This design comes from an exercise in tuning for small area, a short achievable clock period and few clock cycles on the open sky130 flow, not from production work. Only simulation tests tie the RTL to the original design; equivalence was not proved. Some runs may be left out. An edit can pass the tests and still lose a function that they never use. Power is estimated from default activity; no workload was simulated.

==> flow/design.v <==
module AMC(clk, rst, ascii_in, ready, valid, result);
input clk;
input rst;
input ready;
input [7:0] ascii_in;
output valid;
output [6:0] result;
reg  [6:0] c;         
reg        v;         
wire is_eq    = c[4] & c[3] & c[2];
wire is_digit = c[6] | (c[4] & ~(c[3] & c[2]));
wire is_op    = ~c[6] & ~c[4];
wire is_open  = is_op & ~c[1] & ~c[0];
wire is_close = is_op & ~c[2] & ~c[1] & c[0];
wire is_addsub = is_op & c[0] & (c[1] | c[2]);
wire is_minus = c[2];
wire [3:0] d  = c[6] ? (c[3:0] + 4'd9) : c[3:0];
reg  [6:0] A, T, C;
reg        f;         
reg  [6:0] p;         
reg  [6:0] sA0, sC0, sA1, sC1, sA2;
wire [6:0] sum  = A + T;
wire [6:0] prod = T * d;
always @(posedge clk)
    c <= ascii_in[6:0];
always @(posedge clk or posedge rst) begin
    if (rst)
        v <= 1'b0;
    else
        v <= ~(v & is_eq);
end
always @(posedge clk) begin
    if (!v) begin
        A <= 7'd0;
        T <= 7'd1;
        C <= 7'd1;
        f <= 1'b1;
    end
    else if (is_digit) begin
        T <= prod;
        f <= 1'b0;
    end
    else if (is_addsub) begin
        A <= sum;
        T <= is_minus ? -C : C;
        f <= 1'b0;
    end
    else if (is_open) begin
        p <= {p[5:0], ~f};
        if (!f) begin
            sA0 <= A;  sC0 <= C;
            sA1 <= sA0; sC1 <= sC0;
            sA2 <= sA1;
            A <= 7'd0;
            C <= T;
        end
        f <= 1'b1;
    end
    else if (is_close) begin
        p <= {1'b0, p[6:1]};
        T <= sum;
        if (p[0]) begin
            A <= sA0;  C <= sC0;
            sA0 <= sA1; sC0 <= sC1;
            sA1 <= sA2; sC1 <= 7'd1;
        end
        else
            A <= 7'd0;
        f <= 1'b0;
    end
end
assign valid  = v & is_eq;
assign result = sum;
endmodule
==> flow/run.sh <==
#!/bin/bash
# synth_recipe.tcl (not shown) runs the flow's synth.tcl, then flattens the netlist and writes it again
# the make line also repeats each setting of config.mk as NAME=value (left out here)
make -C /OpenROAD-flow-scripts/flow DESIGN_CONFIG=/design/flow/config.mk WORK_HOME=/design/flow/orfs CLKGATE_MAP_FILE= SYNTH_SCRIPT=/design/flow/synth_recipe.tcl finish
==> flow/config.mk <==
export PLATFORM = sky130hd
export DESIGN_NAME = AMC
export DESIGN_NICKNAME = AMC
export VERILOG_FILES = /design/flow/design.v
export SDC_FILE = /design/flow/constraint.sdc
export NUM_CORES = 4
export LEC_CHECK = 0
export CAP_MARGIN = 20
export CORE_MARGIN = 2
export CORE_UTILIZATION = 40
export SLEW_MARGIN = 20
==> flow/constraint.sdc <==
create_clock -name core_clock -period 10.0 [get_ports {clk}]
set_input_delay 2.0000 -clock core_clock [delete_from_list [all_inputs] [get_ports {clk}]]
set_output_delay 2.0000 -clock core_clock [all_outputs]
set_load 0.01 [all_outputs]
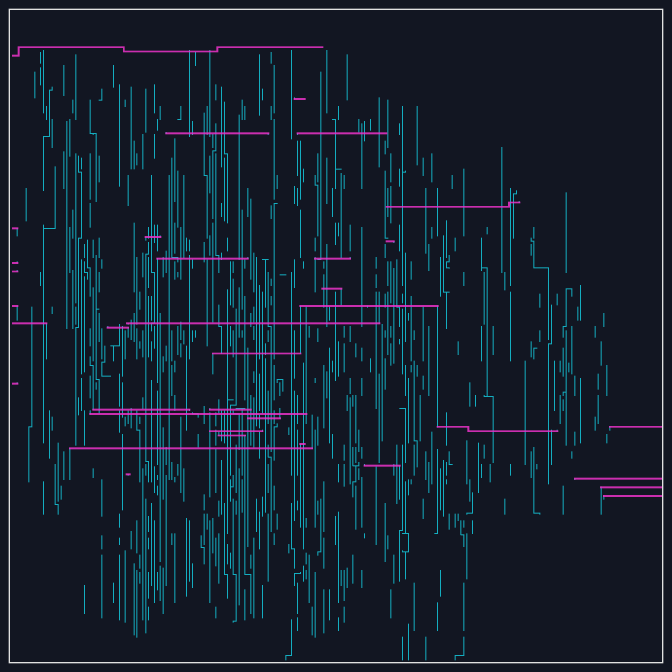
Figure 1: run 1, signal wires by layer.
Two of the layers only.
legend:
  metal 2:
    colour: cyan
    wire_length: 4000 um
  metal 3:
    colour: magenta
    wire_length: 395 um
global-route usage over all layers: 18.9%
wirelength, routed: 8.84 mm
DR WL/cell: 15.8 um
via count: 2900

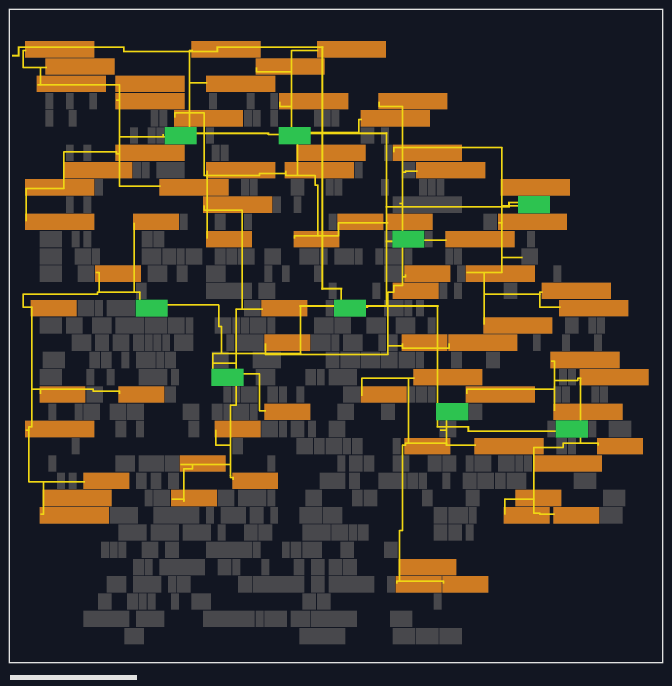
Figure 2: run 1, clock network drawn from the DEF.
Scale bar: 20 um.
legend:
  flip-flops:
    colour: orange
    count: 71
  clock wires:
    colour: yellow
    length: 1000 um
  clock drivers:
    colour: green
    count: 9
flops lie: spread over the die
routed clock nets: 10

==> metrics.md, run 1 <==
| Metric | Value |
|---|---|
| Async S/R FF share, synth | `approximately 1.4%` |
| Clock sinks | `71` |
| Count of non-CTS inverters in the layout | `18` |
| Clock Pin Slew Worst Setup and Hold Paths | `roughly 0.08 ns` |
| Syn_area_per_cell | `around 9.4 um2` |
| Worst Path Max Fanout | `6` |
| Sequential cells | `about 70` |
| Post-CTS setup buffer count | `0` |
| Synth Register Bits | `71` |
| Hold-fix buffers at CTS | `0` |
| Critical path endpoint category | `primary output` |
| CTS HTree Levels | `3` |
| PwrDens | `234 nW/um2` |
| Crit share post-route | `between 50% and 60%` |
| Worst Max-Slew Pin Slew | `approximately 0.82 ns` |
| CP arrival | `around 3.2 ns` |
| Hold slack final | `0.464 ns` |
| Final Hold Violating Endpoints | `0` |
| Worst min path class | `reg -> reg` |
| Ant. Diodes | `0` |
| Fraction of area in multi-input gates | `43.6%` |
| Syn Std Cell Area | `about 3900 um2` |
| Hold EP | `sA2[1]$_DFFE_PP_` |
| Most frequent cells in the layout | `nand2_1 (101), edfxtp_1 (42), nor2_1 (32), dfxtp_1 (28), inv_1 (18)` |
| Final TNS setup | `0 ns` |
| Clock insertion delay at the later pin of the skew report | `0.35 ns` |
| DIE WIDTH | `~100 um` |
| Layout clock buffers | `10` |
| Layout cells sized above 1 | `under 10%` |
| Unrepaired setup endpoints after global routing | `no` |
| Leakage power | `1.75 nW` |
| Post-synth cell types | `53` |
| Startpoint Class | `flip-flop` |
| TritonCTS Buffers | `9` |
| Area grow syn2layout | `11.3%` |
| Core box area | `9640 um2` |
| Pre-antenna DRT Iters | `5` |
| Initial antenna violation count | `0` |
| Largest net degree at the start of global routing | `41` |
| Main synth FF type | `edfxtp_1` |
| Hold Path Origin | `sA1[1]$_DFFE_PP_` |
| Most common library cell in the layout ignoring fill and taps | `nand2_1` |
| Sequential-to-total area share from yosys stat | `a little under half` |
| Reg area | `~1800 um2` |
| Clock-cell share | `4.38%` |
| Syn nets | `between 400 and 500` |
| Number of max-cap violations | `0` |
| Drt drc | `0` |
| DP HPWL | `slightly above 6 mm` |
| Critical path class | `reg -> out` |
| Skew final | `between 0.008 and 0.009 ns` |
| Status | `complete, no violations` |
| Ys Warns | `1` |
| RePlAce Congestion | `about 0.86` |
Testbench counts for the RTL of run 1, summed over its fixed seeds: cycles 23,394.
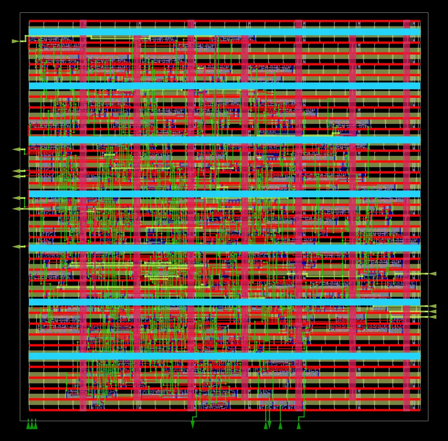
Figure 3: run 1, full-chip view from the flow's report step.
die height: 103 um
Top-Level Pins: 19
Final Util: 45.1%
Row Count: 36
non-filler cells, final: 559

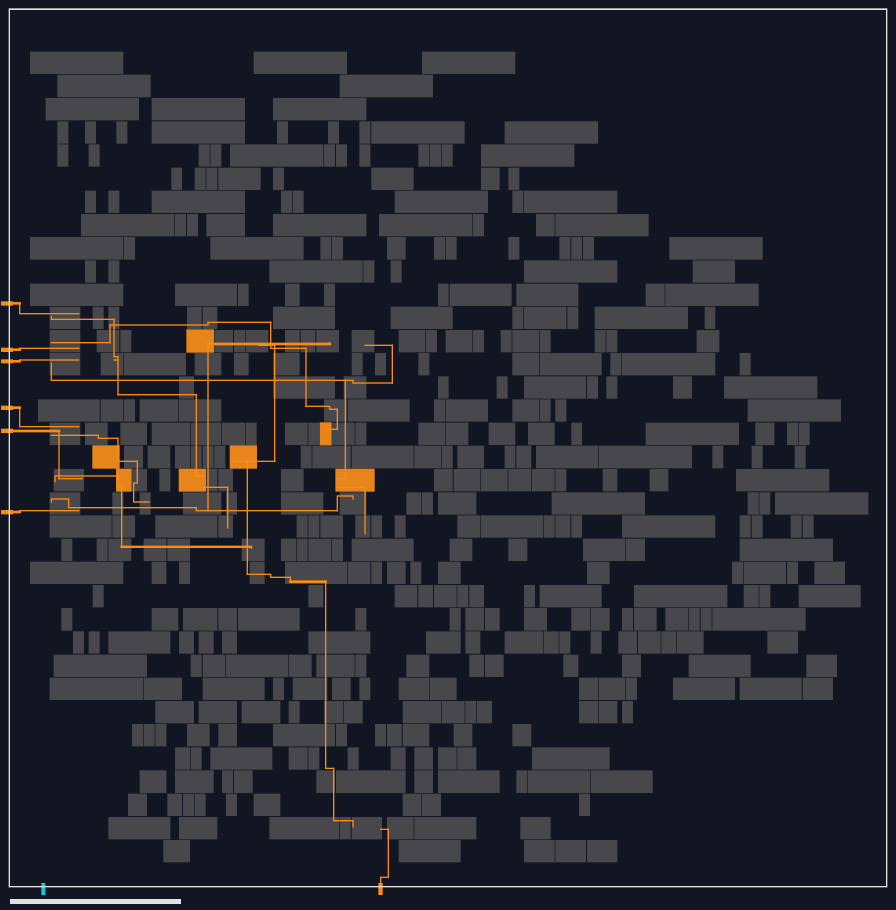
Figure 4: run 1, I/O nets highlighted.
Scale bar: 20 um.
legend:
  result:
    colour: orange
    bits: 7
    direction: output
    edge: 6 west, 1 south
    end_cells: 7
    wire: 431 um
  ready:
    colour: cyan
    bits: 1
    direction: input
    edge: south
    end_cells: 0

[run 1: metal layers]
metal | track usage [%] | wire length, um | vias up
met2 | 29.4 | 4000 | 53
li1 | - | - | 1441
met5 | 0 | 0 | -
met3 | 5.63 | 395 | 10
met1 | 25.7 | 4300 | 1396
met4 | 5.67 | 143 | 0
[run 1: logic make-up (layout without fill, tap and decap cells)]
group	Yosys count	after routing	synth area share, %
xor gates and xnor gates	15	15	4.07
adders and majority gates	23	23	8.92
AOI/OAI and AO/OA	81	81	14.0
buffers and inverters	40	53	4.39
muxes	2	2	0.545
and+or+nand+nor	181	181	20.8
DFF	71	71	47.3
[run 1: synth_stat cells, drive strengths merged (2+ instances only)]
master / instances / area share, %
buf: 7 / 1.2
nor2: 32 / 3.1
and3: 2 / 0.32
o211ai: 4 / 0.77
or2: 2 / 0.32
and2: 14 / 2.2
ha: 15 / 4.8
xor2: 6 / 1.3
a21oi: 15 / 2.0
inv: 18 / 1.7
nand3: 2 / 0.26
nor3: 2 / 0.26
or3b: 2 / 0.51
nor2b: 10 / 1.6
nand2b: 8 / 1.3
xnor2: 7 / 1.6
clkbuf: 15 / 1.4
a21boi: 3 / 0.58
a211oi: 11 / 2.1
edfxtp: 42 / 32
xnor3: 2 / 1.2
o21ai: 18 / 2.3
o31ai: 2 / 0.38
a22oi: 7 / 1.3
o21a: 2 / 0.38
nand2: 101 / 9.7
a21o: 4 / 0.77
fa: 8 / 4.1
dfxtp: 28 / 14
a311oi: 7 / 1.6
[run 1: power by group]
part,internal (mW),switching [mW]
Sequential,0.337,0.0446
Clock,0.114,0.112
Combinational,0.201,0.206
Total,0.652,0.362
[run 1: worst max-delay path, cell delays in order (launching register included)]
cell,delay [ns]
dfxtp_1,0.43
ha_1,0.21
inv_1,0.06
fa_1,0.42
nor2b_1,0.17
o31a_1,0.20
o32ai_1,0.11
a311oi_1,0.61
clkdlybuf4s50_1,0.67
[run 1: metrics by stage]
step                      std cells  power, mW  util, %  setup slack, ns  cell area [um2]
final                           559       1.01     45.1             4.78             4340
after global routing            559       1.09     45.1             4.63             4340
after CTS                       559       1.02     45.1             4.82             4340
after detailed placement        543      0.791     43.1             5.25             4150
after global placement          543      0.778     43.1             5.25             4150
after floorplan                 413      0.649        -             6.20             3900
Figure 5. Gate-type map (run 1).
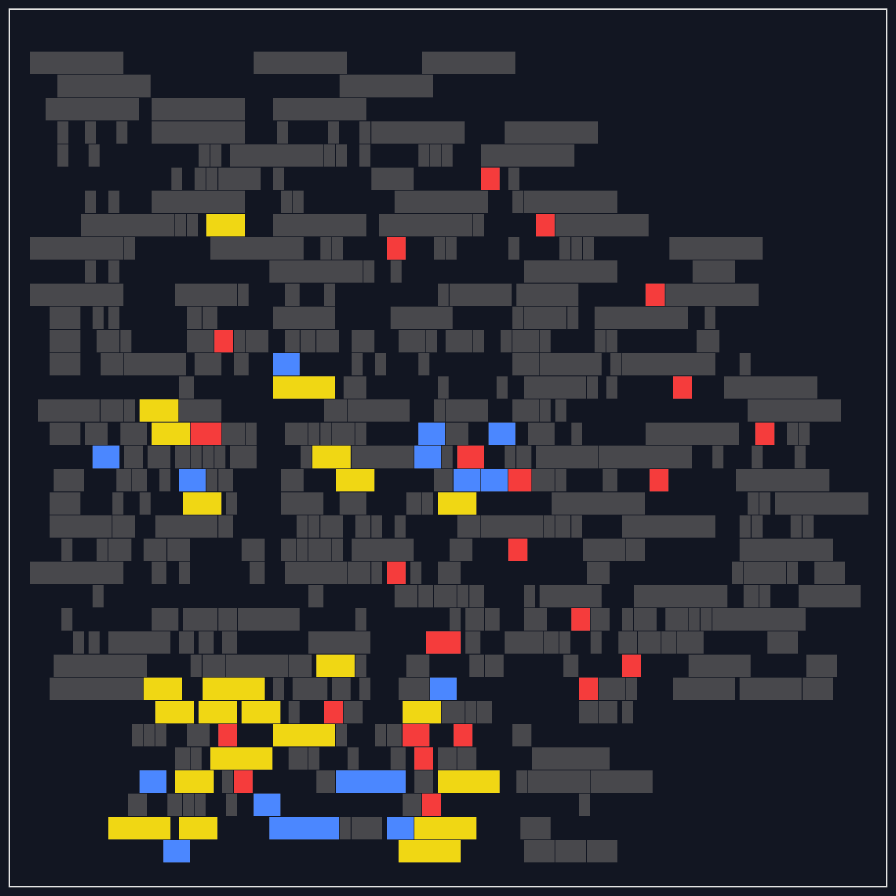

## Run 2: what changed since run 1
==> flow/design.v (replaced) <==
module AMC(clk, rst, ascii_in, ready, valid, result);
input clk;
input rst;
input ready;
input [7:0] ascii_in;
output valid;
output [6:0] result;
wire [7:0] a = ascii_in;
wire       a_digit = a[6] | (a[4] & ~(a[3] & a[2]));
wire       a_op    = ~a[6] & ~a[4];
wire [3:0] a_val   = a[6] ? {1'b0, a[2:0]} + 4'd9 : a[3:0];
wire       a_open  = a_op & ~a[1] & ~a[0];
wire       a_close = a_op & ~a[2] & ~a[1] & a[0];
wire       a_addsub = a_op & a[0] & (a[1] | a[2]);
wire       a_mark  = (a_op & a[2] & a[0]) | (~a_op & ~a_digit);    
reg        k;         
reg  [3:0] q;         
reg        v;         
wire is_eq     = ~k & q[3] & ~q[2];
wire is_addsub = ~k & q[2];
wire is_minus  = q[3];
wire is_open   = ~k & q[0];
wire is_close  = ~k & q[1];
always @(posedge clk) begin
    k <= a_digit;
    q <= a_digit ? a_val : {a_mark, a_addsub, a_close, a_open};
end
reg        valid_r;   
always @(posedge clk or posedge rst) begin
    if (rst) begin
        v <= 1'b0;
        valid_r <= 1'b0;
    end
    else begin
        v <= ~(v & is_eq) & ~valid_r;
        valid_r <= v & is_eq;
    end
end
reg  [6:0] A, T, C;
reg        f;         
reg  [6:0] p;         
reg  [6:0] sA0, sC0, sA1, sC1, sA2;
wire [6:0] sum  = A + T;
wire [6:0] prod = T * q;
always @(posedge clk) begin
    if (!v) begin
        A <= 7'd0;
        T <= 7'd1;
        C <= 7'd1;
        f <= 1'b1;
    end
    else if (k) begin
        T <= prod;
        f <= 1'b0;
    end
    else if (is_addsub | is_eq) begin
        A <= sum;
        T <= is_minus ? -C : C;
        f <= 1'b0;
    end
    else if (is_open) begin
        p <= {p[5:0], ~f};
        if (!f) begin
            sA0 <= A;  sC0 <= C;
            sA1 <= sA0; sC1 <= sC0;
            sA2 <= sA1;
            A <= 7'd0;
            C <= T;
        end
        f <= 1'b1;
    end
    else if (is_close) begin
        p <= {1'b0, p[6:1]};
        T <= sum;
        if (p[0]) begin
            A <= sA0;  C <= sC0;
            sA0 <= sA1; sC0 <= sC1;
            sA1 <= sA2; sC1 <= 7'd1;
        end
        else
            A <= 7'd0;
        f <= 1'b0;
    end
end
assign valid  = valid_r;
assign result = A;
endmodule
==> flow/flow/run.sh (new file) <==
#!/bin/bash
set -euo pipefail
bash standard.sh SETUP_SLACK_MARGIN=7 "BUFFER_PORTS_ARGS=-buffer_cell sky130_fd_sc_hd__buf_2" finish > standard_flow.log 2>&1
==> flow/standard.sh (new file) <==
#!/bin/bash
# synth_recipe.tcl (not shown) runs the flow's synth.tcl, then flattens the netlist and writes it again
# the make line also repeats each setting of config.mk as NAME=value (left out here)
make -C /OpenROAD-flow-scripts/flow DESIGN_CONFIG=/design/flow/config.mk WORK_HOME=/design/flow/orfs CLKGATE_MAP_FILE= SYNTH_SCRIPT=/design/flow/synth_recipe.tcl "${@:-finish}"
removed: flow/run.sh
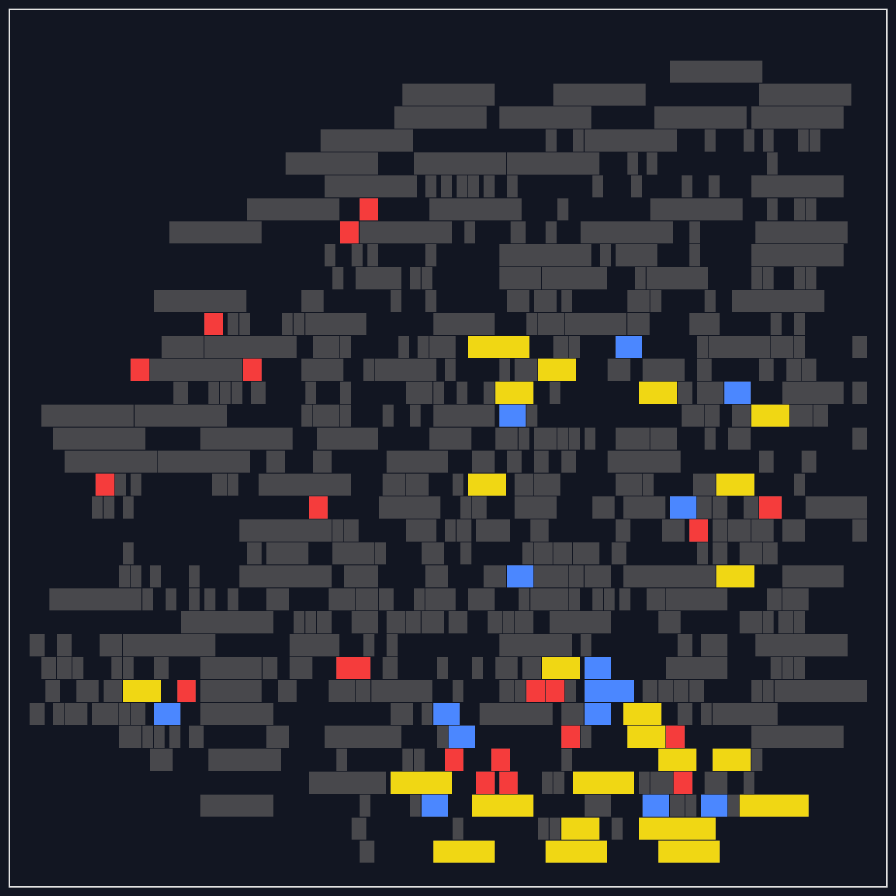
Figure 6: run 2, gate-type map.
legend:
  AND and OR gates:
    colour: red
    cells: 20
  adder and majority cells:
    colour: yellow
    cells: 23
  XOR/XNOR gates:
    colour: blue
    cells: 14
most common library cell in the layout ignoring fill and taps: nand2_1
non-filler cells, final: 581
fraction of area in multi-input gates: 44.9%

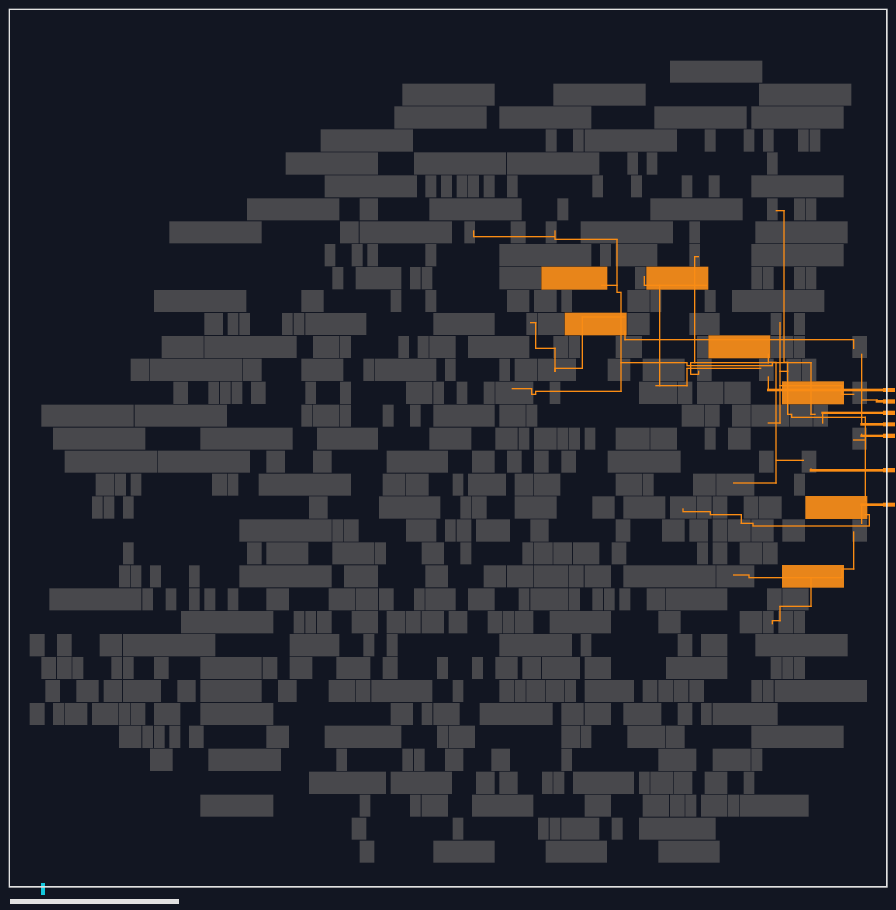
Figure 7: run 2, I/O nets highlighted.
Scale bar: 20 um.
legend:
  ready:
    colour: cyan
    bits: 1
    direction: input
    edge: south
    end_cells: 0
  result:
    colour: orange
    bits: 7
    direction: output
    edge: east
    end_cells: 7
    wire: 399 um
IO Port Bufs: 15

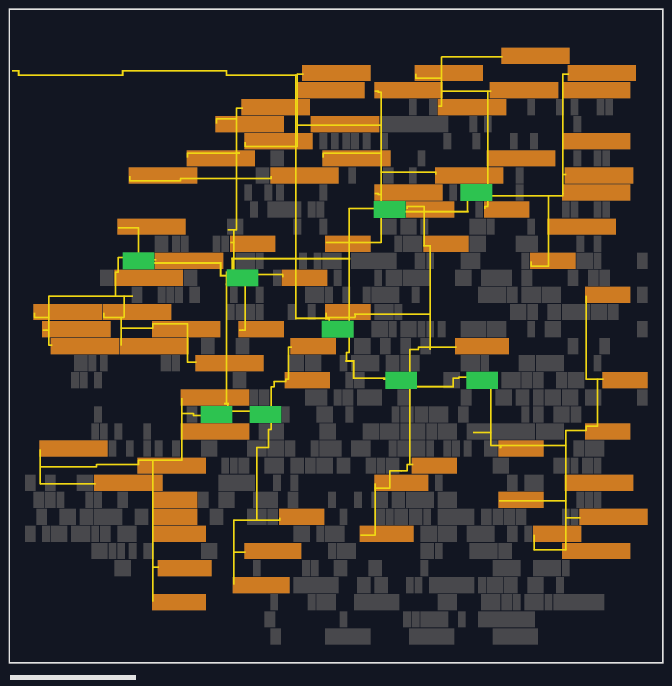
Figure 8: run 2, clock network drawn from the DEF.
Scale bar: 20 um.
legend:
  clock wires:
    colour: yellow
    length: 907 um
  clock drivers:
    colour: green
    count: 9
  flip-flops:
    colour: orange
    count: 71
flops lie: spread over the die
routed clock nets: 10
clock insertion delay at the later pin of the skew report: 0.34 ns
clock power share: 26.0%
P_clk: 0.252 mW
skew final: 0.00953 ns

==> run 2 against run 1 <==
Still clean on timing, DRC and antenna. Via count up 6.6%. Register-to-register slack better by 1.3 ns. Worst hold slack worse by 0.035 ns. Synthesized area up 2.3%. Critical path depth down 7. Sequential cell count unchanged. Die area up 2.2%. Critical path type unchanged. Largest power group is now sequential cells.
==> metrics.md, run 2 <==
| Metric | Value |
|---|---|
| Syn nets | `466` |
| Die height | `approximately 100 um` |
| Global-route usage over all layers | `17.6%` |
| Critical path class | `reg -> out` |
| PwrDens | `216 nW/um2` |
| Top Layer Used | `met4` |
| RePlAce Congestion | `between 0.8 and 0.9` |
| Area leader, netlist | `edfxtp_1` |
| Met2 global-route usage | `between 20 and 30%` |
| Synth top area share | `a little under a third` |
| Syn Std Cell Area | `about 4000 um2` |
| Grt met1 use | `between 20 and 25%` |
| Syn_area_per_cell | `a little over 9 um2` |
| CP delay by family, top | `flip-flops` |
| Worst min path class | `reg -> reg` |
| Ant. Diodes | `0` |
| Slowest-stage cell, CP | `dfxtp_1` |
| Row Count | `36` |
| Commonest cells in the netlist | `nand2_1 (111), edfxtp_1 (42), nor2_1 (30)` |
| Initial antenna violation count | `0` |
| Crit share post-route | `between 20% and 30%` |
| Wirelength, routed | `9.09 mm` |
| Met2 Wirelength | `4.15 mm` |
| Status | `complete, no violations` |
| Area grow syn2layout | `12.1%` |
| Cell chain of the critical path | `buf_2` |
| Core box area | `9730 um2` |
| Top Usage Layer GRT | `met2` |
Testbench counts for the RTL of run 2, summed over its fixed seeds: cycles 25,794.
==> run 2: changes by cell type after synthesis, sizes merged, moves of 4 or more <==
cell / previous run / this run
a211oi: 11 / 3
nor3: 2 / 7
nand2: 101 / 111
nor2b: 10 / 5
xnor2: 7 / 11
==> run 2: what timing repair did <==
item | CTS | global route
pin swaps | 0 | 4
setup endpoints to repair | 4 | 2
gates resized for setup | 8 | 8
buffers inserted | 2 | 2
==> run 2: stage by stage <==
step | total power, mW | hold WS, ns | area (um2) | worst slack (ns)
floorplan | 0.622 | 0.426 | 4010 | 7.02
global placement | 0.700 | 0.421 | 4180 | 6.62
detailed placement | 0.708 | 0.425 | 4180 | 6.55
CTS | 0.962 | 0.434 | 4420 | 7.02
global route | 1.03 | 0.457 | 4470 | 7.02
finish | 0.967 | 0.429 | 4470 | 7.06
==> run 2: layout make-up <==
cell class | instances | area [um2]
Clock buffer | 9 | 124
Multi-Input combinational cell | 319 | 2010
Sequential cell | 71 | 1880
Timing Repair Buffer | 23 | 133
Inverter | 19 | 71.3
Fill cell | 992 | 5260
Clock inverter | 7 | 95.1
Tap cell | 133 | 166
==> run 2: how the worst min path moves through the flow <==
stage,startpoint,endpoint,slack (ns),depth (start not counted)
final,valid_r$_DFF_PP0_,v$_DFF_PP0_,0.43,1
after detailed placement,valid_r$_DFF_PP0_,v$_DFF_PP0_,0.42,1
after floorplan,sA1[0]$_DFFE_PP_,sA2[0]$_DFFE_PP_,0.43,0
after global routing,valid_r$_DFF_PP0_,v$_DFF_PP0_,0.46,1
after CTS,valid_r$_DFF_PP0_,v$_DFF_PP0_,0.43,1
after global placement,valid_r$_DFF_PP0_,v$_DFF_PP0_,0.42,1
==> run 2: cell families after synthesis <==
group	after synthesis	synth area share [%]
adder cells (fa/ha/maj)	23	8.72
buffers and inverters	42	4.33
flip-flops	71	46.4
multiplexers	1	0.282
XOR/XNOR	14	3.07
AND/OR/NAND/NOR	192	21.8
AO/OA/AOI/OAI	89	15.4
==> run 2: power breakdown <==
part           switching [mW]  total [mW]  internal [mW]  leakage [nW]
sequential             0.0515       0.393          0.341         0.629
clock                   0.111       0.252          0.141         0.110
combinational           0.174       0.322          0.148          1.07
total                   0.336       0.967          0.631          1.81
Figure 9. Full-chip view from the flow's report step (run 2).
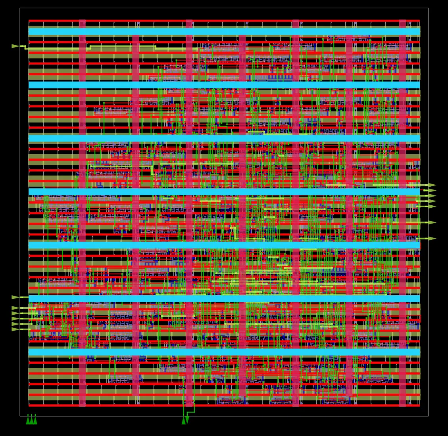

## Run 3: what changed since run 2
==> flow/design.v (replaced) <==
module AMC(clk, rst, ascii_in, ready, valid, result);
input clk;
input rst;
input ready;
input [7:0] ascii_in;
output reg valid;
output [6:0] result;
wire [7:0] a = ascii_in;
wire       is_digit = a[6] | (a[4] & ~(a[3] & a[2]));
wire       is_op    = ~a[6] & ~a[4];
wire       is_open  = is_op & ~a[1] & ~a[0];
wire       is_close = is_op & ~a[2] & ~a[1] & a[0];
wire       is_mul   = is_op & a[1] & ~a[0];
wire       is_plus  = is_op & a[1] & a[0];
wire       is_minus = is_op & a[2] & a[0];
wire       is_eq    = ~is_op & ~is_digit;
wire       d0 = a[0] ^ a[6];
wire       d1 = a[1] ^ (a[6] & a[0]);
wire       d2 = a[6] ? (a[2] | (a[1] & a[0])) : a[2];
wire       d3 = a[6] | a[3];
reg  [6:0] A, Ta, C;
reg  [4:0] Tb;
reg        f;         
reg  [6:0] p;         
reg  [6:0] sA0, sC0, sA1, sC1, sA2;
reg        qo;        
reg        qs;        
reg        qc;        
reg        qr;        
wire       ptop = qc ? p[1] : p[0];
wire [6:0] tA   = qr ? sA1 : sA0;
wire [6:0] tC   = qr ? sC1 : sC0;
wire [6:0] T    = Ta + {Tb, 2'b00};
wire [6:0] S    = A + T;
wire [6:0] negC = -C;
wire [6:0] Ta2  = {Ta[5:0], 1'b0};
wire [6:0] Ta3  = Ta + Ta2;
wire go  = ~valid;
wire dg  = go & is_digit;
wire g1  = dg & d0 & ~d1;             
wire g2  = dg & ~d0 & d1;
wire g3  = dg & d0 & d1;
wire h1  = dg & d2 & ~d3;             
wire h2  = dg & ~d2 & d3;
wire h3  = dg & d2 & d3;
wire tm  = go & is_mul;
wire tp  = go & is_plus;
wire tn  = go & is_minus;
wire tc  = go & is_close;
wire th  = go & (is_open | is_eq);    
wire as  = go & (is_plus | is_minus | is_eq);
wire pop = go & is_close & ptop;
wire ah  = go & ~qs & (is_digit | is_mul | is_open);
wire [6:0] Ta_n = ({7{g1 | th}} & Ta) | ({7{g2}} & Ta2) | ({7{g3}} & Ta3) |
                  ({7{tm}} & T) | ({7{tp}} & C) | ({7{tn}} & negC) |
                  ({7{tc}} & S) | {6'd0, valid};
wire [4:0] Tb_n = ({5{h1}} & Ta[4:0]) | ({5{h2}} & Ta2[4:0]) | ({5{h3}} & Ta3[4:0]);
wire [6:0] A_n  = ({7{as}} & S) | ({7{pop}} & tA) | ({7{ah}} & A);
wire [6:0] C_n  = ({7{qs}} & Ta) | ({7{pop}} & tC) | ({7{~qs & ~pop & go}} & C) |
                  {6'd0, valid};
always @(posedge clk or posedge rst) begin
    if (rst) begin
        valid <= 1'b0;
        A <= 7'd0;
        Ta <= 7'd1;
        Tb <= 5'd0;
        C <= 7'd1;
        f <= 1'b1;
        qo <= 1'b0;
        qs <= 1'b0;
        qc <= 1'b0;
        qr <= 1'b0;
    end
    else begin
        valid <= go & is_eq;
        A <= A_n;
        Ta <= Ta_n;
        Tb <= Tb_n;
        C <= C_n;
        f <= valid | is_open;
        qo <= go & is_open;
        qs <= go & is_open & ~f;
        qc <= go & is_close;
        qr <= pop;
    end
end
always @(posedge clk) begin
    if (qs) begin
        sA0 <= A;  sC0 <= C;
        sA1 <= sA0; sC1 <= sC0;
        sA2 <= sA1;
    end
    else if (qr) begin
        sA0 <= sA1; sC0 <= sC1;
        sA1 <= sA2; sC1 <= 7'd1;
    end
    if (qo)
        p <= {p[5:0], qs};
    else if (qc)
        p <= {1'b0, p[6:1]};
end
assign result = A;
endmodule
==> flow/flow/run.sh (replaced) <==
#!/bin/bash
# The standard layout (standard synthesis unchanged), with:
#  - a tighter setup repair target, so the resizer works on the real
#    critical paths (the SDC and its clock period are not changed);
#  - port buffers of a plain buffer cell;
#  - a clock tree of clkbuf_4 without dummy loads;
#  - a denser placement.
set -euo pipefail
bash standard.sh \
  SETUP_SLACK_MARGIN=6.8 \
  "BUFFER_PORTS_ARGS=-buffer_cell sky130_fd_sc_hd__buf_2" \
  "CTS_ARGS=-sink_clustering_enable -repair_clock_nets -dont_use_dummy_load -buf_list sky130_fd_sc_hd__clkbuf_4" \
  finish > standard_flow.log 2>&1
--- a/flow/config.mk
+++ b/flow/config.mk
@@ -7,5 +7,6 @@
 export LEC_CHECK = 0
 export CAP_MARGIN = 20
 export CORE_MARGIN = 2
-export CORE_UTILIZATION = 40
+export CORE_UTILIZATION = 65
+export PLACE_DENSITY = 0.75
 export SLEW_MARGIN = 20
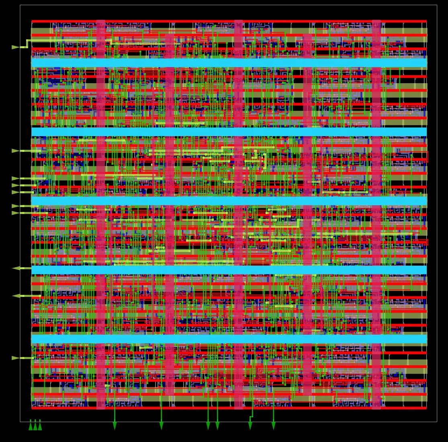
Figure 10: run 3, full-chip view from the flow's report step.
wirelength, routed: 8.38 mm
DIE WIDTH: 82.1 um
die height: 82.1 um

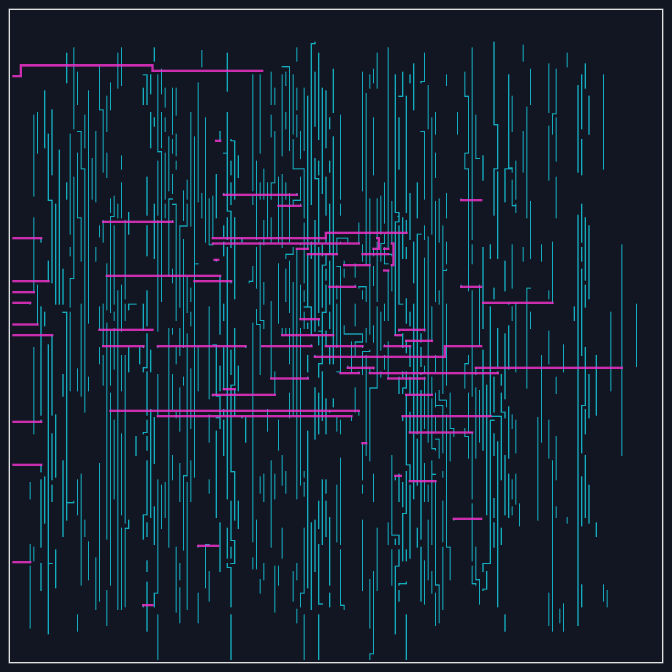
Figure 11: run 3, signal wires by layer.
Two of the layers only.
legend:
  metal 3:
    colour: magenta
    wire_length: 402 um
  metal 2:
    colour: cyan
    wire_length: 4030 um

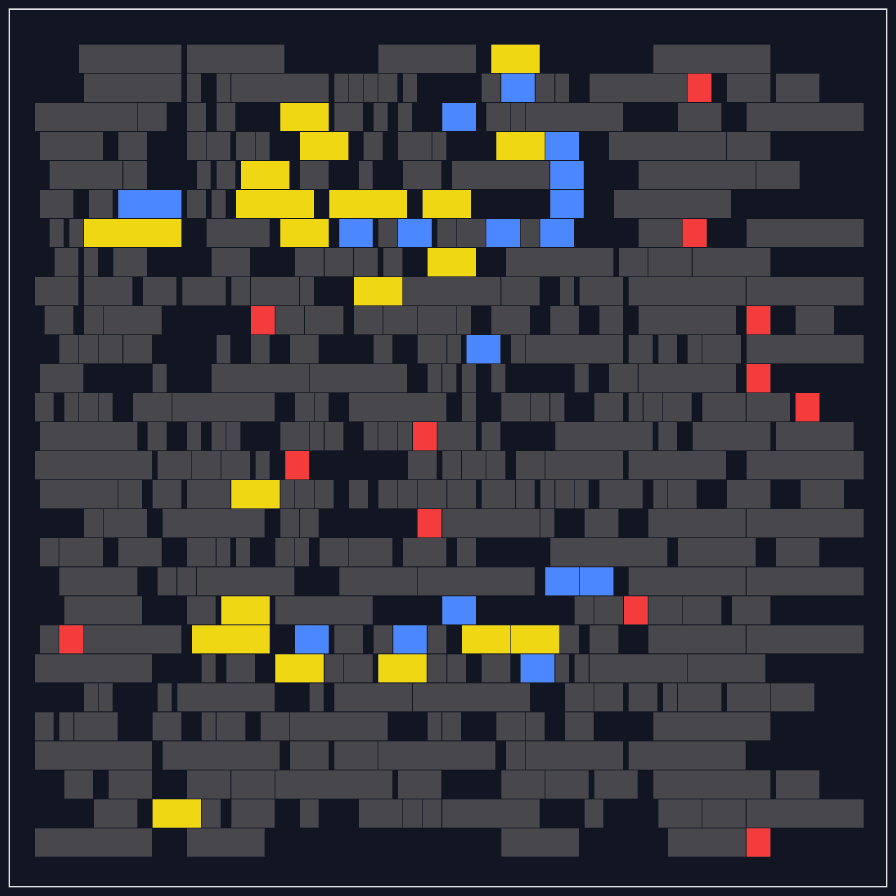
Figure 12: run 3, gate-type map.
legend:
  AND and OR gates:
    colour: red
    cells: 12
  XOR/XNOR gates:
    colour: blue
    cells: 17
  adder and majority cells:
    colour: yellow
    cells: 20

==> run 3 against run 2 <==
Total power is 4.0% lower. Critical endpoint is now valid. Critical path depth did not move. Combinational power up 13%. Count of clock-buffer cells in the layout unchanged. Sequential cell count is 3 higher. Worst hold slack gained 0.026 ns.
==> metrics.md, run 3 <==
| Metric | Value |
|---|---|
| Leakage power | `approximately 1.8 nW` |
| Most frequent cells in the layout | `mux2_2 (35), a21oi_1 (29), dfrtp_1 (28), nand2_1 (28), edfxtp_1 (28)` |
| Fin area | `about 4300 um2` |
| Status | `complete, no violations` |
| Filler Cells Inserted | `418` |
| Post-synth cell types | `53` |
| Top Layer Used | `met4` |
| WP buf/inv | `1` |
| Met2 Wirelength | `4.03 mm` |
| DR WL/cell | `approximately 18 um` |
| RePlAce Congestion | `between 0.9 and 1` |
| Reg area | `about 1900 um2` |
| Skew final | `between 0.02 and 0.025 ns` |
| Post-DP Area | `4150 um2` |
| Initial antenna violation count | `0` |
| Slowest-stage cell, CP | `dfrtp_1` |
| Hold path cells | `0` |
| Non-filler cells, final | `between 400 and 500` |
| Sequential-to-total area share from yosys stat | `between 40% and 50%` |
| Area leader, netlist | `edfxtp_1` |
| Worst path max stage delay | `~0.57 ns` |
| Main synth FF type | `dfrtp_1` |
| Met3 WL | `roughly 400 um` |
| Final Hold Violating Endpoints | `0` |
| Clock Pin Slew Worst Setup and Hold Paths | `0.09 ns` |
| Global-route usage over all layers | `between 20% and 30%` |
| CP delay by family, top | `flip-flops` |
| Syn Std Cell Area | `just under 4000 um2` |
| Clock sinks | `74` |
| CP arrival | `roughly 1.2 ns` |
| Top Usage Layer GRT | `met2` |
| Drt drc | `0` |
| Most common library cell in the layout ignoring fill and taps | `mux2_2` |
| Largest net degree at the start of global routing | `between 50 and 60` |
| Hold Path Origin | `sA1[1]$_DFFE_PP_` |
| IO Port Bufs | `15` |
| Async S/R FF share, synth | `43.2%` |
| Core box area | `roughly 5900 um2` |
| Clock insertion delay at the later pin of the skew report | `slightly above 0.4 ns` |
| Row Count | `28` |
| Pre-antenna DRT Iters | `5` |
| Synth Register Bits | `74` |
| Worst Path Max Fanout | `9` |
| Synth top area share | `a little over a fifth` |
| Top-Level Pins | `19` |
| Ranking of synthesized cells by area | `edfxtp_1 (21%), dfrtp_1 (18%), mux2_2 (9.9%), dfxtp_1 (7.1%), ha_1 (5.4%)` |
| Met3 Track Usage GR | `about 4.7%` |
| Placed Cells | `440` |
| Critical path endpoint category | `primary output` |
| Met2 global-route usage | `a little over two fifths` |
| Commonest cells in the netlist | `mux2_2 (35), a21oi_1 (29), dfrtp_1 (29), nand2_1 (29), edfxtp_1 (28)` |
| Metal-1 WL | `roughly 3.7 mm` |
| Syn nets | `about 400` |
| TritonCTS Buffers | `9` |
Testbench counts for the RTL of run 3, summed over its fixed seeds: cycles 23,394.
## run 3: changes by cell type after synthesis, moves of 6 or more
cell,change
edfxtp_1,-14
mux2_2,+34
o211ai_1,-6
nor2_1,-7
inv_1,-6
dfrtp_1,+27
dfxtp_1,-13
a22oi_1,+6
and2_1,-8
a21oi_1,+13
nand2_1,-82
## run 3: timing repair
item,CTS,global route
resized for setup,4,16
pin swaps,0,6
cloned,0,1
endpoints found under the setup margin,11,11
endpoints found under the hold margin,0,0
hold buffers,0,0
setup buffers,0,3
## run 3: cell families after synthesis
logic type               count (synthesis)  share of synthesized area (%)
AO/OA/AOI/OAI                           96                           16.1
multiplexers                            40                           11.2
XOR/XNOR                                17                           3.76
adder cells (fa/ha/maj)                 20                           6.88
buffers and inverters                   28                           2.78
flip-flops                              74                           48.6
AND/OR/NAND/NOR                         86                           10.7
## run 3: area by class of cell
| class | instances | area share (%) |
|---|---|---|
| Timing Repair inverter | 1 | 0.116 |
| Sequential cell | 74 | 44.8 |
| Timing Repair Buffer | 21 | 3.29 |
| Inverter | 14 | 1.34 |
| Tap cell | 75 | 2.18 |
| Multi-Input combinational cell | 259 | 46.7 |
| Clock buffer | 9 | 1.57 |
## run 3: worst max path at each step
| stage | startpoint | to | slack, ns | depth (start not counted) |
|---|---|---|---|---|
| 3_5_place_dp | ascii_in[6] | C[6]$_DFF_PP0_ | 6.17 | 10 |
| 6_report | valid$_DFF_PP0_ | valid | 6.83 | 1 |
| 2_1_floorplan | ascii_in[4] | Ta[6]$_DFF_PP0_ | 6.77 | 6 |
| 3_3_place_gp | ascii_in[6] | C[6]$_DFF_PP0_ | 6.25 | 10 |
| 4_1_cts | ascii_in[4] | C[6]$_DFF_PP0_ | 6.79 | 10 |
| 5_1_grt | ascii_in[0] | Ta[6]$_DFF_PP0_ | 6.79 | 6 |
## run 3: power breakdown
group	switching, mW	internal [mW]
logic	0.196	0.168
clock network	0.0909	0.0419
registers	0.0608	0.372
## run 3: metrics by stage
step,util (%),setup slack (ns),power [mW],hold slack (ns)
2_1_floorplan,-,6.77,0.696,0.420
3_3_place_gp,70.0,6.25,0.778,0.424
3_5_place_dp,70.0,6.17,0.795,0.441
4_1_cts,71.4,6.79,0.923,0.454
5_1_grt,72.7,6.79,0.995,0.459
6_report,72.7,6.83,0.928,0.455
Figure 13. Clock network drawn from the DEF (run 3).
Scale bar: 20 um.
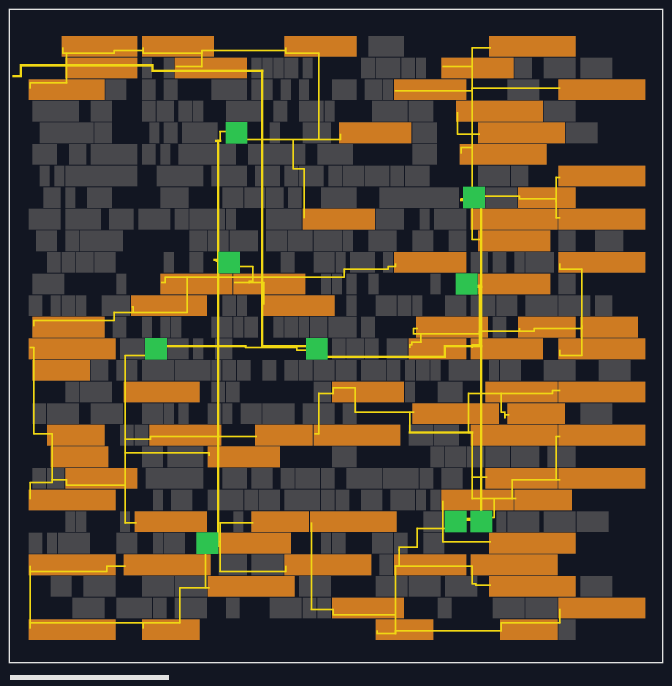

## Run 4: what changed since run 3
==> flow/design.v (replaced) <==
module AMC(clk, rst, ascii_in, ready, valid, result);
input clk;
input rst;
input ready;
input [7:0] ascii_in;
output reg valid;
output [6:0] result;
wire [7:0] a = ascii_in;
reg  [6:0] A, Ta, C;
reg  [4:0] Tb;
reg        ph;        
reg        f;         
reg  [6:0] p;         
reg  [6:0] sA0, sC0, sA1, sC1, sA2;
reg        qo;        
reg        qs;        
reg        qc;        
reg        qr;        
wire       ptop = qc ? p[1] : p[0];
wire [6:0] Ae   = qr ? sA0 : (qc ? 7'd0 : A);
wire [6:0] Ce   = qr ? sC0 : C;
wire [6:0] T    = Ta + {Tb, 2'b00};
wire [6:0] S    = Ae + T;
wire [6:0] negC = -Ce;
wire [6:0] Ta2  = {Ta[5:0], 1'b0};
wire [6:0] Ta3  = Ta + Ta2;
wire go  = ~valid;
wire g0  = go & ~ph;                  
wire g1x = go & ph;                   
wire o_open = ~a[6] & ~a[4];
wire g1  = g0 & ~a[1] & ((~a[6] & (a[0] | ~a[4])) | (a[6] & ~a[0]));
wire g2  = g0 & ((~a[6] & a[1] & ~a[0]) | (a[6] & ~a[1] & a[0]));
wire g3  = g0 & ((~a[6] & a[1] & a[0]) | (a[6] & a[1] & ~a[0]));
wire h1  = g0 & ~a[6] & ~a[3] & a[2];
wire h2  = g0 & ((~a[6] & a[3] & a[4]) | (a[6] & ~a[2] & ~(a[1] & a[0])));
wire h3  = g0 & a[6] & (a[2] | (a[1] & a[0]));
wire tm  = g1x & ~a[0];               
wire tp  = g1x & a[0] & a[1];         
wire tn  = g1x & a[0] & a[2];         
wire tc  = g1x & a[0] & ~a[1] & ~a[2];    
wire is_eq = g1x & a[4];
wire as  = g1x & a[0] & (a[1] | a[2]);    
wire pop = tc & ptop;
wire ah  = (g0 & ~qs) | tm | tc;
wire [6:0] Ta_n = ({7{g1}} & Ta) | ({7{g2}} & Ta2) | ({7{g3}} & Ta3) |
                  ({7{tm}} & T) | ({7{tp}} & Ce) | ({7{tn}} & negC) |
                  ({7{tc}} & S) | {6'd0, valid};
wire [4:0] Tb_n = ({5{h1}} & Ta[4:0]) | ({5{h2}} & Ta2[4:0]) | ({5{h3}} & Ta3[4:0]);
wire [6:0] A_n  = ({7{as}} & S) | ({7{ah}} & Ae);
wire [6:0] C_n  = ({7{qs}} & Ta) | ({7{~qs & go}} & Ce) |
                  {6'd0, valid};
always @(posedge clk or posedge rst) begin
    if (rst) begin
        valid <= 1'b0;
        A <= 7'd0;
        Ta <= 7'd1;
        Tb <= 5'd0;
        C <= 7'd1;
        ph <= 1'b0;
        f <= 1'b1;
        qo <= 1'b0;
        qs <= 1'b0;
        qc <= 1'b0;
        qr <= 1'b0;
    end
    else begin
        valid <= is_eq;
        ph <= go & (ph ? a[0] & ~a[1] & ~a[2] : ~o_open);
        A <= A_n;
        Ta <= Ta_n;
        Tb <= Tb_n;
        C <= C_n;
        f <= valid | (~ph & o_open);
        qo <= g0 & o_open;
        qs <= g0 & o_open & ~f;
        qc <= tc;
        qr <= pop;
    end
end
always @(posedge clk) begin
    if (qs) begin
        sA0 <= A;  sC0 <= C;
        sA1 <= sA0; sC1 <= sC0;
        sA2 <= sA1;
    end
    else if (qr) begin
        sA0 <= sA1; sC0 <= sC1;
        sA1 <= sA2; sC1 <= 7'd1;
    end
    if (qo)
        p <= {p[5:0], qs};
    else if (qc)
        p <= {1'b0, p[6:1]};
end
assign result = A;
endmodule
==> flow/flow/run.sh (replaced) <==
#!/bin/bash
# The standard layout (standard synthesis unchanged), with:
#  - a tighter setup repair target, so the resizer works on the real
#    critical paths (the SDC and its clock period are not changed);
#  - no buffer removal by the repair, so every port keeps its buffer;
#  - port buffers of a plain buffer cell;
#  - a clock tree of clkbuf_8 without dummy loads;
set -euo pipefail
bash standard.sh \
  SETUP_SLACK_MARGIN=7.05 \
  SKIP_BUFFER_REMOVAL=1 \
  "BUFFER_PORTS_ARGS=-buffer_cell sky130_fd_sc_hd__buf_4" \
  "CTS_ARGS=-sink_clustering_enable -repair_clock_nets -dont_use_dummy_load -buf_list sky130_fd_sc_hd__clkbuf_8" \
  finish > standard_flow.log 2>&1
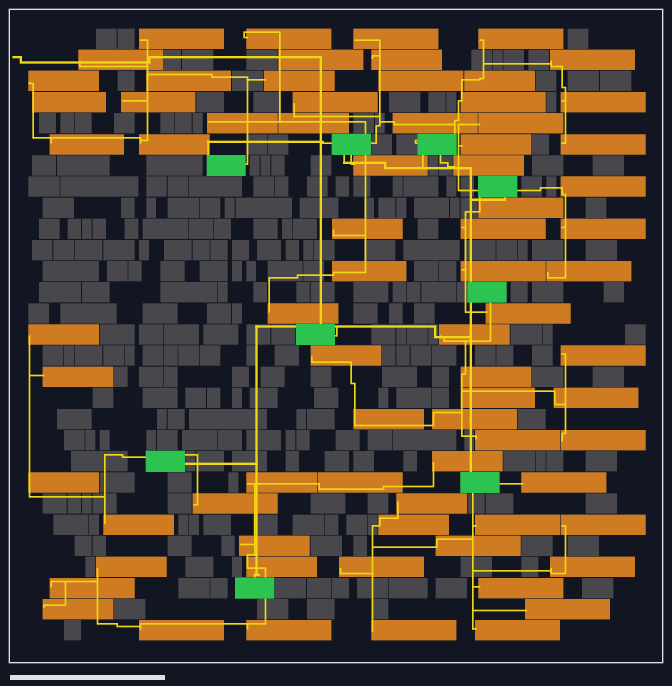
Figure 14: run 4, clock network drawn from the DEF.
Scale bar: 20 um.
legend:
  clock wires:
    colour: yellow
    length: 905 um
  flip-flops:
    colour: orange
    count: 75
  clock drivers:
    colour: green
    count: 9
flops lie: spread over the die
P_clk: 0.178 mW
clock power share: 15.5%
skew final: 0.0253 ns
clock insertion delay at the later pin of the skew report: 0.35 ns

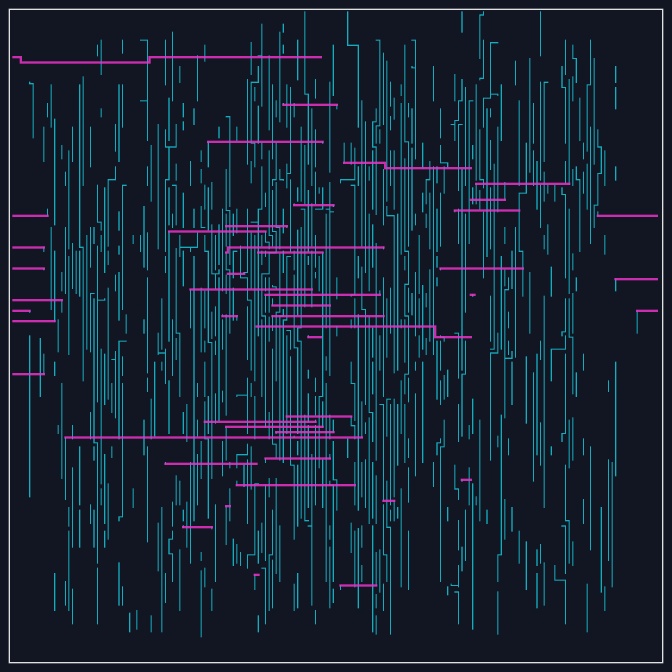
Figure 15: run 4, signal wires by layer.
Two of the layers only.
legend:
  metal 3:
    colour: magenta
    wire_length: 428 um
  metal 2:
    colour: cyan
    wire_length: 4220 um
DR WL/cell: 19.9 um
global-route usage over all layers: 26.0%
via count: 2820
wirelength, routed: 8.75 mm

==> run 4 against run 3 <==
Synthesized area rose by 4.8%. Sequential share of layout area rose by 0.94 points. Core utilization grew 0.30 points. Largest power group is now combinational logic. Combinational power grew 37%. Critical path type is now in -> reg. Sequential power increased by 9.3%. Non-clock buffer count rose by 2. Critical path depth rose by 6. Routed wire length increased by 4.5%. Final area grew 6.5%. Critical endpoint is now Ta[5]$_DFF_PP0_. Count of clock-buffer cells in the layout did not move.
==> metrics.md, run 4 <==
| Metric | Value |
|---|---|
| Filler Cells Inserted | `430` |
| Synth top area share | `between 30% and 40%` |
| Crit. Startpoint | `ascii_in[0]` |
| Hold-fix buffers at CTS | `0` |
| Post-synthesis compound-gate area fraction | `between 10% and 20%` |
| Hold Path Origin | `sA1[5]$_DFFE_PP_` |
| Multi-input gate area | `approximately 2000 um2` |
| Commonest cells in the netlist | `edfxtp_1 (42), dfrtp_1 (30), mux2_2 (30)` |
| Worst min path class | `reg -> reg` |
| Syn Std Cell Area | `between 4000 and 5000 um2` |
| Placed Cells | `between 400 and 500` |
| Post-DP Area | `between 4000 and 5000 um2` |
| Mux share of post-synthesis cell area | `between 10 and 15%` |
| Top-Level Pins | `19` |
| Met3 Track Usage GR | `between 4 and 5%` |
| Die height | `approximately 84 um` |
| Most frequent cells in the layout | `edfxtp_1 (42), mux2_2 (30), dfrtp_1 (27), nand2_1 (23), buf_4 (18)` |
| Ant. Diodes | `0` |
| Cell chain of the critical path | `buf_12, buf_12, or3b_4, a21oi_4, a221o_1, a211oi_2, o221ai_1` |
| Worst Max-Slew Pin Slew | `between 0.6 and 0.7 ns` |
| Status | `complete, no violations` |
| Critical path endpoint category | `flip-flop` |
| Area grow syn2layout | `10.3%` |
| Non-filler cells, final | `~440` |
| TritonCTS Buffers | `9` |
| Top Usage Layer GRT | `met2` |
| Clock Pin Slew Worst Setup and Hold Paths | `about 0.070 ns` |
| Initial antenna violation count | `0` |
| Drt drc | `0` |
| Fin area | `~4600 um2` |
| Largest family of logic cells by synthesized area | `compound AO/OA/AOI/OAI gates` |
| Met2 global-route usage | `just over 40%` |
| Syn nets | `around 380` |
| Synth Register Bits | `75` |
| Adder and majority gate portion of the synthesized area | `under 10%` |
| CTS HTree Levels | `3` |
| Unrepaired setup endpoints after global routing | `yes` |
| RePlAce Congestion | `approximately 0.94` |
| Leakage power | `approximately 1.8 nW` |
| CP arrival | `3.24 ns` |
| Row Count | `29` |
| Clock sinks | `between 70 and 80` |
| Core box area | `6280 um2` |
| DP HPWL | `about 6.0 mm` |
| Final Hold Violating Endpoints | `0` |
| Syn_area_per_cell | `about 12 um2` |
| Fraction of the mapped netlist area in simple logic gates | `between 10% and 20%` |
| Post-synth cell types | `between 50 and 60` |
| PwrDens | `251 nW/um2` |
| Main synth FF type | `edfxtp_1` |
| Layout cells sized above 1 | `~25%` |
| DIE WIDTH | `roughly 84 um` |
| Ranking of synthesized cells by area | `edfxtp_1 (30%), dfrtp_1 (18%), mux2_2 (8.1%), ha_1 (4.8%), xnor2_1 (2.3%)` |
| Xor and xnor fraction of the mapped netlist area | `under 10%` |
| Count leader, synth | `edfxtp_1` |
| Worst Path Max Fanout | `8` |
Testbench counts for the RTL of run 4, summed over its fixed seeds: cycles 23,394.
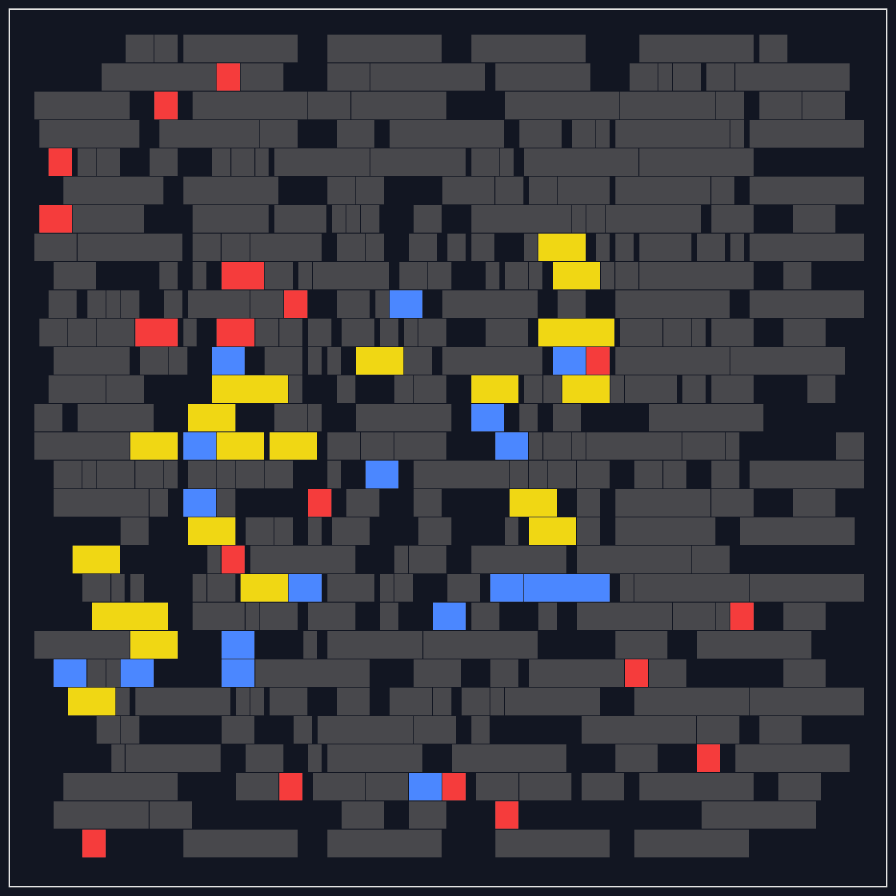
Figure 16: run 4, gate-type map.
legend:
  XOR/XNOR gates:
    colour: blue
    cells: 17
  adder and majority cells:
    colour: yellow
    cells: 19
  AND and OR gates:
    colour: red
    cells: 18
    where: spread over the die

run 4: cell count changes after synthesis, moves of 5 or more:
cell      delta
a21oi_1     -17
dfxtp_1     -14
edfxtp_1    +14
a22oi_1     -10
nor2_1      -10
o21a_1       +7
nand2b_1     +6
o21ai_0      -6
mux2_2       -5
nor2b_1      -5
run 4: worst reg2reg max path, stage by stage, from the launching register on:
cell	delay, ns
dfrtp_2	0.70
nand2b_1	0.18
o21a_1	0.15
inv_1	0.05
ha_1	0.20
fa_1	0.43
a211oi_1	0.22
o21bai_1	0.11
a21oi_1	0.16
xnor3_1	0.29
o22ai_1	0.15
run 4: repair_timing:
action                                  CTS  global route
buffers inserted                          1             5
endpoints found under the hold margin     0             0
gates resized for setup                   3            12
endpoints found under the setup margin    4             5
pin swaps                                 2             5
run 4: through the flow:
stage | hold slack (ns) | setup WS (ns)
final | 0.450 | 7.02
after global routing | 0.467 | 6.97
after CTS | 0.456 | 7.05
after detailed placement | 0.436 | 6.63
after global placement | 0.426 | 6.65
after floorplan | 0.422 | 6.89
run 4: cell type report:
class	instances	area share, %
sequential	75	45.7
tap	77	2.10
clock buffer	9	2.70
timing repair buffer	23	4.75
multi-input combinational	239	43.4
inverter	16	1.31
run 4: logic make-up (layout without fill, tap and decap cells):
kind of cell / after synthesis / in the layout
muxes: 39 / 39
xor gates and xnor gates: 17 / 17
and+or+nand+nor: 82 / 82
buffers and inverters: 31 / 48
DFF: 75 / 75
adders and majority gates: 19 / 19
AOI/OAI and AO/OA: 82 / 82
run 4: metal layers:
layer | vias to the layer above | routed length, um
met5 | - | 0
met4 | 0 | 138
met3 | 12 | 427
met2 | 76 | 4220
met1 | 1409 | 3970
li1 | 1323 | -
run 4: where the power goes:
part           leakage (nW)  internal, mW  switching [mW]
registers             0.815         0.406          0.0661
logic                 0.963         0.223           0.276
clock network        0.0647        0.0803          0.0978
run 4: worst paths after layout:
| kind | end | slack [ns] | depth (start not counted) |
|---|---|---|---|
| setup / recovery | Ta[5]$_DFF_PP0_ | 7.02 | 7 |
| hold / removal | sA2[5]$_DFFE_PP_ | 0.45 | 0 |
| setup reg to reg | A[6]$_DFF_PP0_ | 7.29 | 10 |
| hold reg to reg | sA2[5]$_DFFE_PP_ | 0.45 | 0 |
| max in group asynchronous | Ta[2]$_DFF_PP0_ | 7.91 | 3 |
| min in group asynchronous | A[4]$_DFF_PP0_ | 1.73 | 3 |
Figure 17. Full-chip view from the flow's report step (run 4).
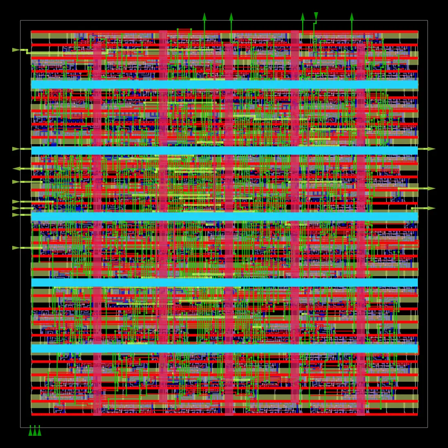

## Run 5: what changed since run 4
--- a/flow/design.v
+++ b/flow/design.v
@@ -54,13 +54,9 @@
         valid <= 1'b0;
         A <= 7'd0;
         Ta <= 7'd1;
-        Tb <= 5'd0;
         C <= 7'd1;
         ph <= 1'b0;
         f <= 1'b1;
-        qo <= 1'b0;
-        qs <= 1'b0;
-        qc <= 1'b0;
         qr <= 1'b0;
     end
     else begin
@@ -68,14 +64,16 @@
         ph <= go & (ph ? a[0] & ~a[1] & ~a[2] : ~o_open);
         A <= A_n;
         Ta <= Ta_n;
-        Tb <= Tb_n;
         C <= C_n;
         f <= valid | (~ph & o_open);
-        qo <= g0 & o_open;
-        qs <= g0 & o_open & ~f;
-        qc <= tc;
         qr <= pop;
     end
+end
+always @(posedge clk) begin
+    Tb <= Tb_n;
+    qo <= g0 & o_open;
+    qs <= g0 & o_open & ~f;
+    qc <= tc;
 end
 always @(posedge clk) begin
     if (qs) begin
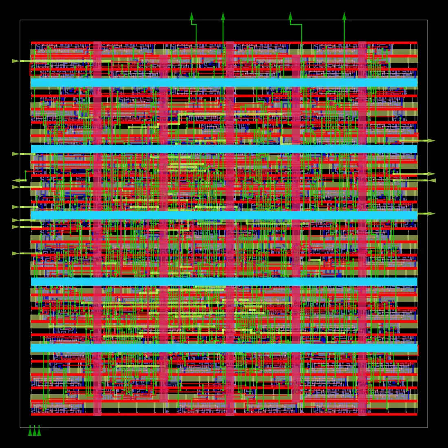
Figure 18: run 5, full-chip view from the flow's report step.
DIE WIDTH: 83.6 um
non-filler cells, final: 431
Row Count: 28
die area: 6980 um2
wirelength, routed: 8.35 mm

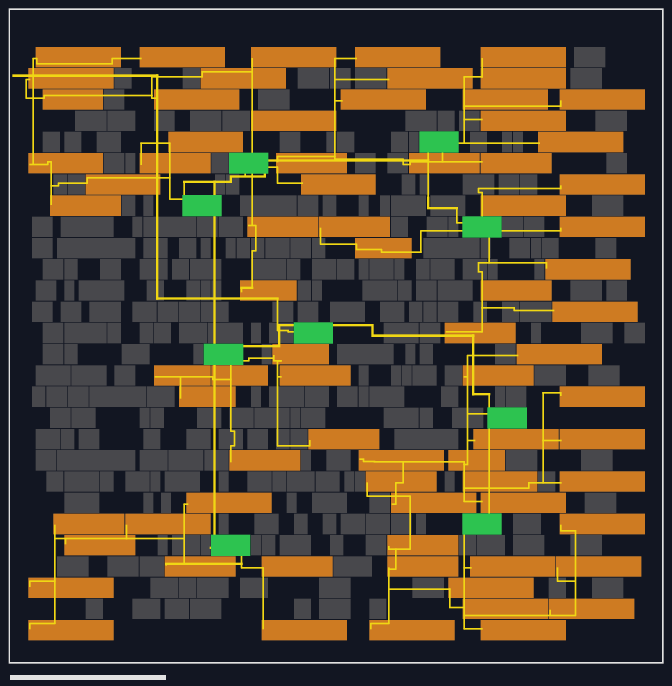
Figure 19: run 5, clock network drawn from the DEF.
Scale bar: 20 um.
legend:
  clock wires:
    colour: yellow
    length: 888 um
  clock drivers:
    colour: green
    count: 9
  flip-flops:
    colour: orange
    count: 75
routed clock nets: 10

==> run 5 against run 4 <==
Worst setup slack better by 0.019 ns. Synthesized area down 0.96%. Non-clock buffer count down 6. Final area fell by 2.9%. Register-to-register slack worse by 0.03 ns. Die area decreased by 0.92%. First-iteration DRC count down 12%. Critical path depth fell by 2. Global-route usage fell by 0.38 points. Cell count decreased by 1.8%. Sequential share of layout area increased by 0.46 points. Critical path type unchanged.
==> metrics.md, run 5 <==
| Metric | Value |
|---|---|
| Main synth FF type | `edfxtp_1` |
| Syn nets | `375` |
| Most frequent cells in the layout | `edfxtp_1 (42), mux2_2 (30), nand2_1 (23), dfrtp_1 (20), buf_4 (17)` |
| Setup WS post-layout | `between 7 and 8 ns` |
| Count leader, synth | `edfxtp_1` |
| Area leader, netlist | `edfxtp_1` |
| Most common library cell in the layout ignoring fill and taps | `edfxtp_1` |
| Startpoint Class | `input pin` |
| Final TNS setup | `0 ns` |
| Critical path class | `in -> reg` |
| CTS HTree Levels | `3` |
| Worst Max-Slew Pin Slew | `between 0.7 and 0.8 ns` |
| Ys Warns | `1` |
| DR WL/cell | `19.4 um` |
| Grt met1 use | `37.1%` |
| DP HPWL | `5.94 mm` |
| Synth top area share | `between 30% and 40%` |
| CP delay by family, top | `compound AO/OA/AOI/OAI gates` |
| Status | `complete, no violations` |
| Worst Path Max Fanout | `14` |
| Layout cells sized above 1 | `a little under a quarter` |
| Final Util | `approximately three quarters` |
| Clock Pin Slew Worst Setup and Hold Paths | `approximately 0.060 ns` |
| Initial antenna violation count | `0` |
| Placed Cells | `roughly 420` |
| Drt drc | `0` |
| Clock insertion delay at the later pin of the skew report | `about 0.35 ns` |
| Crit share post-route | `between 20% and 30%` |
| Leakage power | `about 1.8 nW` |
| Clock sinks | `75` |
| IO Port Bufs | `15` |
| Via count | `between 2000 and 3000` |
| Top Usage Layer GRT | `met2` |
| RePlAce Congestion | `0.913` |
| Pre-antenna DRT Iters | `5` |
| Top-Level Pins | `19` |
| Filler Cells Inserted | `around 410` |
Testbench counts for the RTL of run 5, summed over its fixed seeds: cycles 23,394.
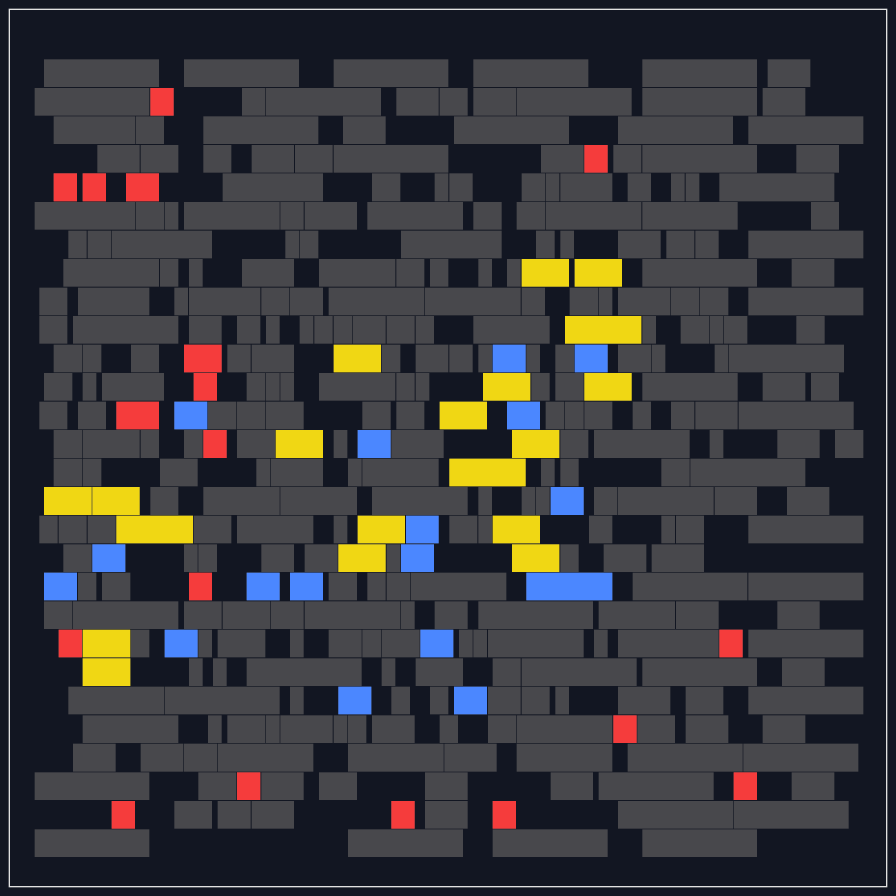
Figure 20: run 5, gate-type map.
legend:
  XOR/XNOR gates:
    colour: blue
    cells: 17
  AND and OR gates:
    colour: red
    cells: 18
    where: spread over the die
  adder and majority cells:
    colour: yellow
    cells: 19

[run 5: cell count changes after synthesis]
| cell | before | now |
|---|---|---|
| dfxtp_1 | 0 | 8 |
| dfrtp_1 | 30 | 22 |
[run 5: path summary, 6_finish.rpt]
| path | startpoint | endpoint | slack, ns |
|---|---|---|---|
| max | ascii_in[6] | Ta[6]$_DFF_PP0_ | 7.04 |
| min | sA1[3]$_DFFE_PP_ | sA2[3]$_DFFE_PP_ | 0.45 |
| max reg2reg | qr$_DFF_PP0_ | Ta[6]$_DFF_PP0_ | 7.26 |
| min reg2reg | sA1[3]$_DFFE_PP_ | sA2[3]$_DFFE_PP_ | 0.45 |
| max in group asynchronous | rst | valid$_DFF_PP0_ | 7.88 |
| min in group asynchronous | rst | A[1]$_DFF_PP0_ | 1.71 |
[run 5: worst reg2reg max path, cell delays in order (launching register included)]
cell and delay, ns:
dfrtp_2 0.69, nand2b_1 0.19, o21a_1 0.14, inv_1 0.05, ha_1 0.20, fa_1 0.42
a211oi_1 0.23, o21bai_1 0.11, a21oi_1 0.16, xnor3_1 0.30, o211ai_2 0.17
[run 5: cell families after synthesis]
kind of cell | share of synthesized area [%]
AO/OA/AOI/OAI | 14.8
XOR/XNOR | 3.95
adder cells (fa/ha/maj) | 6.33
buffers and inverters | 3.77
flip-flops | 49.8
multiplexers | 10.5
AND/OR/NAND/NOR | 10.8
[run 5: power by group]
part / leakage [nW] / total, mW / switching, mW / internal, mW
combinational: 0.928 / 0.486 / 0.270 / 0.216
clock: 0.0647 / 0.177 / 0.0966 / 0.0803
sequential: 0.773 / 0.469 / 0.0635 / 0.405
[run 5: cell type report]
| class | count | area, um2 | area share [%] |
|---|---|---|---|
| Timing Repair Buffer | 17 | 128 | 2.87 |
| Clock buffer | 9 | 124 | 2.78 |
| Tap cell | 75 | 93.8 | 2.11 |
| Sequential cell | 75 | 2050 | 46.2 |
| Multi-Input combinational cell | 239 | 1990 | 44.7 |
| Inverter | 16 | 60.1 | 1.35 |
[run 5: timing repair]
| item | CTS | global route |
|---|---|---|
| gates resized for setup | 6 | 1 |
| setup buffers | 1 | 0 |
| pin swaps | 2 | 5 |
| endpoints found under the setup margin | 4 | 3 |
[run 5: metal layers]
layer | routed length (um) | vias up
met5 | 0 | -
met4 | 170 | 0
met3 | 456 | 15
met2 | 3850 | 83
met1 | 3880 | 1343
li1 | - | 1303
Figure 21. I/O nets highlighted (run 5).
Scale bar: 20 um.
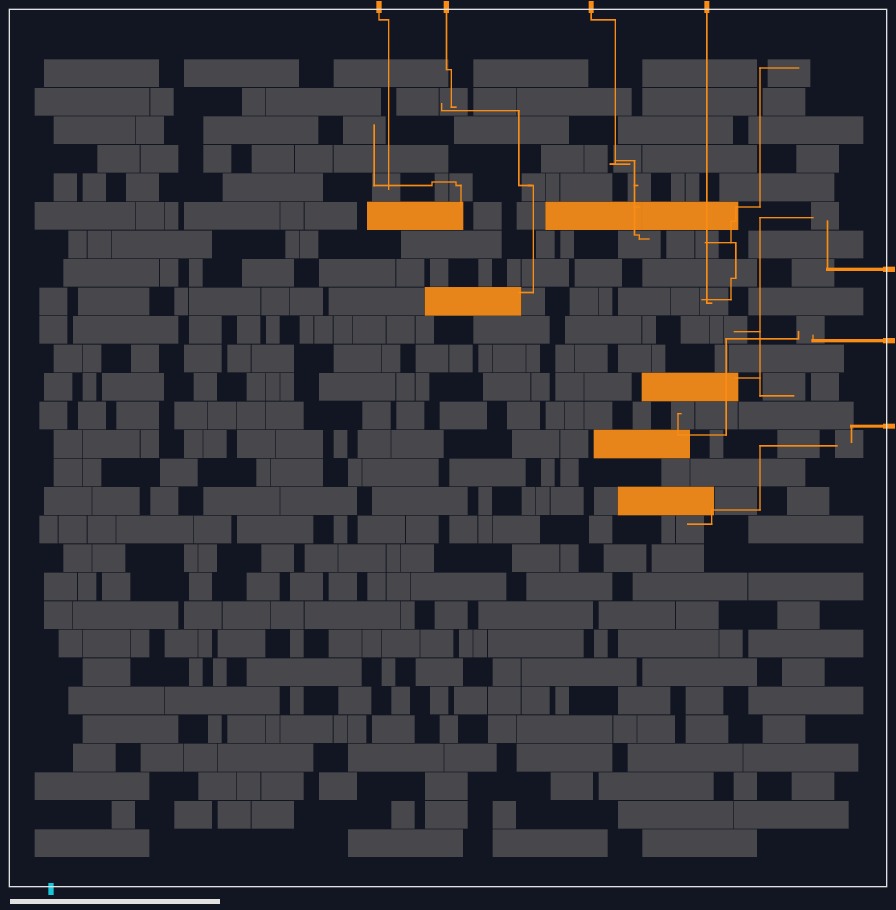

## Run 6: what changed since run 5
--- a/flow/design.v
+++ b/flow/design.v
@@ -27,13 +27,15 @@
 wire go  = ~valid;
 wire g0  = go & ~ph;                  
 wire g1x = go & ph;                   
-wire o_open = ~a[6] & ~a[4];
-wire g1  = g0 & ~a[1] & ((~a[6] & (a[0] | ~a[4])) | (a[6] & ~a[0]));
-wire g2  = g0 & ((~a[6] & a[1] & ~a[0]) | (a[6] & ~a[1] & a[0]));
-wire g3  = g0 & ((~a[6] & a[1] & a[0]) | (a[6] & a[1] & ~a[0]));
-wire h1  = g0 & ~a[6] & ~a[3] & a[2];
-wire h2  = g0 & ((~a[6] & a[3] & a[4]) | (a[6] & ~a[2] & ~(a[1] & a[0])));
-wire h3  = g0 & a[6] & (a[2] | (a[1] & a[0]));
+wire o_open = ~a[4] & a[3];
+wire x04 = ~(a[0] ^ a[4]);
+wire g1  = g0 & ~a[1] & x04;          
+wire g2  = g0 & ~x04 & (a[1] ^ a[0]);     
+wire g3  = g0 & a[1] & x04;           
+wire h1  = g0 & a[4] & ~a[3] & a[2];                      
+wire h2  = g0 & ((a[4] & a[3]) |                          
+                 (~a[4] & ~a[3] & ~a[2] & ~(a[1] & a[0])));   
+wire h3  = g0 & ~a[4] & ~a[3] & (a[2] | (a[1] & a[0]));   
 wire tm  = g1x & ~a[0];               
 wire tp  = g1x & a[0] & a[1];         
 wire tn  = g1x & a[0] & a[2];         
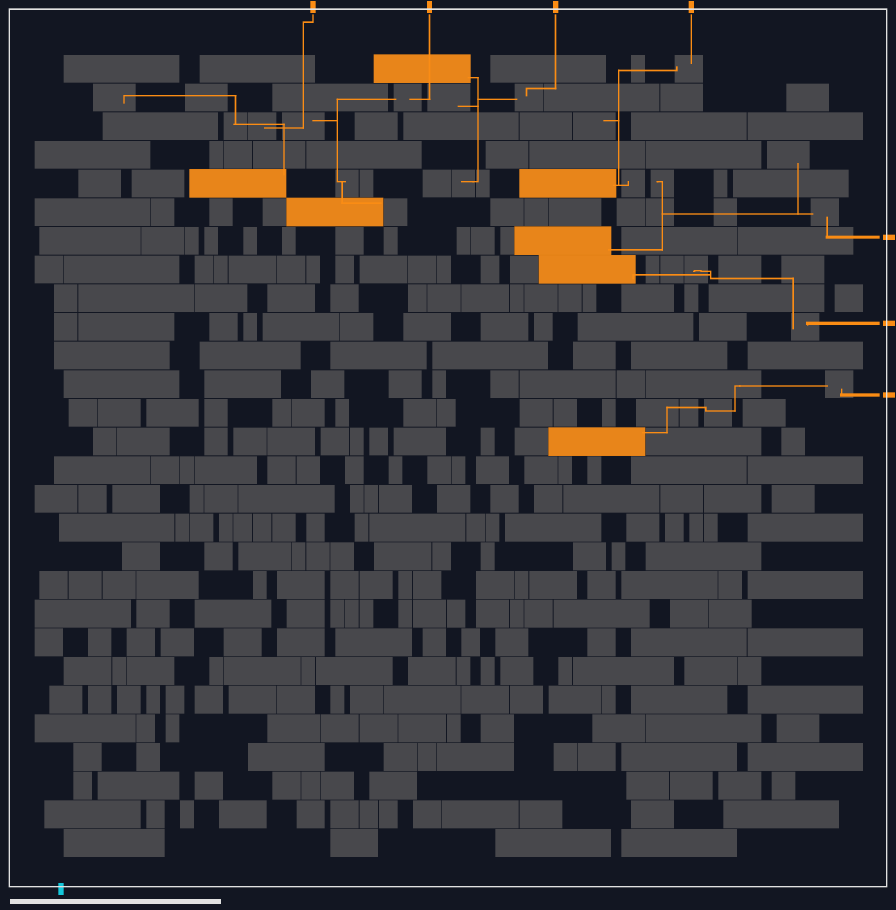
Figure 22: run 6, I/O nets highlighted.
Scale bar: 20 um.
legend:
  ready:
    colour: cyan
    bits: 1
    direction: input
    edge: south
    end_cells: 0
  result:
    colour: orange
    bits: 7
    direction: output
    edge: 4 north, 3 east
    end_cells: 7
    wire: 217 um

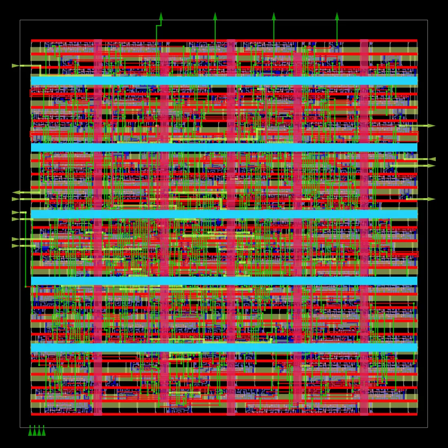
Figure 23: run 6, full-chip view from the flow's report step.
die height: 83.1 um
die area: 6900 um2

==> run 6 against run 5 <==
Core utilization decreased by 0.74 points. Non-clock buffer count increased by 1. Critical path depth up 1. Total power up 0.35%. First-iteration DRC count shrank 29%.
==> metrics.md, run 6 <==
| Metric | Value |
|---|---|
| Total Power | `between 1 and 1.5 mW` |
| Drt drc | `0` |
| Number of max-cap violations | `0` |
| Sequential-to-total area share from yosys stat | `between 50% and 60%` |
| Critical path class | `in -> reg` |
| IO Port Bufs | `14` |
| Unrepaired setup endpoints after global routing | `yes` |
| WP buf/inv | `1` |
| Wirelength, routed | `around 7.7 mm` |
| Core box area | `5990 um2` |
| Most common library cell in the layout ignoring fill and taps | `edfxtp_1` |
| Async S/R FF share, synth | `33.3%` |
| Cell chain of the critical path | `buf_4, xnor2_1, nor3_4, a221o_1, a211oi_2, o211ai_1` |
| Status | `complete, no violations` |
| Leakage power | `1.78 nW` |
| Final TNS setup | `0 ns` |
| Critical path endpoint category | `flip-flop` |
| Area leader, netlist | `edfxtp_1` |
| PwrDens | `around 260 nW/um2` |
| Filler Cells Inserted | `419` |
| Pre-antenna DRT Iters | `8` |
| Hold path cells | `0` |
| Final Hold Violating Endpoints | `0` |
| Multi-input gate area | `between 1500 and 2000 um2` |
| Row Count | `28` |
| Worst R2R End | `A[6]$_DFF_PP0_` |
| CP arrival | `3.18 ns` |
| CP delay by family, top | `compound AO/OA/AOI/OAI gates` |
| Worst path max stage delay | `between 0.3 and 0.4 ns` |
| Most frequent cells in the layout | `edfxtp_1 (42), mux2_2 (27), inv_1 (21), nand2_1 (21), dfrtp_1 (20)` |
| Slowest-stage cell, CP | `a221o_1` |
| Layout cells sized above 1 | `23.5%` |
| Initial antenna violation count | `0` |
| Clock sinks | `75` |
| Worst reg2reg path depth | `11` |
| Setup WS post-layout | `7.05 ns` |
| Area grow syn2layout | `7.66%` |
| DIE WIDTH | `83.1 um` |
| Hold slack final | `between 0.4 and 0.5 ns` |
| Main synth FF type | `edfxtp_1` |
| Hold EP | `sA2[0]$_DFFE_PP_` |
| Global-route usage over all layers | `24.4%` |
| Syn nets | `roughly 380` |
| DR WL/cell | `~18 um` |
| RR Startpoint | `qr$_DFF_PP0_` |
| TritonCTS Buffers | `9` |
| Largest net degree at the start of global routing | `52` |
Testbench counts for the RTL of run 6, summed over its fixed seeds: cycles 23,394.
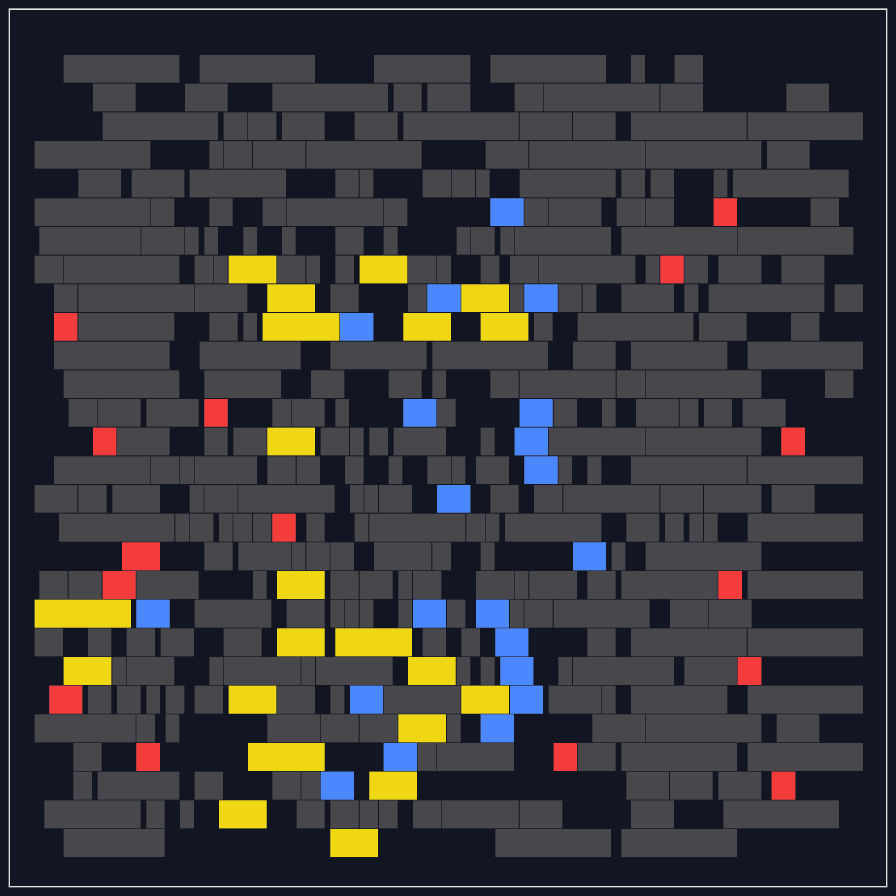
Figure 24: run 6, gate-type map.
legend:
  AND and OR gates:
    colour: red
    cells: 15
  adder and majority cells:
    colour: yellow
    cells: 21
  XOR/XNOR gates:
    colour: blue
    cells: 20

-- run 6: cell types whose count changed after synthesis, sizes merged, moves of 4 or more --
cell | previous run | this run
nand2b | 9 | 13
o22ai | 4 | 9
o21ai | 14 | 5
nor2 | 13 | 21
inv | 16 | 23
a211oi | 6 | 2
-- run 6: kinds of logic (layout without fill, tap and decap cells) --
kind of cell | count (synthesis) | in the layout | synth area share (%)
muxes | 36 | 36 | 10.3
buffers and inverters | 38 | 50 | 4.28
xor gates and xnor gates | 20 | 20 | 4.31
adders and majority gates | 21 | 21 | 7.02
DFF | 75 | 75 | 50.4
and+or+nand+nor | 84 | 84 | 11.0
AOI/OAI and AO/OA | 72 | 72 | 12.7
-- run 6: timing repair --
action,CTS,global route
pin swaps,0,2
endpoints found under the setup margin,3,15
setup buffers,1,2
resized for setup,2,4
-- run 6: how the worst max path moves through the flow --
stage,from,endpoint,depth (start not counted)
global route,ascii_in[0],Ta[6]$_DFF_PP0_,6
detailed placement,ascii_in[0],Ta[6]$_DFF_PP0_,6
global placement,ascii_in[0],Ta[6]$_DFF_PP0_,6
floorplan,ascii_in[1],Ta[6]$_DFF_PP0_,7
CTS,valid$_DFF_PP0_,valid,1
finish,ascii_in[0],Ta[6]$_DFF_PP0_,6
-- run 6: area by class of cell --
type / count / share of cell area [%]
multi-input cells: 233 / 42.8
repair buffers: 18 / 3.17
well taps: 75 / 2.14
clock buffers: 9 / 2.83
inverters: 23 / 2.09
flip-flops and latches: 75 / 46.9
-- run 6: power breakdown --
group | switching [mW] | leakage (nW) | internal, mW
clock network | 0.0950 | 0.0647 | 0.0803
logic | 0.264 | 0.938 | 0.217
registers | 0.0662 | 0.772 | 0.414
total | 0.425 | 1.78 | 0.711
-- run 6: worst register-to-register path: stages, from the launching register on --
cell and delay [ns]:
dfrtp_2 0.70, nand2b_1 0.18, o21a_1 0.13, inv_1 0.04, ha_1 0.20, fa_1 0.41, a21o_1 0.18, a21oi_1 0.23
o21bai_1 0.10, a21oi_1 0.19, xnor2_1 0.18, o22ai_1 0.11
-- run 6: metal layers --
layer	up-vias	part of all wire [%]	global-route usage, %
met4	0	2.0	7.90
met2	66	46	37.8
met1	1308	47	34.6
met5	-	0	0
li1	1270	-	-
met3	17	4.5	5.47

what the ideal ports hide:
In the flow no input, the clock included, has a driving cell. The finished layouts below were timed again as built, in two steps. Step 1 sets driving cells, clkbuf_16 on the clock port and buf_2 on the other inputs (assumed; they add their load-dependent delay and slew). Step 2, shift: input delay + t, output delay - t, t = (earliest + latest rising clock arrival at the registers) / 2. This alone moves slack from input paths to output paths. Three values: ideal ports, drivers, drivers and shift; two values: the first two.
run | t, ns | setup slack, ns | hold WS [ns]
run 1 | 0.378 | 4.777 / 4.746 / 5.123 | 0.464 / 0.464 / 0.464
run 2 | 0.365 | 7.057 / 7.024 / 7.059 | 0.429 / 0.429 / 0.429
run 3 | 0.427 | 6.832 / 6.803 / 6.415 | 0.455 / 0.455 / 0.455
run 4 | 0.373 | 7.022 / 7.006 / 6.633 | 0.450 / 0.450 / 0.450
run 5 | 0.368 | 7.041 / 7.050 / 6.682 | 0.449 / 0.449 / 0.449
run 6 | 0.370 | 7.046 / 7.049 / 6.683 | 0.451 / 0.451 / 0.451
After both steps setup and hold are still met in every run listed. For run 3, which loses most, drivers alone change the setup slack by -0.029 ns; drivers and shift together by -0.417 ns.
